Background: an optimization exercise with open tools, aiming at small area, a short achievable clock period and few clock cycles. Do not read the settings as production practice. In this exercise RTL edits were held to simulation tests only and were not proved equivalent to the original. The series may have gaps, and a smaller design here may also do less where the tests do not look.

File: design/flow/config.mk
export PLATFORM = sky130hd
export DESIGN_NAME = FemtoRV32
export DESIGN_NICKNAME = FemtoRV32
export VERILOG_FILES = /design/flow/design.v
export SDC_FILE = /design/flow/constraint.sdc
export NUM_CORES = 4
export LEC_CHECK = 0
export CAP_MARGIN = 20
export CORE_MARGIN = 2
export CORE_UTILIZATION = 45
export SETUP_SLACK_MARGIN = 0.3
export SLEW_MARGIN = 20
File: design/flow/constraint.sdc
create_clock -name core_clock -period 14.0 [get_ports {clk}]
set_input_delay 2.8000 -clock core_clock [delete_from_list [all_inputs] [get_ports {clk}]]
set_output_delay 2.8000 -clock core_clock [all_outputs]
set_load 0.01 [all_outputs]
File: design/flow/design.v
module FemtoRV32(
   input          clk,
   output [31:0] mem_addr,   
   output [31:0] mem_wdata,  
   output  [3:0] mem_wmask,  
   input  [31:0] mem_rdata,  
   output        mem_rstrb,  
   input         mem_rbusy,  
   input         mem_wbusy,  
   input         reset       
);
   parameter RESET_ADDR       = 32'h00000000;
   parameter ADDR_WIDTH       = 24;
   localparam ADDR_PAD = {(32-ADDR_WIDTH){1'b0}};  
   wire [4:0] rdId = instr[11:7];
   (* onehot *)
   wire [7:0] funct3Is = 8'b00000001 << instr[14:12];
   wire [31:0] Uimm={    instr[31],   instr[30:12], {12{1'b0}}};
   wire [31:0] Iimm={{21{instr[31]}}, instr[30:20]};
   /*verilator lint_off UNUSED*/  
   wire [31:0] Simm={{21{instr[31]}}, instr[30:25],instr[11:7]};
   wire [31:0] Bimm={{20{instr[31]}}, instr[7],instr[30:25],instr[11:8],1'b0};
   wire [31:0] Jimm={{12{instr[31]}}, instr[19:12],instr[20],instr[30:21],1'b0};
   /*verilator lint_on UNUSED*/
   wire isLoad    =  (instr[6:2] == 5'b00000);  
   wire isALUimm  =  (instr[6:2] == 5'b00100);  
   wire isAUIPC   =  (instr[6:2] == 5'b00101);  
   wire isStore   =  (instr[6:2] == 5'b01000);  
   wire isALUreg  =  (instr[6:2] == 5'b01100);  
   wire isLUI     =  (instr[6:2] == 5'b01101);  
   wire isBranch  =  (instr[6:2] == 5'b11000);  
   wire isJALR    =  (instr[6:2] == 5'b11001);  
   wire isJAL     =  (instr[6:2] == 5'b11011);  
   wire isALU = isALUimm | isALUreg;
   reg [31:0] rs1;
   reg [31:0] rs2;
   reg [31:0] registerFile [31:0];
   always @(posedge clk) begin
     if (writeBack)
       if (rdId != 0)
         registerFile[rdId] <= writeBackData;
   end
   wire [31:0] aluIn1 = rs1;
   wire [31:0] aluIn2 = isALUreg | isBranch ? rs2 : Iimm;
   wire aluWr;                
   wire [31:0] aluPlus = aluIn1 + aluIn2;
   wire [32:0] aluMinus = {1'b1, ~aluIn2} + {1'b0,aluIn1} + 33'b1;
   wire        LT  = (aluIn1[31] ^ aluIn2[31]) ? aluIn1[31] : aluMinus[32];
   wire        LTU = aluMinus[32];
   wire        EQ  = (aluMinus[31:0] == 0);
   wire [31:0] shifter_in = funct3Is[1] ?
     {aluIn1[ 0], aluIn1[ 1], aluIn1[ 2], aluIn1[ 3], aluIn1[ 4], aluIn1[ 5], 
      aluIn1[ 6], aluIn1[ 7], aluIn1[ 8], aluIn1[ 9], aluIn1[10], aluIn1[11], 
      aluIn1[12], aluIn1[13], aluIn1[14], aluIn1[15], aluIn1[16], aluIn1[17], 
      aluIn1[18], aluIn1[19], aluIn1[20], aluIn1[21], aluIn1[22], aluIn1[23],
      aluIn1[24], aluIn1[25], aluIn1[26], aluIn1[27], aluIn1[28], aluIn1[29], 
      aluIn1[30], aluIn1[31]} : aluIn1;
   /*verilator lint_off WIDTH*/
   wire [31:0] shifter = 
               $signed({instr[30] & aluIn1[31], shifter_in}) >>> aluIn2[4:0];
   /*verilator lint_on WIDTH*/
   wire [31:0] leftshift = {
     shifter[ 0], shifter[ 1], shifter[ 2], shifter[ 3], shifter[ 4], 
     shifter[ 5], shifter[ 6], shifter[ 7], shifter[ 8], shifter[ 9], 
     shifter[10], shifter[11], shifter[12], shifter[13], shifter[14], 
     shifter[15], shifter[16], shifter[17], shifter[18], shifter[19], 
     shifter[20], shifter[21], shifter[22], shifter[23], shifter[24], 
     shifter[25], shifter[26], shifter[27], shifter[28], shifter[29], 
     shifter[30], shifter[31]};
   wire funcM     = instr[25];
   wire isDivide  = isALUreg & funcM & instr[14];  
   wire aluBusy   = |quotient_msk;  
   wire isMULH   = funct3Is[1];
   wire isMULHSU = funct3Is[2];
   wire sign1 = aluIn1[31] &  isMULH;
   wire sign2 = aluIn2[31] & (isMULH | isMULHSU);
   wire signed [32:0] signed1 = {sign1, aluIn1};
   wire signed [32:0] signed2 = {sign2, aluIn2};
   wire signed [63:0] multiply = signed1 * signed2;
   wire [31:0] aluOut_base =
     (funct3Is[0]  ? instr[30] & instr[5] ? aluMinus[31:0] : aluPlus : 32'b0) |
     (funct3Is[1]  ? leftshift                                       : 32'b0) |
     (funct3Is[2]  ? {31'b0, LT}                                     : 32'b0) |
     (funct3Is[3]  ? {31'b0, LTU}                                    : 32'b0) |
     (funct3Is[4]  ? aluIn1 ^ aluIn2                                 : 32'b0) |
     (funct3Is[5]  ? shifter                                         : 32'b0) |
     (funct3Is[6]  ? aluIn1 | aluIn2                                 : 32'b0) |
     (funct3Is[7]  ? aluIn1 & aluIn2                                 : 32'b0) ;
   wire [31:0] aluOut_muldiv =
     (  funct3Is[0]   ?  multiply[31: 0] : 32'b0) |  
     ( |funct3Is[3:1] ?  multiply[63:32] : 32'b0) |  
     (  instr[14]     ?  div_sign ? -divResult : divResult : 32'b0) ; 
   wire [31:0] aluOut = isALUreg & funcM ? aluOut_muldiv : aluOut_base;
   reg [31:0] dividend;
   reg [62:0] divisor;
   reg [31:0] quotient;
   reg [31:0] quotient_msk;
   wire divstep_do = divisor <= {31'b0, dividend};
   wire [31:0] dividendN     = divstep_do ? dividend - divisor[31:0] : dividend;
   wire [31:0] quotientN     = divstep_do ? quotient | quotient_msk  : quotient;
   wire div_sign = ~instr[12] & (instr[13] ? aluIn1[31] : 
                    (aluIn1[31] != aluIn2[31]) & |aluIn2);
   always @(posedge clk) begin
      if (isDivide & aluWr) begin
	 dividend <=   ~instr[12] & aluIn1[31] ? -aluIn1 : aluIn1;
	 divisor  <= {(~instr[12] & aluIn2[31] ? -aluIn2 : aluIn2), 31'b0};
	 quotient <= 0;
	 quotient_msk <= 1 << 31;
      end else begin
	 dividend     <= dividendN;
	 divisor      <= divisor >> 1;
	 quotient     <= quotientN;
	 quotient_msk <= quotient_msk >> 1;
      end
   end
   reg  [31:0] divResult;
   always @(posedge clk) divResult <= instr[13] ? dividendN : quotientN;
   wire predicate =
        funct3Is[0] &  EQ  |  
        funct3Is[1] & !EQ  |  
        funct3Is[4] &  LT  |  
        funct3Is[5] & !LT  |  
        funct3Is[6] &  LTU |  
        funct3Is[7] & !LTU ;  
   reg  [ADDR_WIDTH-1:0] PC;  
   reg  [31:2] instr;         
   wire [ADDR_WIDTH-1:0] PCplus4 = PC + 4;
   wire [ADDR_WIDTH-1:0] PCplusImm = PC + ( instr[3] ? Jimm[ADDR_WIDTH-1:0] :
                                            instr[4] ? Uimm[ADDR_WIDTH-1:0] :
                                                       Bimm[ADDR_WIDTH-1:0] );
   wire [ADDR_WIDTH-1:0] loadstore_addr = rs1[ADDR_WIDTH-1:0] +
                   (instr[5] ? Simm[ADDR_WIDTH-1:0] : Iimm[ADDR_WIDTH-1:0]);
   assign mem_addr = {ADDR_PAD,
                       state[WAIT_INSTR_bit] | state[FETCH_INSTR_bit] ?
                       PC : loadstore_addr
                     };
   wire [31:0] writeBackData  =
      (isLUI               ? Uimm                 : 32'b0) |   
      (isALU               ? aluOut               : 32'b0) |   
      (isAUIPC             ? {ADDR_PAD,PCplusImm} : 32'b0) |   
      (isJALR   | isJAL    ? {ADDR_PAD,PCplus4  } : 32'b0) |   
      (isLoad              ? LOAD_data            : 32'b0);    
   wire mem_byteAccess     = instr[13:12] == 2'b00;  
   wire mem_halfwordAccess = instr[13:12] == 2'b01;  
   wire LOAD_sign =
        !instr[14] & (mem_byteAccess ? LOAD_byte[7] : LOAD_halfword[15]);
   wire [31:0] LOAD_data =
         mem_byteAccess ? {{24{LOAD_sign}},     LOAD_byte} :
     mem_halfwordAccess ? {{16{LOAD_sign}}, LOAD_halfword} :
                          mem_rdata ;
   wire [15:0] LOAD_halfword =
               loadstore_addr[1] ? mem_rdata[31:16] : mem_rdata[15:0];
   wire  [7:0] LOAD_byte =
               loadstore_addr[0] ? LOAD_halfword[15:8] : LOAD_halfword[7:0];
   assign mem_wdata[ 7: 0] = rs2[7:0];
   assign mem_wdata[15: 8] = loadstore_addr[0] ? rs2[7:0]  : rs2[15: 8];
   assign mem_wdata[23:16] = loadstore_addr[1] ? rs2[7:0]  : rs2[23:16];
   assign mem_wdata[31:24] = loadstore_addr[0] ? rs2[7:0]  :
                             loadstore_addr[1] ? rs2[15:8] : rs2[31:24];
   wire [3:0] STORE_wmask =
              mem_byteAccess      ?
                    (loadstore_addr[1] ?
                          (loadstore_addr[0] ? 4'b1000 : 4'b0100) :
                          (loadstore_addr[0] ? 4'b0010 : 4'b0001)
                    ) :
              mem_halfwordAccess ?
                    (loadstore_addr[1] ? 4'b1100 : 4'b0011) :
              4'b1111;
   localparam FETCH_INSTR_bit     = 0;
   localparam WAIT_INSTR_bit      = 1;
   localparam EXECUTE_bit         = 2;
   localparam WAIT_ALU_OR_MEM_bit = 3;
   localparam NB_STATES           = 4;
   localparam FETCH_INSTR     = 1 << FETCH_INSTR_bit;
   localparam WAIT_INSTR      = 1 << WAIT_INSTR_bit;
   localparam EXECUTE         = 1 << EXECUTE_bit;
   localparam WAIT_ALU_OR_MEM = 1 << WAIT_ALU_OR_MEM_bit;
   (* onehot *)
   reg [NB_STATES-1:0] state;
   wire writeBack = ~(isBranch | isStore ) &
                    (state[EXECUTE_bit] | state[WAIT_ALU_OR_MEM_bit]);
   assign mem_rstrb = state[EXECUTE_bit] & isLoad | state[FETCH_INSTR_bit];
   assign mem_wmask = {4{state[EXECUTE_bit] & isStore}} & STORE_wmask;
   assign aluWr = state[EXECUTE_bit] & isALU;
   wire jumpToPCplusImm = isJAL | (isBranch & predicate);
   wire needToWait = isLoad | isStore | isDivide;
   wire [ADDR_WIDTH-1:0] PC_new = 
			 isJALR           ? {aluPlus[ADDR_WIDTH-1:1],1'b0} :
                         jumpToPCplusImm  ? PCplusImm :
                         PCplus4;
   always @(posedge clk) begin
      if(!reset) begin
         state      <= WAIT_ALU_OR_MEM;  
         PC         <= RESET_ADDR[ADDR_WIDTH-1:0];
      end else
      case(1'b1)
        state[WAIT_INSTR_bit]: begin
           if(!mem_rbusy) begin  
              rs1 <= (mem_rdata[19:15] == 5'd0) ? 32'b0 :
                     registerFile[mem_rdata[19:15]];
              rs2 <= (mem_rdata[24:20] == 5'd0) ? 32'b0 :
                     registerFile[mem_rdata[24:20]];
              instr <= mem_rdata[31:2];  
              state <= EXECUTE;          
           end
        end
        state[EXECUTE_bit]: begin
           PC <= PC_new;
           state <= needToWait ? WAIT_ALU_OR_MEM : FETCH_INSTR;
        end
        state[WAIT_ALU_OR_MEM_bit]: begin
           if(!aluBusy & !mem_rbusy & !mem_wbusy) state <= FETCH_INSTR;
        end
        default: begin  
          state <= WAIT_INSTR;
        end
      endcase
   end
endmodule
File: design/flow/run.sh
#!/bin/bash
# synth_recipe.tcl (not shown) runs the flow's synth.tcl, then flattens the netlist and writes it again
# the make line also repeats each setting of config.mk as NAME=value (left out here)
make -C /OpenROAD-flow-scripts/flow DESIGN_CONFIG=/design/flow/config.mk WORK_HOME=/design/flow/orfs CLKGATE_MAP_FILE= SYNTH_SCRIPT=/design/flow/synth_recipe.tcl finish
==> results.yml, run 1 <==
drt:
  wl_per_cell_um: 34.5
  wl_met3_um: 40900
  drc_errors: 0
  wl_met1_um: 166000
  vias_per_cell: 6.32
  drt_wl_total_um: 455000
  route.met2.wl_um: 209000
  drt_iter0_markers: 10400
  vias: 83400
  antenna_left: 0
  drt_pass1_iterations: 8
  top_layer: "met5"
die:
  die_x_um: 502
  initial_utilization_pct: 45.3
  die_area_um2: 252000
  taps: 3312
  io_pins: 105
  die_h_um: 502
cts:
  cts_made_buffers: 148
  cts_tree: "built"
  cts_resized: 0
  clk-insertion-delay-late_ns: 0.90
  cts-hold-fix-buffers: 0
  post_cts_buffers: 0
  h-tree-depth: 4
  clock_path_buffers: 3
  clock_sinks: 1336
  cts_root_buffer: "clkbuf_16"
  clk_pin_slew_worst_paths_ns: 0.10
global_routing:
  met2_usage_pct: 57.3
  antenna_found_initial: 29
  grt_pass1_wl_um: 639000
  grt-ovfl-total: 0
  grt_pass1_vias: 84900
  grt_util_met3_pct: 6.85
  grt_busiest_layer: "met2"
  grtUsageMet1_pct: 45.3
  grt_start_max_net_pins: 151
  grt_usage_pct: 36.3
synthesis:
  synth_cell_types: 108
  async_flop_share_pct: 0
  synth_adder_area_share_pct: 25.0
  muxShareOfSynthArea_pct: 15.3
  synthTopCellsByCount: "inv_1, fa_1, edfxtp_1"
  synth-compound-area-share_pct: 7.50
  synth_top_area_cell: "edfxtp_1"
  yosysSeqAreaShare_pct: 34.0
  synth-simple-area-share_pct: 9.30
  synth_top_family_by_area: "adder cells"
  synth_area_per_cell_um2: 11.4
  synth.top_cell.area_share_pct: 30.1
  netlist_instances: 9764
  synth-main-ff-cell: "edfxtp_1"
  synth-edff-count: 1118
  ys_warn_count: 1
  synth_area_um2: 112000
  synth_most_common_cell: "inv_1"
  synth_xor_xnor_area_share_pct: 2.23
  synth_seq_cells: 1336
  ys_top_cells_by_area: "edfxtp_1, fa_1, mux4_2"
timing:
  drv_slew: 0
  max_slew_margin_pct: 18.2
  worst_slew_pin_slew_ns: 1.23
  finalCriticalPeriod_ns: 13.03
  max_freq_mhz: 76.7
  timing.final.ws_setup_ns: 0.971
  clock_skew_ns: 0.136
  fin_crit_sh_pct: 93.1
  rsz0062_at_grt: "false"
  finalHoldViolCount: 0
  fin_tns_setup_ns: 0
  whs_ns: 0.414
  finalSetupViolCount: 0
setup_path:
  r2r_slack_ns: 0.97
  slowest_delay_ns: 0.94
  regToRegStartpoint: "instr[5]$_DFFE_PP_"
  cp_slowest_cell: "xor2_1"
  path_depth: 36
  reg2regPathDepth: 36
  cp_top_family: "adder cells"
  crit_arrival_ns: 13.61
  crit_start: "instr[5]$_DFFE_PP_"
  reg2reg_to: "registerFile[13][16]$_DFFE_PP_"
  path_class: "flip-flop to flip-flop"
  worstSetupEndpoint: "registerFile[13][16]$_DFFE_PP_"
  crit_required_ns: 14.58
  path_buf_inv: 10
  startpoint_type: "flip-flop"
  worst_setup_path_end_kind: "flip-flop"
  critPathMaxFanout: 32
  crit_path_frequent_cell: "fa_1"
cells_and_area:
  largest_register_ffs: 1024
  diodes: 12
  nets: 11300
  stdcell_count: 13200
  top_regs: "registerFile x1024, divisor x63"
  layout_commonest_cell: "inv_1"
  clock_buffers: 177
  final_cell_mix: "inv_1, fa_1, edfxtp_1"
  regMostFlops: "registerFile"
  drive_above_1_share_pct: 14.2
  synthToLayoutAreaGrowth_pct: 9.90
  regArea_um2: 37900
  inv_count: 1353
  n_sequential_cell: 1336
  layout.nonclk_buf_share_pct: 2.80
  signal_buffers: 408
  multi_input_area_share_pct: 54.5
  multi_input_area_um2: 66900
  fillerInstances: 21900
  multi_input_comb_cells: 6510
  clkCellAreaFrac_pct: 4.18
  dominant-cell-class: "multi-input combinational cells"
run_status:
  outcome: "timing/DRC/antenna clean"
run:
  cap_violations: 0
place:
  place_hpwl_um: 319000
  place_congestion: 1.07
  preCtsSetupSlack_ns: 1.38
  port_buffers: 96
  dp.cells: 12900
  dpl_cell_area_um2: 117000
hold_path:
  holdPathStages: 2
  hold_class: "flip-flop to flip-flop"
  hold_end: "divisor[32]$_DFF_P_"
  min-delay-start: "divisor[33]$_DFF_P_"
Testbench counts for the RTL of run 1, summed over its fixed seeds: cycles 402,223.
Figure 1. Placement density heat map (run 1).
The die is cut into 25 by 25 equal tiles; white is low, dark blue is high, 0 to 100% covered.
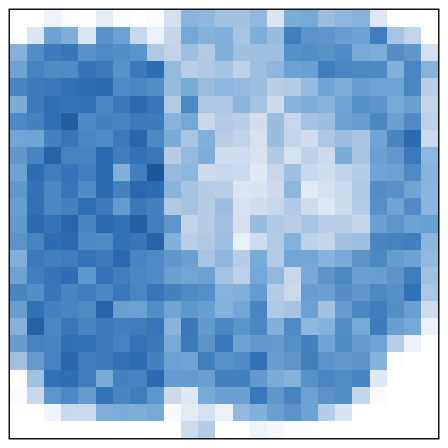
nearly empty tiles: 8.2%
tiles over 75% full: 4.5%
mean over tiles: 47%
emptiest ninth of the die: lower right
densest ninth of the die: middle left
fullest tile: 85%

Figure 2. Signal wires on met2 (run 1).
The bar under the picture is 200 um long.
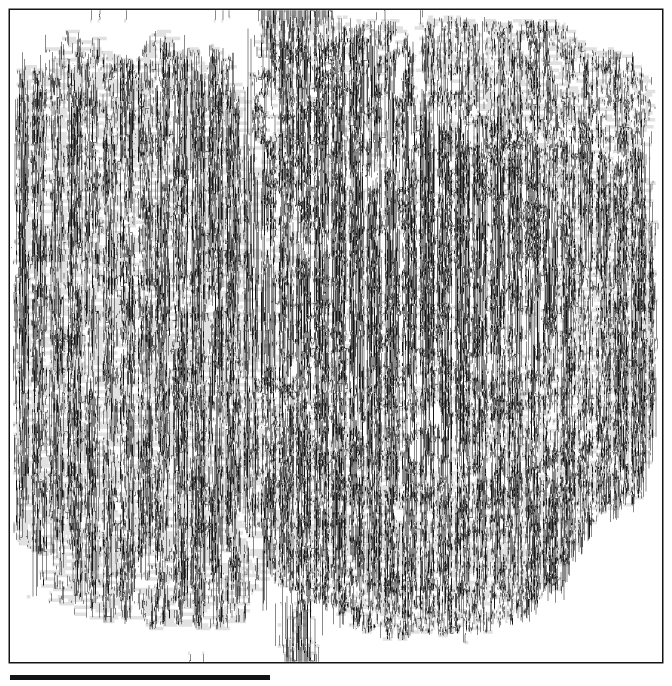
wire length on this layer: 209 mm
nets with wire on the layer: 9894
share of all routed wire: 46%

Figure 3. Cell classes on the final placement (run 1).
The bar under the picture is 200 um long.
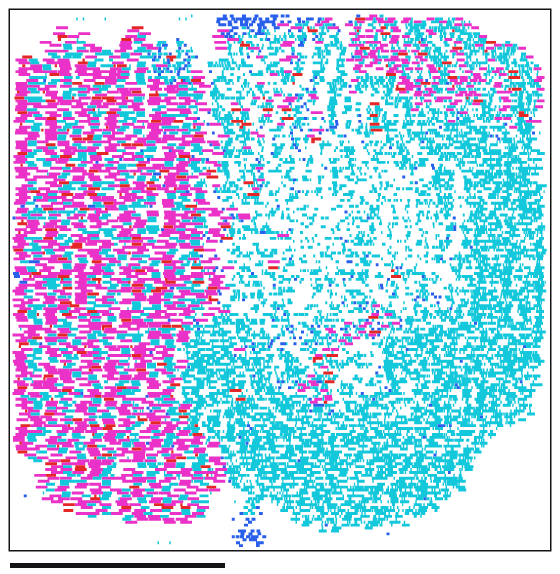
legend:
  magenta:
    class: registers
    cells: 1336
  red:
    class: clock drivers and dummy loads
    cells: 271
  blue:
    class: remaining buffers and delay cells
    cells: 408
  cyan:
    class: remaining logic cells
    cells: 7863
row cnt: 182
design area: 123000 um2
share of the core filled with cells: 49.8%
Seq/total area: 30.9%
Core Region: 246000 um2

==> run 2: a larger rewrite; changed files in full <==
==> design/flow/design.v <==
module FemtoRV32(
   input          clk,
   output [31:0] mem_addr,   
   output [31:0] mem_wdata,  
   output  [3:0] mem_wmask,  
   input  [31:0] mem_rdata,  
   output        mem_rstrb,  
   input         mem_rbusy,  
   input         mem_wbusy,  
   input         reset       
);
   wire go = ~mem_rbusy & ~mem_wbusy;
   reg         ex;       
   reg         rr;       
   reg         wv;       
   reg  [23:2] pcW;      
   reg  [23:2] pcE;      
   reg  [31:2] instr;
   reg  [31:0] rs1;
   reg  [31:0] rs2;
   reg         pend_ld;  
   reg         pend_md;  
   reg   [4:0] prd;      
   reg   [2:0] pf3;      
   reg   [1:0] pa;       
   wire [4:0] rdId = instr[11:7];
   wire [7:0] funct3Is = 8'b00000001 << instr[14:12];
   wire [31:0] Uimm={    instr[31],   instr[30:12], {12{1'b0}}};
   wire [31:0] Iimm={{21{instr[31]}}, instr[30:20]};
   wire [31:0] Simm={{21{instr[31]}}, instr[30:25],instr[11:7]};
   wire [31:0] Bimm={{20{instr[31]}}, instr[7],instr[30:25],instr[11:8],1'b0};
   wire [31:0] Jimm={{12{instr[31]}}, instr[19:12],instr[20],instr[30:21],1'b0};
   wire isLoad    =  (instr[6:2] == 5'b00000);
   wire isALUimm  =  (instr[6:2] == 5'b00100);
   wire isAUIPC   =  (instr[6:2] == 5'b00101);
   wire isStore   =  (instr[6:2] == 5'b01000);
   wire isALUreg  =  (instr[6:2] == 5'b01100);
   wire isLUI     =  (instr[6:2] == 5'b01101);
   wire isBranch  =  (instr[6:2] == 5'b11000);
   wire isJALR    =  (instr[6:2] == 5'b11001);
   wire isJAL     =  (instr[6:2] == 5'b11011);
   wire isALU = isALUimm | isALUreg;
   wire isMD  = isALUreg & instr[25];
   wire [31:0] aluIn1 = rs1;
   wire [31:0] aluIn2 = isALUreg | isBranch ? rs2 : Iimm;
   wire [31:0] aluPlus = aluIn1 + aluIn2;
   wire [32:0] aluMinus = {1'b1, ~aluIn2} + {1'b0,aluIn1} + 33'b1;
   wire        LT  = (aluIn1[31] ^ aluIn2[31]) ? aluIn1[31] : aluMinus[32];
   wire        LTU = aluMinus[32];
   wire        EQ  = (aluIn1 == aluIn2);
   wire [31:0] shifter_in = funct3Is[1] ?
     {aluIn1[ 0], aluIn1[ 1], aluIn1[ 2], aluIn1[ 3], aluIn1[ 4], aluIn1[ 5],
      aluIn1[ 6], aluIn1[ 7], aluIn1[ 8], aluIn1[ 9], aluIn1[10], aluIn1[11],
      aluIn1[12], aluIn1[13], aluIn1[14], aluIn1[15], aluIn1[16], aluIn1[17],
      aluIn1[18], aluIn1[19], aluIn1[20], aluIn1[21], aluIn1[22], aluIn1[23],
      aluIn1[24], aluIn1[25], aluIn1[26], aluIn1[27], aluIn1[28], aluIn1[29],
      aluIn1[30], aluIn1[31]} : aluIn1;
   /*verilator lint_off WIDTH*/
   wire [31:0] shifter =
               $signed({instr[30] & aluIn1[31], shifter_in}) >>> aluIn2[4:0];
   /*verilator lint_on WIDTH*/
   wire [31:0] leftshift = {
     shifter[ 0], shifter[ 1], shifter[ 2], shifter[ 3], shifter[ 4],
     shifter[ 5], shifter[ 6], shifter[ 7], shifter[ 8], shifter[ 9],
     shifter[10], shifter[11], shifter[12], shifter[13], shifter[14],
     shifter[15], shifter[16], shifter[17], shifter[18], shifter[19],
     shifter[20], shifter[21], shifter[22], shifter[23], shifter[24],
     shifter[25], shifter[26], shifter[27], shifter[28], shifter[29],
     shifter[30], shifter[31]};
   wire [31:0] aluOut =
     (funct3Is[0]  ? instr[30] & instr[5] ? aluMinus[31:0] : aluPlus : 32'b0) |
     (funct3Is[1]  ? leftshift                                       : 32'b0) |
     (funct3Is[2]  ? {31'b0, LT}                                     : 32'b0) |
     (funct3Is[3]  ? {31'b0, LTU}                                    : 32'b0) |
     (funct3Is[4]  ? aluIn1 ^ aluIn2                                 : 32'b0) |
     (funct3Is[5]  ? shifter                                         : 32'b0) |
     (funct3Is[6]  ? aluIn1 | aluIn2                                 : 32'b0) |
     (funct3Is[7]  ? aluIn1 & aluIn2                                 : 32'b0) ;
   wire predicate =
        funct3Is[0] &  EQ  |
        funct3Is[1] & !EQ  |
        funct3Is[4] &  LT  |
        funct3Is[5] & !LT  |
        funct3Is[6] &  LTU |
        funct3Is[7] & !LTU ;
   wire [23:0] pcEfull = {pcE, 2'b00};
   wire [23:0] PCplusImm = pcEfull + ( instr[3] ? Jimm[23:0] :
                                   instr[4] ? Uimm[23:0] :
                                              Bimm[23:0] );
   wire [23:0] loadstore_addr = rs1[23:0] +
                   (instr[5] ? Simm[23:0] : Iimm[23:0]);
   wire redirect = ex & (isJAL | isJALR | (isBranch & predicate));
   wire exLS     = ex & (isLoad | isStore);
   wire exLong   = ex & (isLoad | isStore | isMD);   
   reg  [33:0] hi;        
   reg   [5:0] cnt;       
   reg         mdDiv;     
   reg         msA, msB;  
   reg         dsgn;      
   wire mdBusy = |cnt;
   wire mdStart = go & ex & isMD;
   wire mFirst = ~mdBusy;
   wire mLast  = (cnt == 6'd1);
   wire sA = mFirst ? (instr[14:12] == 3'd1) : msA;
   wire signed [32:0] mA = {sA & rs1[31], rs1};
   wire signed [8:0]  mB = {mLast & msB & rs2[7], rs2[7:0]};
   wire signed [41:0] mP = mA * mB;
   wire signed [41:0] mSum = (mFirst ? 42'sd0 : {{8{hi[33]}}, hi}) + mP;
   wire [31:0] dR = hi[31:0];
   wire        dSkip = (cnt[5:3] != 3'd0) & (dR[31:24] == 8'd0) &
                       ({dR[23:0], rs1[31:24]} < rs2);
   wire [32:0] dRs   = {dR, rs1[31]};
   wire [33:0] dDiff = {1'b0, dRs} - {2'b0, rs2};
   wire        dGe   = ~dDiff[33];
   wire dSigned = ~instr[12];
   wire [31:0] dA = dSigned & rs1[31] ? -rs1 : rs1;
   wire [31:0] dB = dSigned & rs2[31] ? -rs2 : rs2;
   wire        dBz = (rs2 == 32'b0);
   always @(posedge clk) begin
      if (!reset) begin
         cnt <= 6'd0;
      end else if (mdStart) begin
         mdDiv <= instr[14];
         msA   <= (instr[14:12] == 3'd1);
         msB   <= (instr[14:12] == 3'd1) | (instr[14:12] == 3'd2);
         dsgn  <= dSigned & (instr[13] ? rs1[31] : (rs1[31] ^ rs2[31]) & ~dBz);
         if (instr[14]) begin
            rs2 <= dB;
            if (dBz) begin
               hi  <= {2'b0, dA};
               rs1 <= 32'hffffffff;
               cnt <= 6'd0;
            end else begin
               hi  <= 34'b0;
               rs1 <= dA;
               cnt <= 6'd32;
            end
         end else begin
            hi  <= mSum[41:8];
            rs2 <= {mSum[7:0], rs2[31:8]};
            cnt <= 6'd3;
         end
      end else if (mdBusy) begin
         if (mdDiv) begin
            if (dSkip) begin
               hi  <= {2'b0, dR[23:0], rs1[31:24]};
               rs1 <= {rs1[23:0], 8'b0};
               cnt <= cnt - 6'd8;
            end else begin
               hi  <= {2'b0, dGe ? dDiff[31:0] : dRs[31:0]};
               rs1 <= {rs1[30:0], dGe};
               cnt <= cnt - 6'd1;
            end
         end else begin
            hi  <= mSum[41:8];
            rs2 <= {mSum[7:0], rs2[31:8]};
            cnt <= cnt - 6'd1;
         end
      end else if (rdOp) begin
         rs1 <= fwd1 ? wbData : rf1;
         rs2 <= fwd2 ? wbData : rf2;
      end
   end
   wire [31:0] divSel = pf3[1] ? dR : rs1;
   wire [31:0] mdResult = mdDiv ? (dsgn ? -divSel : divSel) :
                          (pf3 == 3'd0) ? rs2 : hi[31:0];
   wire ld_byte = pf3[1:0] == 2'b00;
   wire ld_half = pf3[1:0] == 2'b01;
   wire [15:0] LOAD_halfword = pa[1] ? mem_rdata[31:16] : mem_rdata[15:0];
   wire  [7:0] LOAD_byte     = pa[0] ? LOAD_halfword[15:8] : LOAD_halfword[7:0];
   wire LOAD_sign = !pf3[2] & (ld_byte ? LOAD_byte[7] : LOAD_halfword[15]);
   wire [31:0] LOAD_data =
         ld_byte ? {{24{LOAD_sign}},     LOAD_byte} :
         ld_half ? {{16{LOAD_sign}}, LOAD_halfword} :
                   mem_rdata ;
   wire rCycle = rr & ~(pend_md & mdBusy);
   wire [31:0] exResult =
      (isLUI               ? Uimm                 : 32'b0) |
      (isALU               ? aluOut               : 32'b0) |
      (isAUIPC             ? {8'b0, PCplusImm}    : 32'b0) |
      (isJALR   | isJAL    ? {8'b0, pcW, 2'b00}   : 32'b0);    
   wire exWb = ex & ~(isBranch | isStore | isLoad | isMD);
   wire rWb  = rCycle & (pend_ld | pend_md);
   wire wbEn = exWb | rWb;                  
   wire [4:0]  wbRd   = rr ? prd : rdId;
   wire [31:0] wbData = rr ? (pend_ld ? LOAD_data : mdResult) : exResult;
   reg [31:0] registerFile [1:31];
   always @(posedge clk) begin
      if (go & wbEn & (wbRd != 5'd0))
         registerFile[wbRd] <= wbData;
   end
   wire latchDirect = (ex & ~exLong & ~redirect) | (~ex & ~rr & wv);
   wire latchPark   = exLong;
   wire rdOp = go & (latchDirect | rCycle);
   wire [4:0] ri1 = rr ? instr[19:15] : mem_rdata[19:15];
   wire [4:0] ri2 = rr ? instr[24:20] : mem_rdata[24:20];
   wire [31:0] rf1 = (ri1 == 5'd0) ? 32'b0 : registerFile[ri1];
   wire [31:0] rf2 = (ri2 == 5'd0) ? 32'b0 : registerFile[ri2];
   wire fwd1 = wbEn & (wbRd == ri1) & (ri1 != 5'd0);
   wire fwd2 = wbEn & (wbRd == ri2) & (ri2 != 5'd0);
   wire fetch = (ex & ~exLong) | rCycle | (~ex & ~rr);
   wire [23:0] pcW4 = {pcW, 2'b00} + 24'd4;
   wire [23:0] target = isJALR ? {aluPlus[23:1], 1'b0} : PCplusImm;
   wire [23:0] fetchAddr = redirect ? target : pcW4;
   assign mem_addr  = {8'b0, exLS ? loadstore_addr : fetchAddr};
   assign mem_rstrb = go & (fetch | (ex & isLoad));
   wire mem_byteAccess     = instr[13:12] == 2'b00;
   wire mem_halfwordAccess = instr[13:12] == 2'b01;
   wire [3:0] STORE_wmask =
              mem_byteAccess      ?
                    (loadstore_addr[1] ?
                          (loadstore_addr[0] ? 4'b1000 : 4'b0100) :
                          (loadstore_addr[0] ? 4'b0010 : 4'b0001)
                    ) :
              mem_halfwordAccess ?
                    (loadstore_addr[1] ? 4'b1100 : 4'b0011) :
              4'b1111;
   assign mem_wmask = {4{go & ex & isStore}} & STORE_wmask;
   assign mem_wdata[ 7: 0] = rs2[7:0];
   assign mem_wdata[15: 8] = loadstore_addr[0] ? rs2[7:0]  : rs2[15: 8];
   assign mem_wdata[23:16] = loadstore_addr[1] ? rs2[7:0]  : rs2[23:16];
   assign mem_wdata[31:24] = loadstore_addr[0] ? rs2[7:0]  :
                             loadstore_addr[1] ? rs2[15:8] : rs2[31:24];
   always @(posedge clk) begin
      if (!reset) begin
         ex      <= 1'b0;
         rr      <= 1'b0;
         wv      <= 1'b0;
         pend_ld <= 1'b0;
         pend_md <= 1'b0;
         pcW     <= 22'h3fffff;    
      end else if (go) begin
         if (fetch) pcW <= fetchAddr[23:2];
         wv <= fetch;
         if (latchDirect | latchPark) begin
            instr <= mem_rdata[31:2];
            pcE   <= pcW;
         end
         if (latchPark) begin
            prd     <= rdId;
            pf3     <= instr[14:12];
            pa      <= loadstore_addr[1:0];
            pend_ld <= isLoad;
            pend_md <= isMD;
         end else if (rCycle) begin
            pend_ld <= 1'b0;
            pend_md <= 1'b0;
         end
         ex <= latchDirect | rCycle;
         rr <= latchPark | (rr & ~rCycle);
      end
   end
endmodule
Figure 4. Logic cells by family (run 2).
The bar under the picture is 100 um long.
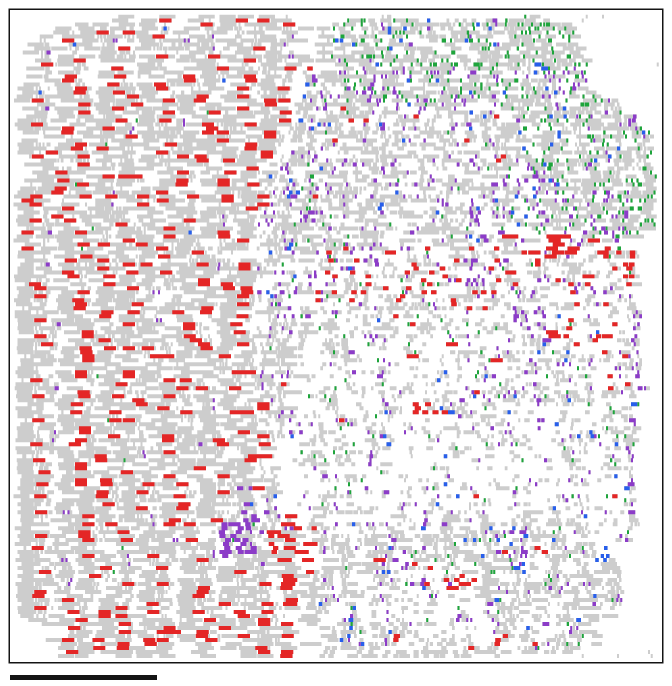
legend:
  green:
    family: inv cells
    cells: 527
    most_used: inv_1
  blue:
    family: and/or cells
    cells: 157
    most_used: and2_1
  red:
    family: mux cells
    cells: 530
    most_used: mux4_2
    where: spread over the die
  purple:
    family: nor cells
    cells: 874
    most_used: nor2_1

==> run 2 against run 1 <==
Sequential cell count decreased by 147. Largest cell class unchanged. Synthesized cell count decreased by 12%. Still clean on timing, DRC and antenna. Setup slack improved by 1.5 ns. Non-clock buffer count decreased by 17. First-iteration DRC count increased by 8.3%.
==> results.yml, run 2 <==
cells_and_area:
  clock_buffers: 172
  layout.nonclk_buf_share_pct: 3.39
  top_regs: "registerFile x992, hi x34"
  n_sequential_cell: 1189
  synthToLayoutAreaGrowth_pct: 10.2
  inv_count: 527
  dominant-cell-class: "multi-input combinational cells"
  layout_commonest_cell: "nand2_1"
  stdcell_count: 11100
  drive_above_1_share_pct: 12.0
  regMostFlops: "registerFile"
  seq_share_pct: 36.9
  multi_input_comb_cells: 6184
  regArea_um2: 35400
  nets: 9058
  diodes: 12
  multi_input_area_share_pct: 49.7
timing:
  max_freq_mhz: 86.6
  drv_slew: 0
  clock_skew_ns: 0.0352
  timing.final.ws_setup_ns: 2.46
  max_slew_margin_pct: 12.4
  finalSetupViolCount: 0
  fin_tns_setup_ns: 0
  finalHoldViolCount: 0
  rsz0062_at_grt: "false"
  fin_crit_sh_pct: 82.4
setup_path:
  critPathMaxFanout: 23
  worstSetupEndpoint: "mem_addr[18]"
  path_buf_inv: 4
  crit_required_ns: 11.20
  crit_arrival_ns: 8.74
  cp_top_family: "compound AO/OA/AOI/OAI gates"
cts:
  post_cts_buffers: 0
  cts_made_buffers: 135
  clk-insertion-delay-late_ns: 0.82
  h-tree-depth: 4
  cts_tree: "built"
place:
  dp.cells: 10800
  preCtsSetupSlack_ns: 3.48
  place_hpwl_um: 277000
  place_congestion: 1.07
die:
  core_area_um2: 192000
  io_pins: 105
synthesis:
  synth_seq_cells: 1189
  muxShareOfSynthArea_pct: 11.5
  synth.top_cell.area_share_pct: 39.9
  synth_area_per_cell_um2: 10.2
  synthTopCellsByCount: "nand2_1, edfxtp_1, nor2_1"
  synth-edff-count: 1156
  synth-main-ff-cell: "edfxtp_1"
  synth-simple-area-share_pct: 14.6
run_status:
  outcome: "timing/DRC/antenna clean"
drt:
  wl_met3_um: 48000
  wl_per_cell_um: 37.0
  drc_errors: 0
  route.met2.wl_um: 179000
  drt_iter0_markers: 11300
  vias_per_cell: 6.84
global_routing:
  grt_usage_pct: 40.8
  grt-ovfl-total: 0
  grtUsageMet1_pct: 52.3
  met2_usage_pct: 61.3
  grt_start_max_net_pins: 119
run:
  cap_violations: 0
hold_path:
  hold_class: "flip-flop to flip-flop"
  holdPathStages: 2
  min-delay-start: "wv$_SDFFE_PN0P_"
  hold_end: "wv$_SDFFE_PN0P_"
Testbench counts for the RTL of run 2, summed over its fixed seeds: cycles 164,664.
Figure 5. Finished layout with every layer on (run 2).
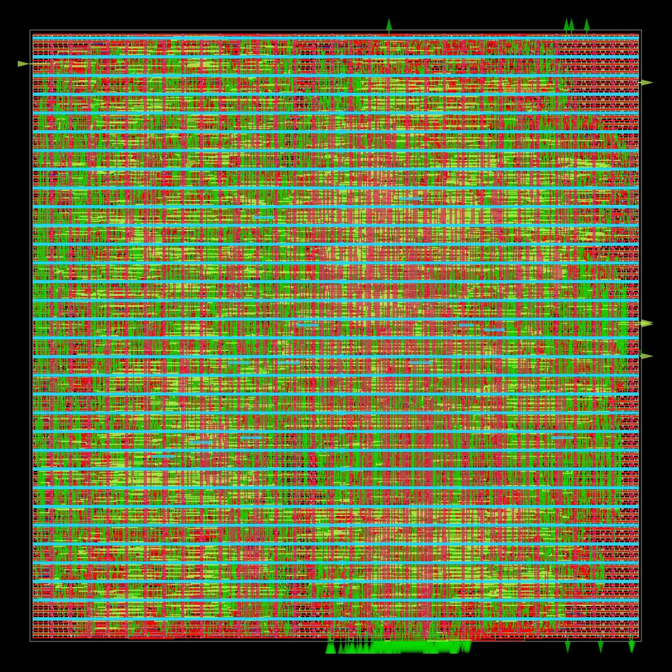
Die H: 444 um
die area: 197000 um2
Routed WL: 409000 um
design area: 96000 um2

==> inputs of run 3 (changes only) <==
--- a/design/flow/design.v
+++ b/design/flow/design.v
@@ -27,26 +27,44 @@
    wire [7:0] funct3Is = 8'b00000001 << instr[14:12];
    wire [31:0] Uimm={    instr[31],   instr[30:12], {12{1'b0}}};
    wire [31:0] Iimm={{21{instr[31]}}, instr[30:20]};
-   wire [31:0] Simm={{21{instr[31]}}, instr[30:25],instr[11:7]};
    wire [31:0] Bimm={{20{instr[31]}}, instr[7],instr[30:25],instr[11:8],1'b0};
    wire [31:0] Jimm={{12{instr[31]}}, instr[19:12],instr[20],instr[30:21],1'b0};
-   wire isLoad    =  (instr[6:2] == 5'b00000);
-   wire isALUimm  =  (instr[6:2] == 5'b00100);
-   wire isAUIPC   =  (instr[6:2] == 5'b00101);
-   wire isStore   =  (instr[6:2] == 5'b01000);
-   wire isALUreg  =  (instr[6:2] == 5'b01100);
-   wire isLUI     =  (instr[6:2] == 5'b01101);
-   wire isBranch  =  (instr[6:2] == 5'b11000);
-   wire isJALR    =  (instr[6:2] == 5'b11001);
-   wire isJAL     =  (instr[6:2] == 5'b11011);
-   wire isALU = isALUimm | isALUreg;
-   wire isMD  = isALUreg & instr[25];
+   wire [31:2] nI = rr ? instr : mem_rdata[31:2];
+   wire nLoad    = (nI[6:2] == 5'b00000);
+   wire nALUimm  = (nI[6:2] == 5'b00100);
+   wire nStore   = (nI[6:2] == 5'b01000);
+   wire nALUreg  = (nI[6:2] == 5'b01100);
+   wire nBranch  = (nI[6:2] == 5'b11000);
+   wire nMD      = nALUreg & nI[25];
+   reg isLoad, isAUIPC, isStore, isALUreg, isLUI, isBranch, isJALR, isJAL;
+   reg isALU, isMD, aluSub, selRs2, exLongI, exWbI;
+   always @(posedge clk) begin
+      if (rdOp) begin
+         isLoad   <= nLoad;
+         isAUIPC  <= (nI[6:2] == 5'b00101);
+         isStore  <= nStore;
+         isALUreg <= nALUreg;
+         isLUI    <= (nI[6:2] == 5'b01101);
+         isBranch <= nBranch;
+         isJALR   <= (nI[6:2] == 5'b11001);
+         isJAL    <= (nI[6:2] == 5'b11011);
+         isALU    <= nALUimm | nALUreg;
+         isMD     <= nMD;
+         aluSub   <= nBranch | (nALUimm | nALUreg) & (nI[13] & ~nI[14] |
+                     ~nI[14] & ~nI[13] & ~nI[12] & nI[30] & nI[5]);
+         selRs2   <= nALUreg | nBranch;
+         exLongI  <= nLoad | nStore | nMD;
+         exWbI    <= ~(nBranch | nStore | nLoad | nMD);
+      end
+   end
    wire [31:0] aluIn1 = rs1;
-   wire [31:0] aluIn2 = isALUreg | isBranch ? rs2 : Iimm;
-   wire [31:0] aluPlus = aluIn1 + aluIn2;
-   wire [32:0] aluMinus = {1'b1, ~aluIn2} + {1'b0,aluIn1} + 33'b1;
-   wire        LT  = (aluIn1[31] ^ aluIn2[31]) ? aluIn1[31] : aluMinus[32];
-   wire        LTU = aluMinus[32];
+   wire [31:0] aluIn2 = selRs2 ? rs2 :
+                        {Iimm[31:5], isStore ? instr[11:7] : instr[24:20]};
+   wire [32:0] aluSum = {1'b0, aluIn1} + {1'b0, aluIn2 ^ {32{aluSub}}} +
+                        {32'b0, aluSub};
+   wire [31:0] aluPlus = aluSum[31:0];
+   wire        LTU = ~aluSum[32];
+   wire        LT  = (aluIn1[31] ^ aluIn2[31]) ? aluIn1[31] : LTU;
    wire        EQ  = (aluIn1 == aluIn2);
    wire [31:0] shifter_in = funct3Is[1] ?
      {aluIn1[ 0], aluIn1[ 1], aluIn1[ 2], aluIn1[ 3], aluIn1[ 4], aluIn1[ 5],
@@ -68,7 +86,7 @@
      shifter[25], shifter[26], shifter[27], shifter[28], shifter[29],
      shifter[30], shifter[31]};
    wire [31:0] aluOut =
-     (funct3Is[0]  ? instr[30] & instr[5] ? aluMinus[31:0] : aluPlus : 32'b0) |
+     (funct3Is[0]  ? aluPlus                                         : 32'b0) |
      (funct3Is[1]  ? leftshift                                       : 32'b0) |
      (funct3Is[2]  ? {31'b0, LT}                                     : 32'b0) |
      (funct3Is[3]  ? {31'b0, LTU}                                    : 32'b0) |
@@ -87,11 +105,10 @@
    wire [23:0] PCplusImm = pcEfull + ( instr[3] ? Jimm[23:0] :
                                    instr[4] ? Uimm[23:0] :
                                               Bimm[23:0] );
-   wire [23:0] loadstore_addr = rs1[23:0] +
-                   (instr[5] ? Simm[23:0] : Iimm[23:0]);
+   wire [23:0] loadstore_addr = aluPlus[23:0];
    wire redirect = ex & (isJAL | isJALR | (isBranch & predicate));
    wire exLS     = ex & (isLoad | isStore);
-   wire exLong   = ex & (isLoad | isStore | isMD);   
+   wire exLong   = ex & exLongI;   
    reg  [33:0] hi;        
    reg   [5:0] cnt;       
    reg         mdDiv;     
@@ -179,7 +196,7 @@
       (isALU               ? aluOut               : 32'b0) |
       (isAUIPC             ? {8'b0, PCplusImm}    : 32'b0) |
       (isJALR   | isJAL    ? {8'b0, pcW, 2'b00}   : 32'b0);    
-   wire exWb = ex & ~(isBranch | isStore | isLoad | isMD);
+   wire exWb = ex & exWbI;
    wire rWb  = rCycle & (pend_ld | pend_md);
    wire wbEn = exWb | rWb;                  
    wire [4:0]  wbRd   = rr ? prd : rdId;
@@ -194,8 +211,16 @@
    wire rdOp = go & (latchDirect | rCycle);
    wire [4:0] ri1 = rr ? instr[19:15] : mem_rdata[19:15];
    wire [4:0] ri2 = rr ? instr[24:20] : mem_rdata[24:20];
-   wire [31:0] rf1 = (ri1 == 5'd0) ? 32'b0 : registerFile[ri1];
-   wire [31:0] rf2 = (ri2 == 5'd0) ? 32'b0 : registerFile[ri2];
+   reg [31:0] rf1, rf2;
+   integer k;
+   always @* begin
+      rf1 = 32'b0;
+      rf2 = 32'b0;
+      for (k = 1; k < 32; k = k + 1) begin
+         rf1 = rf1 | ({32{ri1 == k}} & registerFile[k]);
+         rf2 = rf2 | ({32{ri2 == k}} & registerFile[k]);
+      end
+   end
    wire fwd1 = wbEn & (wbRd == ri1) & (ri1 != 5'd0);
    wire fwd2 = wbEn & (wbRd == ri2) & (ri2 != 5'd0);
    wire fetch = (ex & ~exLong) | rCycle | (~ex & ~rr);
==> design/flow/flow/run.sh (new file) <==
#!/bin/bash
# Standard layout, with timing repair aiming well below the 14 ns clock period
# (setup margin 8 ns), so that the achieved period is as short as the design allows.
set -euo pipefail
bash standard.sh SETUP_SLACK_MARGIN=8 finish > standard_make.log 2>&1
==> design/flow/standard.sh (new file) <==
#!/bin/bash
# synth_recipe.tcl (not shown) runs the flow's synth.tcl, then flattens the netlist and writes it again
# the make line also repeats each setting of config.mk as NAME=value (left out here)
make -C /OpenROAD-flow-scripts/flow DESIGN_CONFIG=/design/flow/config.mk WORK_HOME=/design/flow/orfs CLKGATE_MAP_FILE= SYNTH_SCRIPT=/design/flow/synth_recipe.tcl "${@:-finish}"
--- a/design/flow/config.mk
+++ b/design/flow/config.mk
@@ -8,5 +8,4 @@
 export CAP_MARGIN = 20
 export CORE_MARGIN = 2
 export CORE_UTILIZATION = 45
-export SETUP_SLACK_MARGIN = 0.3
 export SLEW_MARGIN = 20
removed: design/flow/run.sh
Figure 6. Finished layout with every layer on (run 3).
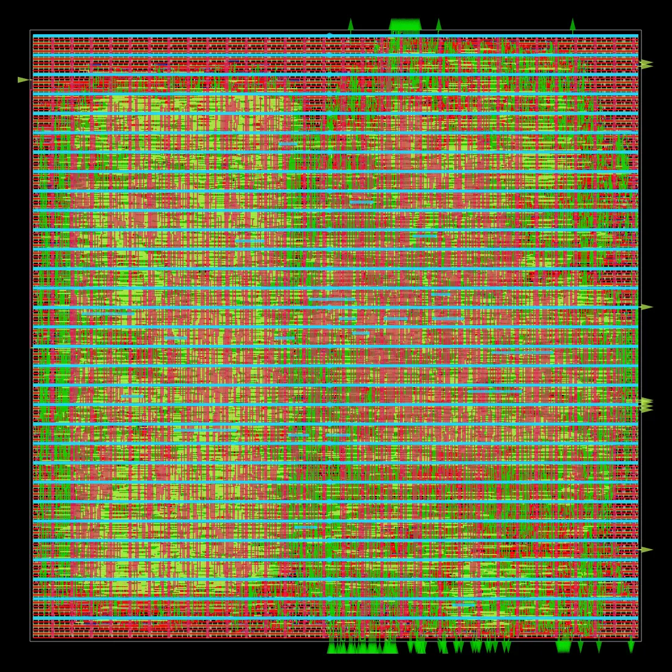
Routed WL: 459000 um
Final Non-Filler Cells: 10.5k

==> run 3 against run 2 <==
Maximum frequency rose by 44%. Sequential share of layout area rose by 0.23 points. Cell area rose by 0.49%. Critical path type unchanged. Critical endpoint is now mem_addr[5]. Highest routed layer unchanged.
==> results.yml, run 3 <==
cts:
  clock_path_buffers: 3
  clk_pin_slew_worst_paths_ns: 0.05
  cts_tree: "built"
  cts_made_buffers: 133
  cts-hold-fix-buffers: 0
  cts_root_buffer: "clkbuf_16"
  post_cts_buffers: 163
  h-tree-depth: 4
  clock_sinks: 1202
  clk-insertion-delay-late_ns: 0.83
  cts_resized: 672
synthesis:
  synth_area_per_cell_um2: 10.4
  synth_area_um2: 81000
  synth_top_area_cell: "edfxtp_1"
  synthTopCellsByCount: "edfxtp_1, nand2_1, a22oi_1"
  synth-simple-area-share_pct: 12.0
  synth-edff-count: 1169
  async_flop_share_pct: 0
  muxShareOfSynthArea_pct: 2.13
  yosysSeqAreaShare_pct: 44.1
  synth.top_cell.area_share_pct: 43.3
  synth_seq_cells: 1202
  synth_cell_types: 112
  synth_xor_xnor_area_share_pct: 2.84
  ys_warn_count: 1
  synth_top_family_by_area: "compound AO/OA/AOI/OAI gates"
  ys_top_cells_by_area: "edfxtp_1, fa_1, a22oi_1"
  netlist_instances: 7795
  synth_most_common_cell: "edfxtp_1"
  synth-main-ff-cell: "edfxtp_1"
  synth-compound-area-share_pct: 22.4
global_routing:
  grt_start_max_net_pins: 84
  grt-ovfl-total: 0
  grt_pass1_vias: 74700
  grt_busiest_layer: "met2"
  grt_usage_pct: 48.0
  antenna_found_initial: 45
  met2_usage_pct: 66.5
  grt_pass1_wl_um: 613000
  grt_util_met3_pct: 21.3
  grtUsageMet1_pct: 57.0
drt:
  wl_met3_um: 76000
  wl_per_cell_um: 43.6
  antenna_left: 0
  drc_errors: 0
  vias: 80800
  top_layer: "met5"
  wl_met1_um: 151000
  drt_pass1_iterations: 10
  vias_per_cell: 7.69
  route.met2.wl_um: 182000
  drt_iter0_markers: 17300
setup_path:
  crit_arrival_ns: 5.19
  worstSetupEndpoint: "mem_addr[5]"
  path_cells: "buf_6, buf_12, mux2_4, o21ai_4, buf_12, xnor2_4, inv_2, fa_2, nor2b_4, o21bai_4, a21oi_4, o31ai_4, o211a_1, or2_4, a211oi_4, nor2_4, buf_12, buf_12, mux2_4, nand2_2, o21ai_2, buf_2"
  path_buf_inv: 7
  worst_setup_path_end_kind: "output port"
  critPathMaxFanout: 8
  cp_slowest_cell: "edfxtp_1"
  cp_top_family: "compound AO/OA/AOI/OAI gates"
  startpoint_type: "flip-flop"
  reg2reg_to: "hi[30]$_DFFE_PP_"
  crit_start: "isStore$_DFFE_PP_"
  crit_required_ns: 11.20
  regToRegStartpoint: "rs2[7]$_DFFE_PP_"
  path_class: "flip-flop to output port"
  r2r_slack_ns: 7.10
  slowest_delay_ns: 0.42
  reg2regPathDepth: 29
  crit_path_frequent_cell: "buf_12"
cells_and_area:
  regArea_um2: 35800
  drive_above_1_share_pct: 18.0
  dominant-cell-class: "multi-input combinational cells"
  largest_register_ffs: 992
  design_area_um2: 96400
  diodes: 26
  layout.nonclk_buf_share_pct: 6.88
  inv_count: 461
  top_regs: "registerFile x992, hi x34"
  seq_share_pct: 37.1
  layout_commonest_cell: "edfxtp_1"
  final_cell_mix: "edfxtp_1, nand2_1, a22oi_1"
  clock_buffers: 153
  multi_input_area_um2: 44600
  nets: 8636
  multi_input_comb_cells: 5559
  clkCellAreaFrac_pct: 4.65
  regMostFlops: "registerFile"
  fillerInstances: 15400
  synthToLayoutAreaGrowth_pct: 19.0
  multi_input_area_share_pct: 46.3
  signal_buffers: 675
  utilization_pct: 54.0
place:
  port_buffers: 96
  place_hpwl_um: 281000
  place_congestion: 1.08
  dp.cells: 9989
  dpl_cell_area_um2: 86100
  preCtsSetupSlack_ns: 4.83
hold_path:
  min-delay-start: "wv$_SDFFE_PN0P_"
  hold_end: "wv$_SDFFE_PN0P_"
  hold_class: "flip-flop to flip-flop"
  holdPathStages: 2
timing:
  rsz0062_at_grt: "true"
  timing.final.ws_setup_ns: 6.01
  max_freq_mhz: 125
  drv_slew: 0
  finalSetupViolCount: 0
  clock_skew_ns: 0.0650
  fin_crit_sh_pct: 57.1
  max_slew_margin_pct: 11.2
  finalHoldViolCount: 0
  whs_ns: 0.493
die:
  die_x_um: 428
  rows: 155
  die_area_um2: 183000
  io_pins: 105
  die_h_um: 428
  taps: 2355
  initial_utilization_pct: 45.4
run_status:
  outcome: "timing/DRC/antenna clean"
Testbench counts for the RTL of run 3, summed over its fixed seeds: cycles 164,664.
Figure 7. Cell classes on the final placement (run 3).
The bar under the picture is 100 um long.
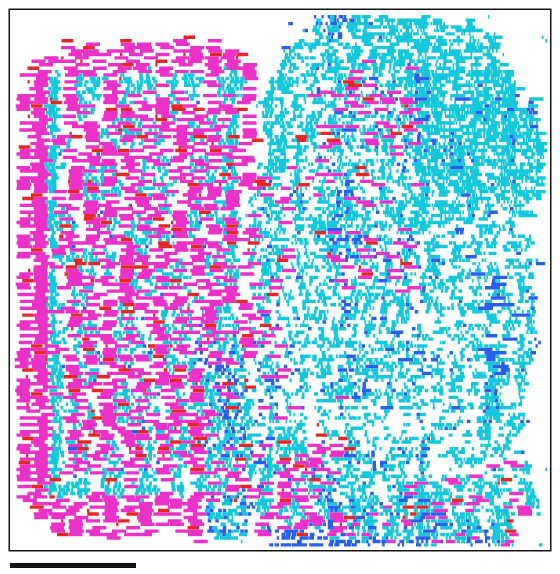
legend:
  cyan:
    class: remaining logic cells
    cells: 6020
  magenta:
    class: registers
    cells: 1202
  red:
    class: clock drivers and dummy loads
    cells: 238
  blue:
    class: remaining buffers and delay cells
    cells: 675

==> run 4: a larger rewrite; changed files in full <==
==> design/flow/design.v <==
module FemtoRV32(
   input          clk,
   output [31:0] mem_addr,   
   output [31:0] mem_wdata,  
   output  [3:0] mem_wmask,  
   input  [31:0] mem_rdata,  
   output        mem_rstrb,  
   input         mem_rbusy,  
   input         mem_wbusy,  
   input         reset       
);
   wire go = ~mem_rbusy & ~mem_wbusy;
   reg         ex;       
   reg         rr;       
   reg         wv;       
   reg  [23:2] pcW;      
   reg  [31:2] instr;
   reg  [31:0] rs1;
   reg  [31:0] rs2;
   reg         pend_ld;  
   reg         pend_md;  
   reg   [4:0] prd;      
   reg   [2:0] pf3;      
   reg   [1:0] pa;       
   wire [4:0] rdId = instr[11:7];
   wire [7:0] funct3Is = 8'b00000001 << instr[14:12];
   wire [31:0] Uimm={    instr[31],   instr[30:12], {12{1'b0}}};
   wire [31:0] Iimm={{21{instr[31]}}, instr[30:20]};
   wire [31:2] nI = rr ? instr : mem_rdata[31:2];
   wire nLoad    = (nI[6:2] == 5'b00000);
   wire nALUimm  = (nI[6:2] == 5'b00100);
   wire nStore   = (nI[6:2] == 5'b01000);
   wire nALUreg  = (nI[6:2] == 5'b01100);
   wire nBranch  = (nI[6:2] == 5'b11000);
   wire nMD      = nALUreg & nI[25];
   reg isLoad, isAUIPC, isStore, isALUreg, isLUI, isBranch, isJALR, isJAL;
   reg isALU, isMD, aluSub, selRs2, exLongI, exWbI;
   reg [4:0]  imm5;     
   reg [23:2] tgt;      
   wire [23:0] nImm = nI[3] ? {{4{nI[31]}}, nI[19:12], nI[20], nI[30:21], 1'b0} :
                      nI[4] ? {nI[23:12], 12'b0} :
                              {{12{nI[31]}}, nI[7], nI[30:25], nI[11:8], 1'b0};
   wire [23:0] nTgt = {pcW, 2'b00} + nImm;
   always @(posedge clk) begin
      if (rdOp & ~brTakenNow) tgt <= nTgt[23:2];
      if (rdOp) begin
         isLoad   <= nLoad;
         isAUIPC  <= (nI[6:2] == 5'b00101);
         isStore  <= nStore;
         isALUreg <= nALUreg;
         isLUI    <= (nI[6:2] == 5'b01101);
         isBranch <= nBranch;
         isJALR   <= (nI[6:2] == 5'b11001);
         isJAL    <= (nI[6:2] == 5'b11011);
         isALU    <= nALUimm | nALUreg;
         isMD     <= nMD;
         aluSub   <= nBranch | (nALUimm | nALUreg) & (nI[13] & ~nI[14] |
                     ~nI[14] & ~nI[13] & ~nI[12] & nI[30] & nI[5]);
         selRs2   <= nALUreg | nBranch;
         exLongI  <= nLoad | nStore | nMD;
         exWbI    <= ~(nBranch | nStore | nLoad | nMD);
         imm5     <= nStore ? nI[11:7] : nI[24:20];
      end
   end
   wire [31:0] aluIn1 = rs1;
   wire [31:0] aluIn2 = selRs2 ? rs2 : {Iimm[31:5], imm5};
   wire [32:0] aluSum = {1'b0, aluIn1} + {1'b0, aluIn2 ^ {32{aluSub}}} +
                        {32'b0, aluSub};
   wire [31:0] aluPlus = aluSum[31:0];
   wire        LTU = ~aluSum[32];
   wire        LT  = (aluIn1[31] ^ aluIn2[31]) ? aluIn1[31] : LTU;
   wire [32:0] bDiff = {1'b0, rs1} - {1'b0, rs2};
   wire        bLTU  = bDiff[32];
   wire        bLT   = (rs1[31] ^ rs2[31]) ? rs1[31] : bLTU;
   wire        bEQ   = (rs1 == rs2);
   wire [31:0] shifter_in = funct3Is[1] ?
     {aluIn1[ 0], aluIn1[ 1], aluIn1[ 2], aluIn1[ 3], aluIn1[ 4], aluIn1[ 5],
      aluIn1[ 6], aluIn1[ 7], aluIn1[ 8], aluIn1[ 9], aluIn1[10], aluIn1[11],
      aluIn1[12], aluIn1[13], aluIn1[14], aluIn1[15], aluIn1[16], aluIn1[17],
      aluIn1[18], aluIn1[19], aluIn1[20], aluIn1[21], aluIn1[22], aluIn1[23],
      aluIn1[24], aluIn1[25], aluIn1[26], aluIn1[27], aluIn1[28], aluIn1[29],
      aluIn1[30], aluIn1[31]} : aluIn1;
   /*verilator lint_off WIDTH*/
   wire [31:0] shifter =
               $signed({instr[30] & aluIn1[31], shifter_in}) >>> aluIn2[4:0];
   /*verilator lint_on WIDTH*/
   wire [31:0] leftshift = {
     shifter[ 0], shifter[ 1], shifter[ 2], shifter[ 3], shifter[ 4],
     shifter[ 5], shifter[ 6], shifter[ 7], shifter[ 8], shifter[ 9],
     shifter[10], shifter[11], shifter[12], shifter[13], shifter[14],
     shifter[15], shifter[16], shifter[17], shifter[18], shifter[19],
     shifter[20], shifter[21], shifter[22], shifter[23], shifter[24],
     shifter[25], shifter[26], shifter[27], shifter[28], shifter[29],
     shifter[30], shifter[31]};
   wire [31:0] aluOut =
     (funct3Is[0]  ? aluPlus                                         : 32'b0) |
     (funct3Is[1]  ? leftshift                                       : 32'b0) |
     (funct3Is[2]  ? {31'b0, LT}                                     : 32'b0) |
     (funct3Is[3]  ? {31'b0, LTU}                                    : 32'b0) |
     (funct3Is[4]  ? aluIn1 ^ aluIn2                                 : 32'b0) |
     (funct3Is[5]  ? shifter                                         : 32'b0) |
     (funct3Is[6]  ? aluIn1 | aluIn2                                 : 32'b0) |
     (funct3Is[7]  ? aluIn1 & aluIn2                                 : 32'b0) ;
   wire predicate =
        funct3Is[0] &  bEQ  |
        funct3Is[1] & !bEQ  |
        funct3Is[4] &  bLT  |
        funct3Is[5] & !bLT  |
        funct3Is[6] &  bLTU |
        funct3Is[7] & !bLTU ;
   wire [23:0] PCplusImm = {tgt, 2'b00};
   wire [12:0] lsLo    = {1'b0, rs1[11:0]} + {1'b0, Iimm[11:5], imm5};
   reg  [11:0] lsHiInc, lsHiDec;
   integer q;
   always @* begin
      for (q = 0; q < 12; q = q + 1) begin
         lsHiInc[q] = rs1[12+q] ^ ((rs1[23:12] & ((12'd1 << q) - 12'd1)) ==
                                   ((12'd1 << q) - 12'd1));
         lsHiDec[q] = rs1[12+q] ^ ((rs1[23:12] & ((12'd1 << q) - 12'd1)) == 12'd0);
      end
   end
   wire [11:0] lsHi    = (instr[31] ^ lsLo[12]) ? (lsLo[12] ? lsHiInc : lsHiDec) :
                                                  rs1[23:12];
   wire [23:0] loadstore_addr = {lsHi, lsLo[11:0]};
   reg  kill;
   wire exV      = ex & ~kill;     
   wire brTakenNow = exV & isBranch & predicate;
   wire redirect = exV & (isJAL | isJALR) | kill;
   wire exLS     = exV & (isLoad | isStore);
   wire exLong   = exV & exLongI;   
   reg  [33:0] hi;        
   reg   [5:0] cnt;       
   reg         mdDiv;     
   reg         msA, msB;  
   reg         dsgn;      
   reg         dbneg;     
   wire mdBusy = |cnt;
   wire mdStart = go & exV & isMD;
   wire mFirst = ~mdBusy;
   wire mLast  = (cnt == 6'd1);
   wire sA = mFirst ? (instr[14:12] == 3'd1) : msA;
   wire [32:0] mA = {sA & rs1[31], rs1};
   wire        mS = mLast & msB & rs2[7];
   wire [10:0] mb = {mS, mS, rs2[7:0], 1'b0};    
   wire [34:0] mAe = {{2{mA[32]}}, mA};
   wire [34:0] mA2 = {mA[32], mA, 1'b0};
   reg  [34:0] pp [0:4];
   reg   [4:0] pneg;
   integer j;
   always @* begin
      for (j = 0; j < 5; j = j + 1) begin
         pneg[j] = mb[2*j+2];
         pp[j] = ((mb[2*j+1] ^ mb[2*j]) ? mAe :
                  (mb[2*j+2] ^ mb[2*j+1]) ? mA2 : 35'b0) ^ {35{mb[2*j+2]}};
         pp[j][34] = ~pp[j][34];
      end
   end
   wire [33:0] hiS = mFirst ? 34'b0 : hi;
   localparam [41:0] MK = - (42'h1 << 33) - (42'h1 << 34) - (42'h1 << 36)
                          - (42'h1 << 38) - (42'h1 << 40);
   wire [41:0] mO0 = {8'b0, ~hiS[33], hiS[32:0]};
   wire [41:0] mO1 = {7'b0, pp[0]};
   wire [41:0] mO2 = {5'b0, pp[1], 1'b0, pneg[0]};
   wire [41:0] mO3 = {3'b0, pp[2], 1'b0, pneg[1], 2'b0};
   wire [41:0] mO4 = {1'b0, pp[3], 1'b0, pneg[2], 4'b0};
   wire [41:0] mO5 = {pp[4][33:0], 1'b0, pneg[3], 6'b0};
   wire [41:0] mO6 = MK | {33'b0, pneg[4], 8'b0};
   wire [41:0] mS1 = mO0 ^ mO1 ^ mO2;
   wire [41:0] mM1 = mO0 & mO1 | mO0 & mO2 | mO1 & mO2;
   wire [41:0] mC1 = {mM1[40:0], 1'b0};
   wire [41:0] mS2 = mO3 ^ mO4 ^ mO5;
   wire [41:0] mM2 = mO3 & mO4 | mO3 & mO5 | mO4 & mO5;
   wire [41:0] mC2 = {mM2[40:0], 1'b0};
   wire [41:0] mS3 = mS1 ^ mC1 ^ mS2;
   wire [41:0] mM3 = mS1 & mC1 | mS1 & mS2 | mC1 & mS2;
   wire [41:0] mC3 = {mM3[40:0], 1'b0};
   wire [41:0] mS4 = mS3 ^ mC3 ^ mC2;
   wire [41:0] mM4 = mS3 & mC3 | mS3 & mC2 | mC3 & mC2;
   wire [41:0] mC4 = {mM4[40:0], 1'b0};
   wire [41:0] mS5 = mS4 ^ mC4 ^ mO6;
   wire [41:0] mM5 = mS4 & mC4 | mS4 & mO6 | mC4 & mO6;
   wire [41:0] mC5 = {mM5[40:0], 1'b0};
   wire [41:0] mSum = mS5 + mC5;
   wire [31:0] dR = hi[31:0];
   wire [33:0] dBop  = dbneg ? {2'b11, rs2} : ~{2'b00, rs2};
   wire [33:0] dSkD  = {2'b00, dR[23:0], rs1[31:24]} + dBop + {33'b0, ~dbneg};
   wire        dSkip = (cnt[5:3] != 3'd0) & (dR[31:24] == 8'd0) & dSkD[33];
   wire [32:0] dRs   = {dR, rs1[31]};
   wire [33:0] dDiff = {1'b0, dRs} + dBop + {33'b0, ~dbneg};
   wire        dGe   = ~dDiff[33];
   wire        dRemLast = pf3[1] & (dSkip ? (cnt == 6'd8) : (cnt == 6'd1));
   wire [31:0] negRs1 = -rs1;
   wire dSigned = ~instr[12];
   wire [31:0] dA = dSigned & rs1[31] ? negRs1 : rs1;
   wire        dBz = (rs2 == 32'b0);
   wire [5:0] cntN = !reset ? 6'd0 :
                     mdStart ? (instr[14] ? (dBz ? 6'd0 : 6'd32) : 6'd3) :
                     mdBusy ? cnt - ((mdDiv & dSkip) ? 6'd8 : 6'd1) : cnt;
   always @(posedge clk) begin
      cnt <= cntN;
      if (!reset) begin
      end else if (mdStart) begin
         mdDiv <= instr[14];
         msA   <= (instr[14:12] == 3'd1);
         msB   <= (instr[14:12] == 3'd1) | (instr[14:12] == 3'd2);
         dsgn  <= dSigned & (instr[13] ? rs1[31] : (rs1[31] ^ rs2[31]) & ~dBz);
         dbneg <= dSigned & rs2[31];
         if (instr[14]) begin
            if (dBz) begin
               rs1 <= instr[13] ? dA : 32'hffffffff;
            end else begin
               hi  <= 34'b0;
               rs1 <= dA;
            end
         end else begin
            hi  <= mSum[41:8];
            rs2 <= {mSum[7:0], rs2[31:8]};
         end
      end else if (mdBusy) begin
         if (mdDiv) begin
            if (dSkip) begin
               hi  <= {2'b0, dR[23:0], rs1[31:24]};
               rs1 <= dRemLast ? {dR[23:0], rs1[31:24]} : {rs1[23:0], 8'b0};
            end else begin
               hi  <= {2'b0, dGe ? dDiff[31:0] : dRs[31:0]};
               rs1 <= dRemLast ? (dGe ? dDiff[31:0] : dRs[31:0]) :
                                 {rs1[30:0], dGe};
            end
         end else begin
            hi  <= mSum[41:8];
            rs2 <= {mSum[7:0], rs2[31:8]};
         end
      end
      if (rdOp) begin
         rs1 <= fwd1 ? wbData : rf1;
         rs2 <= fwd2 ? wbData : rf2;
      end
   end
   wire [31:0] mdResult = mdDiv ? (dsgn ? negRs1 : rs1) :
                          (pf3 == 3'd0) ? rs2 : hi[31:0];
   wire ld_byte = pf3[1:0] == 2'b00;
   wire ld_half = pf3[1:0] == 2'b01;
   wire [15:0] LOAD_halfword = pa[1] ? mem_rdata[31:16] : mem_rdata[15:0];
   wire  [7:0] LOAD_byte     = pa[0] ? LOAD_halfword[15:8] : LOAD_halfword[7:0];
   wire LOAD_sign = !pf3[2] & (ld_byte ? LOAD_byte[7] : LOAD_halfword[15]);
   wire [31:0] LOAD_data =
         ld_byte ? {{24{LOAD_sign}},     LOAD_byte} :
         ld_half ? {{16{LOAD_sign}}, LOAD_halfword} :
                   mem_rdata ;
   wire rCycle = rr & ~(pend_md & mdBusy);
   wire [31:0] exResult =
      (isLUI               ? Uimm                 : 32'b0) |
      (isALU               ? aluOut               : 32'b0) |
      (isAUIPC             ? {8'b0, PCplusImm}    : 32'b0) |
      (isJALR   | isJAL    ? {8'b0, pcW, 2'b00}   : 32'b0);    
   wire exWb = exV & exWbI;
   wire rWb  = rCycle & (pend_ld | pend_md);
   wire wbEn = exWb | rWb;                  
   wire [4:0]  wbRd   = rr ? prd : rdId;
   wire [31:0] wbData = rr ? (pend_ld ? LOAD_data : mdResult) : exResult;
   reg [31:0] registerFile [1:31];
   always @(posedge clk) begin
      if (go & wbEn & (wbRd != 5'd0))
         registerFile[wbRd] <= wbData;
   end
   wire latchDirect = (exV & ~exLong & ~redirect) | (~ex & ~rr & wv);
   wire latchPark   = exLong;
   wire rdOp = go & (latchDirect | rCycle);
   wire [4:0] ri1 = rr ? instr[19:15] : mem_rdata[19:15];
   wire [4:0] ri2 = rr ? instr[24:20] : mem_rdata[24:20];
   reg [31:0] rf1, rf2;
   integer k;
   always @* begin
      rf1 = 32'b0;
      rf2 = 32'b0;
      for (k = 1; k < 32; k = k + 1) begin
         rf1 = rf1 | ({32{ri1 == k}} & registerFile[k]);
         rf2 = rf2 | ({32{ri2 == k}} & registerFile[k]);
      end
   end
   wire fwd1 = wbEn & (wbRd == ri1) & (ri1 != 5'd0);
   wire fwd2 = wbEn & (wbRd == ri2) & (ri2 != 5'd0);
   wire fetch = (exV & ~exLong) | rCycle | (~ex & ~rr) | kill;
   wire [23:0] pcW4 = {pcW, 2'b00} + 24'd4;
   wire useLS  = exV & (isJALR | isLoad | isStore);
   wire useTgt = exV & isJAL | kill;
   wire [23:0] fetchAddr = useLS ? loadstore_addr : useTgt ? PCplusImm : pcW4;
   assign mem_addr  = {8'b0, fetchAddr};
   assign mem_rstrb = go & rqWant;
   wire mem_byteAccess     = instr[13:12] == 2'b00;
   wire mem_halfwordAccess = instr[13:12] == 2'b01;
   wire [3:0] STORE_wmask =
              mem_byteAccess      ?
                    (loadstore_addr[1] ?
                          (loadstore_addr[0] ? 4'b1000 : 4'b0100) :
                          (loadstore_addr[0] ? 4'b0010 : 4'b0001)
                    ) :
              mem_halfwordAccess ?
                    (loadstore_addr[1] ? 4'b1100 : 4'b0011) :
              4'b1111;
   assign mem_wmask = {4{go & wqWant}} & STORE_wmask;
   assign mem_wdata = mem_byteAccess     ? {4{rs2[7:0]}}  :
                      mem_halfwordAccess ? {2{rs2[15:0]}} : rs2;
   reg rqWant, wqWant;
   wire exN     = !reset ? 1'b0 : go ? latchDirect | rCycle : ex;
   wire killN   = !reset ? 1'b0 : go ? brTakenNow : kill;
   wire rrN     = !reset ? 1'b0 : go ? latchPark | (rr & ~rCycle) : rr;
   wire pendMdN = !reset ? 1'b0 : go ? (latchPark ? isMD : ~rCycle & pend_md) :
                                       pend_md;
   wire rdOpN   = reset & rdOp;
   wire nLongN  = rdOpN ? nLoad | nStore | nMD : exLongI;
   wire nLoadN  = rdOpN ? nLoad : isLoad;
   wire nStoreN = rdOpN ? nStore : isStore;
   always @(posedge clk) begin
      rqWant <= killN | (exN ? ~nLongN | nLoadN :
                                ~rrN | ~(pendMdN & (cntN != 6'd0)));
      wqWant <= ~killN & exN & nStoreN;
      kill   <= killN;
   end
   always @(posedge clk) begin
      if (!reset) begin
         ex      <= 1'b0;
         rr      <= 1'b0;
         wv      <= 1'b0;
         pend_ld <= 1'b0;
         pend_md <= 1'b0;
         pcW     <= 22'h3fffff;    
      end else if (go) begin
         if (fetch) pcW <= fetchAddr[23:2];
         wv <= fetch;
         if (latchDirect | latchPark) begin
            instr <= mem_rdata[31:2];
         end
         if (latchPark) begin
            prd     <= rdId;
            pf3     <= instr[14:12];
            pa      <= loadstore_addr[1:0];
            pend_ld <= isLoad;
            pend_md <= isMD;
         end else if (rCycle) begin
            pend_ld <= 1'b0;
            pend_md <= 1'b0;
         end
         ex <= latchDirect | rCycle;
         rr <= latchPark | (rr & ~rCycle);
      end
   end
endmodule
==> design/flow/config.mk <==
export PLATFORM = sky130hd
export DESIGN_NAME = FemtoRV32
export DESIGN_NICKNAME = FemtoRV32
export VERILOG_FILES = /design/flow/design.v
export SDC_FILE = /design/flow/constraint.sdc
export NUM_CORES = 4
export LEC_CHECK = 0
export CAP_MARGIN = 30
export CORE_MARGIN = 2
export CORE_UTILIZATION = 45
export SLEW_MARGIN = 20
Figure 8. Logic cells by family (run 4).
The bar under the picture is 100 um long.
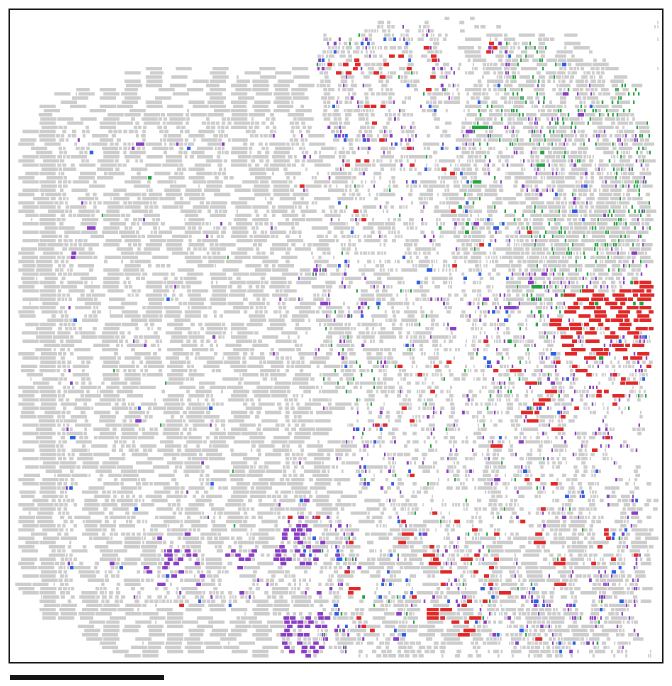
legend:
  blue:
    family: and/or cells
    cells: 137
    most_used: or3_1
  red:
    family: mux cells
    cells: 222
    most_used: mux2i_1
  green:
    family: inv cells
    cells: 385
    most_used: inv_1
  purple:
    family: nor cells
    cells: 693
    most_used: nor2_1
Final Non-Filler Cells: 10.2k
most common cell after layout, fill and taps aside: edfxtp_1
multi-input gate share of total cell area: 45.2%

==> run 4 against run 3 <==
Global-route usage down 0.43 points. Wire length down 3.1%. Maximum frequency grew 14%. Non-clock buffer count grew 5. First-iteration DRC count is 0.43% higher. Still clean. Critical endpoint is now pcW[15]$_SDFFE_PN1P_. Critical path type is now flip-flop to flip-flop. Clock skew decreased by 0.0095 ns. Highest routed layer unchanged.
==> results.yml, run 4 <==
timing:
  worst_slew_pin_slew_ns: 1.33
  rsz0062_at_grt: "true"
  finalHoldViolCount: 0
  finalSetupViolCount: 0
  timing.final.ws_setup_ns: 6.99
  whs_ns: 0.479
  fin_crit_sh_pct: 50.1
  max_freq_mhz: 143
  clock_skew_ns: 0.0555
  finalCriticalPeriod_ns: 7.01
cells_and_area:
  layout.nonclk_buf_share_pct: 6.93
  inv_count: 385
  drive_above_1_share_pct: 17.8
  regArea_um2: 36000
  multi_input_comb_cells: 5318
  signal_buffers: 680
  multi_input_area_um2: 42500
  top_regs: "registerFile x992, hi x34"
  n_sequential_cell: 1211
  clock_buffers: 161
  fillerInstances: 15000
  nets: 8224
  synthToLayoutAreaGrowth_pct: 19.0
  clkCellAreaFrac_pct: 4.68
  diodes: 26
setup_path:
  slowest_delay_ns: 0.41
  cp_slowest_cell: "edfxtp_1"
  crit_required_ns: 14.72
  reg2regPathDepth: 47
  regToRegStartpoint: "rs1[0]$_DFFE_PP_"
  worst_setup_path_end_kind: "flip-flop"
  crit_arrival_ns: 7.74
  path_buf_inv: 34
  path_class: "flip-flop to flip-flop"
  cp_top_family: "buffers and inverters"
  crit_path_frequent_cell: "buf_4"
  reg2reg_to: "pcW[15]$_SDFFE_PN1P_"
  path_depth: 47
  critPathMaxFanout: 4
  worstSetupEndpoint: "pcW[15]$_SDFFE_PN1P_"
synthesis:
  synth-compound-area-share_pct: 22.2
  ys_top_cells_by_area: "edfxtp_1, ha_1, a22oi_1"
  synth_area_per_cell_um2: 10.6
  synth-main-ff-cell: "edfxtp_1"
  yosysSeqAreaShare_pct: 45.6
  ys_warn_count: 2
  synth-simple-area-share_pct: 10.5
  synth_top_area_cell: "edfxtp_1"
  synth_area_um2: 79000
  async_flop_share_pct: 0
  synth_seq_cells: 1211
  synth_cell_types: 92
  synthTopCellsByCount: "edfxtp_1, nand2_1, nor2_1"
  netlist_instances: 7484
  synth.top_cell.area_share_pct: 44.7
  muxShareOfSynthArea_pct: 3.97
cts:
  h-tree-depth: 4
  cts-hold-fix-buffers: 0
  clock_path_buffers: 3
  post_cts_buffers: 175
  clock_sinks: 1211
  cts_root_buffer: "clkbuf_16"
  cts_made_buffers: 136
  clk_pin_slew_worst_paths_ns: 0.07
run_status:
  outcome: "timing/DRC/antenna clean"
die:
  io_pins: 105
  core_area_um2: 174000
  taps: 2325
  rows: 153
  initial_utilization_pct: 45.3
  die_area_um2: 179000
  die_x_um: 423
hold_path:
  hold_class: "flip-flop to flip-flop"
  hold_end: "wv$_SDFFE_PN0P_"
  holdPathStages: 2
drt:
  antenna_left: 0
  wl_per_cell_um: 43.7
  drt_iter0_markers: 17400
  drc_errors: 0
  wl_met1_um: 146000
  drt_wl_total_um: 445000
  route.met2.wl_um: 175000
  wl_met3_um: 74100
global_routing:
  grtUsageMet1_pct: 56.5
  grt_busiest_layer: "met2"
  grt_pass1_vias: 72500
  grt_usage_pct: 47.6
  grt_pass1_wl_um: 592000
  met2_usage_pct: 65.8
  grt_util_met3_pct: 21.4
  grt_start_max_net_pins: 67
place:
  dp.cells: 9640
  dpl_cell_area_um2: 84200
  place_congestion: 1.09
  port_buffers: 96
  preCtsSetupSlack_ns: 6.25
  place_hpwl_um: 268000
run:
  cap_violations: 0
Testbench counts for the RTL of run 4, summed over its fixed seeds: cycles 169,644.
Figure 9. Cell classes on the final placement (run 4).
The bar under the picture is 100 um long.
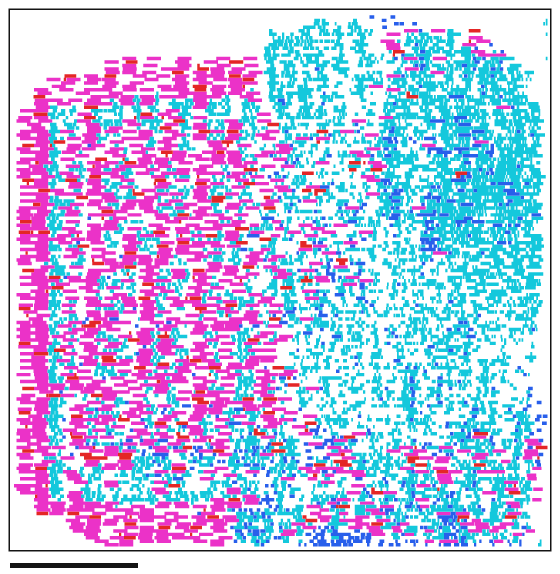
legend:
  red:
    class: clock drivers and dummy loads
    cells: 235
  blue:
    class: remaining buffers and delay cells
    cells: 680
  cyan:
    class: remaining logic cells
    cells: 5703
  magenta:
    class: registers
    cells: 1211
design area: 94000 um2
share of the core filled with cells: 54.0%
Seq/total area: 38.3%

==> inputs of run 5 (changes only) <==
--- a/design/flow/design.v
+++ b/design/flow/design.v
@@ -9,7 +9,8 @@
    input         mem_wbusy,  
    input         reset       
 );
-   wire go = ~mem_rbusy & ~mem_wbusy;
+   wire goIn = ~mem_rbusy & ~mem_wbusy;
+   wire go   = goIn & ~lsStall;
    reg         ex;       
    reg         rr;       
    reg         wv;       
@@ -110,6 +111,9 @@
         funct3Is[7] & !bLTU ;
    wire [23:0] PCplusImm = {tgt, 2'b00};
    wire [12:0] lsLo    = {1'b0, rs1[11:0]} + {1'b0, Iimm[11:5], imm5};
+   reg         retry, dirUp;
+   wire        lsStall = exV & (isLoad | isStore | isJALR) & ~retry &
+                         (instr[31] ^ lsLo[12]);
    reg  [11:0] lsHiInc, lsHiDec;
    integer q;
    always @* begin
@@ -119,8 +123,15 @@
          lsHiDec[q] = rs1[12+q] ^ ((rs1[23:12] & ((12'd1 << q) - 12'd1)) == 12'd0);
       end
    end
-   wire [11:0] lsHi    = (instr[31] ^ lsLo[12]) ? (lsLo[12] ? lsHiInc : lsHiDec) :
-                                                  rs1[23:12];
+   wire [11:0] lsHi    = retry ? (dirUp ? lsHiInc : lsHiDec) : rs1[23:12];
+   always @(posedge clk) begin
+      if (!reset) begin
+         retry <= 1'b0;
+      end else if (goIn) begin
+         retry <= lsStall;
+         dirUp <= lsLo[12];
+      end
+   end
    wire [23:0] loadstore_addr = {lsHi, lsLo[11:0]};
    reg  kill;
    wire exV      = ex & ~kill;     
@@ -286,7 +297,9 @@
    wire useTgt = exV & isJAL | kill;
    wire [23:0] fetchAddr = useLS ? loadstore_addr : useTgt ? PCplusImm : pcW4;
    assign mem_addr  = {8'b0, fetchAddr};
-   assign mem_rstrb = go & rqWant;
+   wire lsCand = exV & (isLoad | isStore | isJALR);
+   wire lsOK   = retry | ~(instr[31] ^ lsLo[12]);
+   assign mem_rstrb = goIn & rqWant & (~lsCand | lsOK);
    wire mem_byteAccess     = instr[13:12] == 2'b00;
    wire mem_halfwordAccess = instr[13:12] == 2'b01;
    wire [3:0] STORE_wmask =
@@ -298,7 +311,7 @@
               mem_halfwordAccess ?
                     (loadstore_addr[1] ? 4'b1100 : 4'b0011) :
               4'b1111;
-   assign mem_wmask = {4{go & wqWant}} & STORE_wmask;
+   assign mem_wmask = {4{goIn & wqWant & lsOK}} & STORE_wmask;
    assign mem_wdata = mem_byteAccess     ? {4{rs2[7:0]}}  :
                       mem_halfwordAccess ? {2{rs2[15:0]}} : rs2;
    reg rqWant, wqWant;
--- a/design/flow/config.mk
+++ b/design/flow/config.mk
@@ -7,5 +7,6 @@
 export LEC_CHECK = 0
 export CAP_MARGIN = 30
 export CORE_MARGIN = 2
-export CORE_UTILIZATION = 45
+export CORE_UTILIZATION = 38
 export SLEW_MARGIN = 20
+export TNS_END_PERCENT = 10
Figure 10. Placement density heat map (run 5).
The die is cut into 23 by 23 equal tiles; white is low, dark blue is high, 0 to 100% covered.
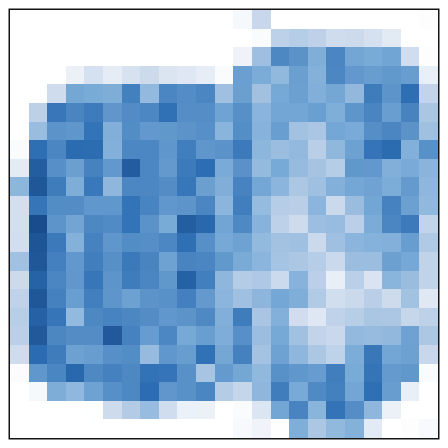
densest ninth of the die: middle left
nearly empty tiles: 16%
tiles over 75% full: 4.0%

==> run 5 against run 4 <==
Still clean on timing, DRC and antenna. Maximum frequency up 3.4%. Utilization down 9.8 points. Sequential cell count up 2. Die area up 18%. Via count down 2.4%. Wire length down 0.92%. Largest cell class unchanged. Highest routed layer unchanged.
==> results.yml, run 5 <==
hold_path:
  holdPathStages: 2
  hold_end: "wv$_SDFFE_PN0P_"
  hold_class: "flip-flop to flip-flop"
cells_and_area:
  diodes: 26
  dominant-cell-class: "multi-input combinational cells"
  final_cell_mix: "edfxtp_1, nand2_1, a22oi_1"
  seq_share_pct: 39.6
  largest_register_ffs: 992
  fillerInstances: 19200
  regMostFlops: "registerFile"
  drive_above_1_share_pct: 13.2
  stdcell_count: 10400
  clock_buffers: 155
  layout.nonclk_buf_share_pct: 5.25
  utilization_pct: 44.1
drt:
  drt_wl_total_um: 440000
  route.met2.wl_um: 174000
  drt_iter0_markers: 18000
  drc_errors: 0
  top_layer: "met5"
  antenna_left: 0
timing:
  worst_slew_pin_slew_ns: 1.20
  drv_slew: 0
  finalCriticalPeriod_ns: 6.78
  whs_ns: 0.457
  fin_tns_setup_ns: 0
  timing.final.ws_setup_ns: 7.22
  max_freq_mhz: 147
  clock_skew_ns: 0.0911
cts:
  cts_resized: 275
  clock_path_buffers: 3
  cts-hold-fix-buffers: 0
  cts_root_buffer: "clkbuf_16"
  clk_pin_slew_worst_paths_ns: 0.06
place:
  preCtsSetupSlack_ns: 6.05
  place_hpwl_um: 275000
  place_congestion: 1.04
setup_path:
  slowest_delay_ns: 0.83
  path_class: "input port to flip-flop"
  cp_top_family: "compound AO/OA/AOI/OAI gates"
  critPathMaxFanout: 28
  reg2regPathDepth: 13
  cp_slowest_cell: "clkdlybuf4s50_1"
synthesis:
  synth-simple-area-share_pct: 10.2
  muxShareOfSynthArea_pct: 3.10
  yosysSeqAreaShare_pct: 45.8
  synth-compound-area-share_pct: 23.1
  synth-main-ff-cell: "edfxtp_1"
  synth_top_area_cell: "edfxtp_1"
  synth_top_family_by_area: "compound AO/OA/AOI/OAI gates"
  ys_top_cells_by_area: "edfxtp_1, ha_1, a22oi_1"
  synth.top_cell.area_share_pct: 44.9
  netlist_instances: 7429
  synth_area_per_cell_um2: 10.6
  synth_xor_xnor_area_share_pct: 4.51
  synth_adder_area_share_pct: 8.53
global_routing:
  antenna_found_initial: 37
  grt-ovfl-total: 0
  grt_util_met3_pct: 17.2
  grt_pass1_vias: 71500
die:
  core_area_um2: 206000
  die_x_um: 459
  rows: 167
run_status:
  outcome: "timing/DRC/antenna clean"
Testbench counts for the RTL of run 5, summed over its fixed seeds: cycles 169,644.
Figure 11. Signal wires on met2 (run 5).
The bar under the picture is 100 um long.
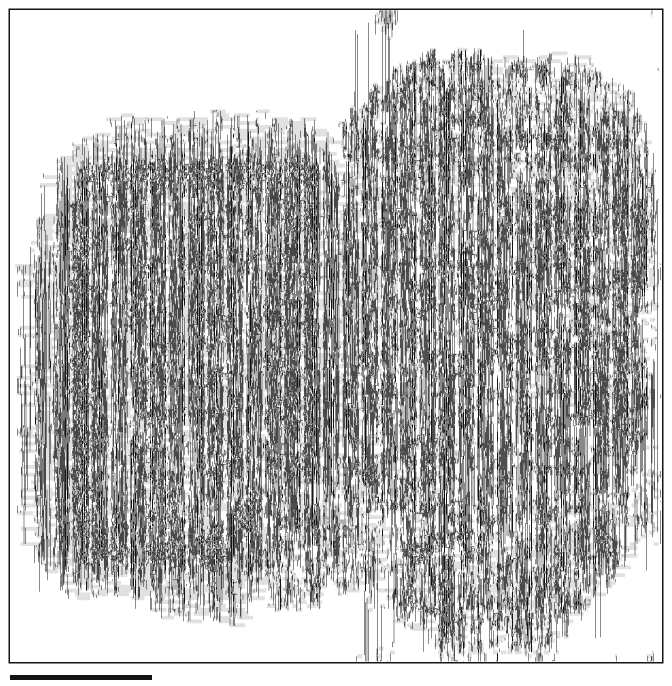
main direction: vertical
longest straight run: 234 um
share of all routed wire: 40%
nets with wire on the layer: 6793


==> screenshots <==
Placement density heat map.
Plate I
The die is cut into 21 by 21 equal tiles; white is low, dark blue is high, 0 to 100% covered.
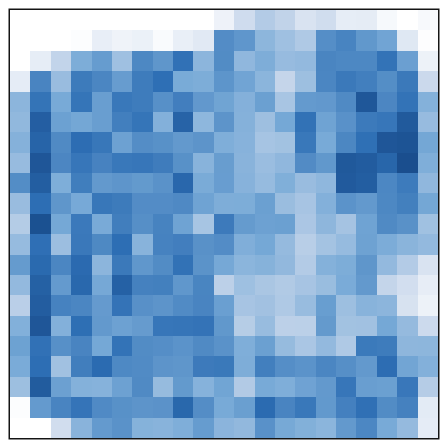
Plate II
The die is cut into 22 by 22 equal tiles; white is low, dark blue is high, 0 to 100% covered.
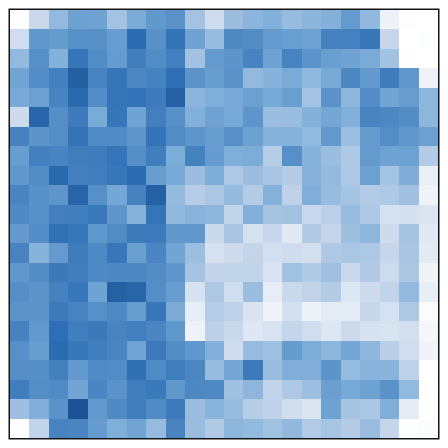
Plate II: run 2
Plate I: run 4

Key to Plate II:
tiles over 75% full: 2.9%
mean over tiles: 47%
fullest tile: 86%
nearly empty tiles: 2.7%


==> gallery <==
Signal wires on met2.
The bar under the picture is 100 um long.
image #1
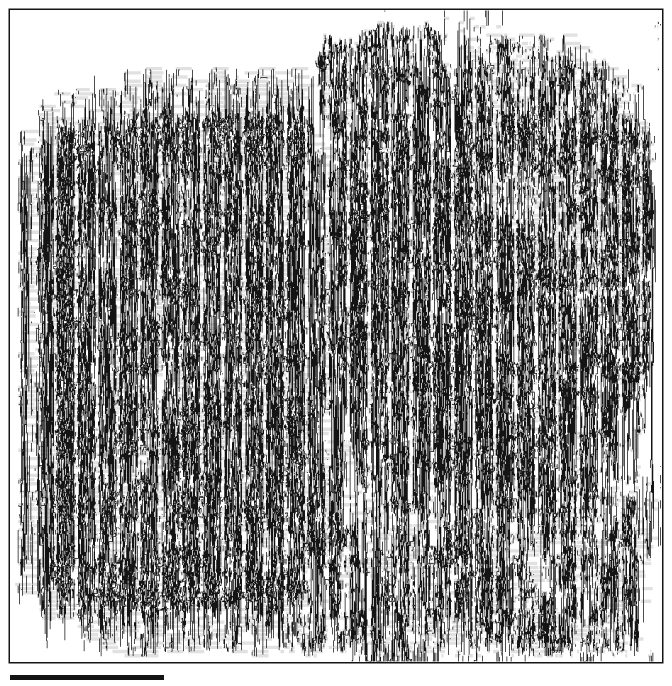
image #2
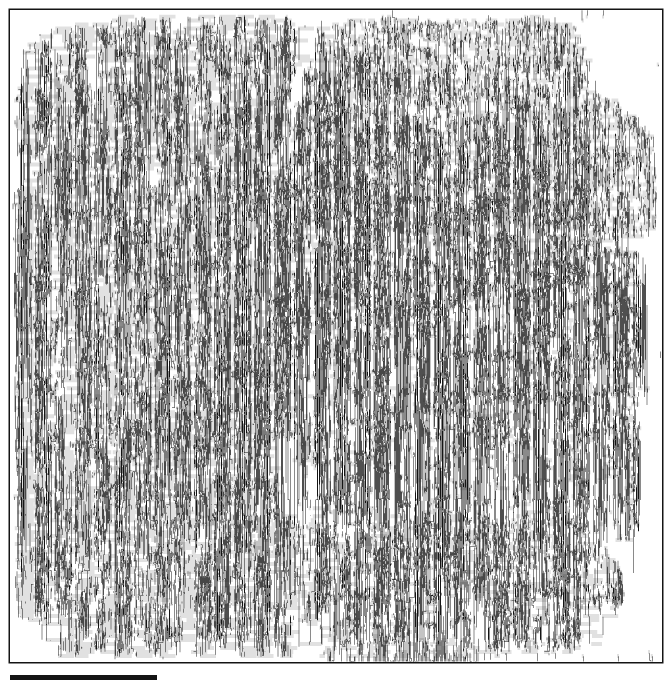
Image #1 comes from run 4.
Image #2 comes from run 2.

Key to image #2:
longest straight run: 149 um
share of all routed wire: 44%
main direction: vertical
nets with wire on the layer: 7407

==> port drivers added, routing unchanged <==
In the flow no input, the clock included, has a driving cell. The finished layouts below were timed again as built, in two steps. Step 1: set_driving_cell puts a clkbuf_16 on clk and a buf_2 on each other input, an assumption about the parent block. Step 2, shift: input delay + t, output delay - t, t = (earliest + latest rising clock arrival at the registers) / 2. This alone moves slack from input paths to output paths. Slacks: ideal / step 1 / step 2; pairs: ideal / step 1.
| run | t (ns) | setup WS [ns] | hold slack, ns | worst setup path at the end | worst register clock-pin slew, ns |
|---|---|---|---|---|---|
| run 1 | 0.930 | 0.971 / 0.971 / 0.971 | 0.414 / 0.414 / 0.414 | register to register | 0.10 / 0.10 |
| run 2 | 0.895 | 2.457 / 2.364 / 3.260 | 0.478 / 0.478 / 0.478 | register to output | 0.07 / 0.07 |
| run 3 | 0.873 | 6.007 / 5.925 / 6.797 | 0.493 / 0.493 / 0.493 | register to output | 0.07 / 0.07 |
| run 4 | 0.894 | 6.988 / 6.909 / 6.963 | 0.479 / 0.479 / 0.479 | input to register | 0.07 / 0.07 |
| run 5 | 0.908 | 7.217 / 7.243 / 6.353 | 0.457 / 0.457 / 0.457 | input to register | 0.07 / 0.07 |
After both steps every run listed still meets setup and hold. The setup slack of run 5, which loses most, moves by +0.026 ns with the drivers and by -0.864 ns with both steps.
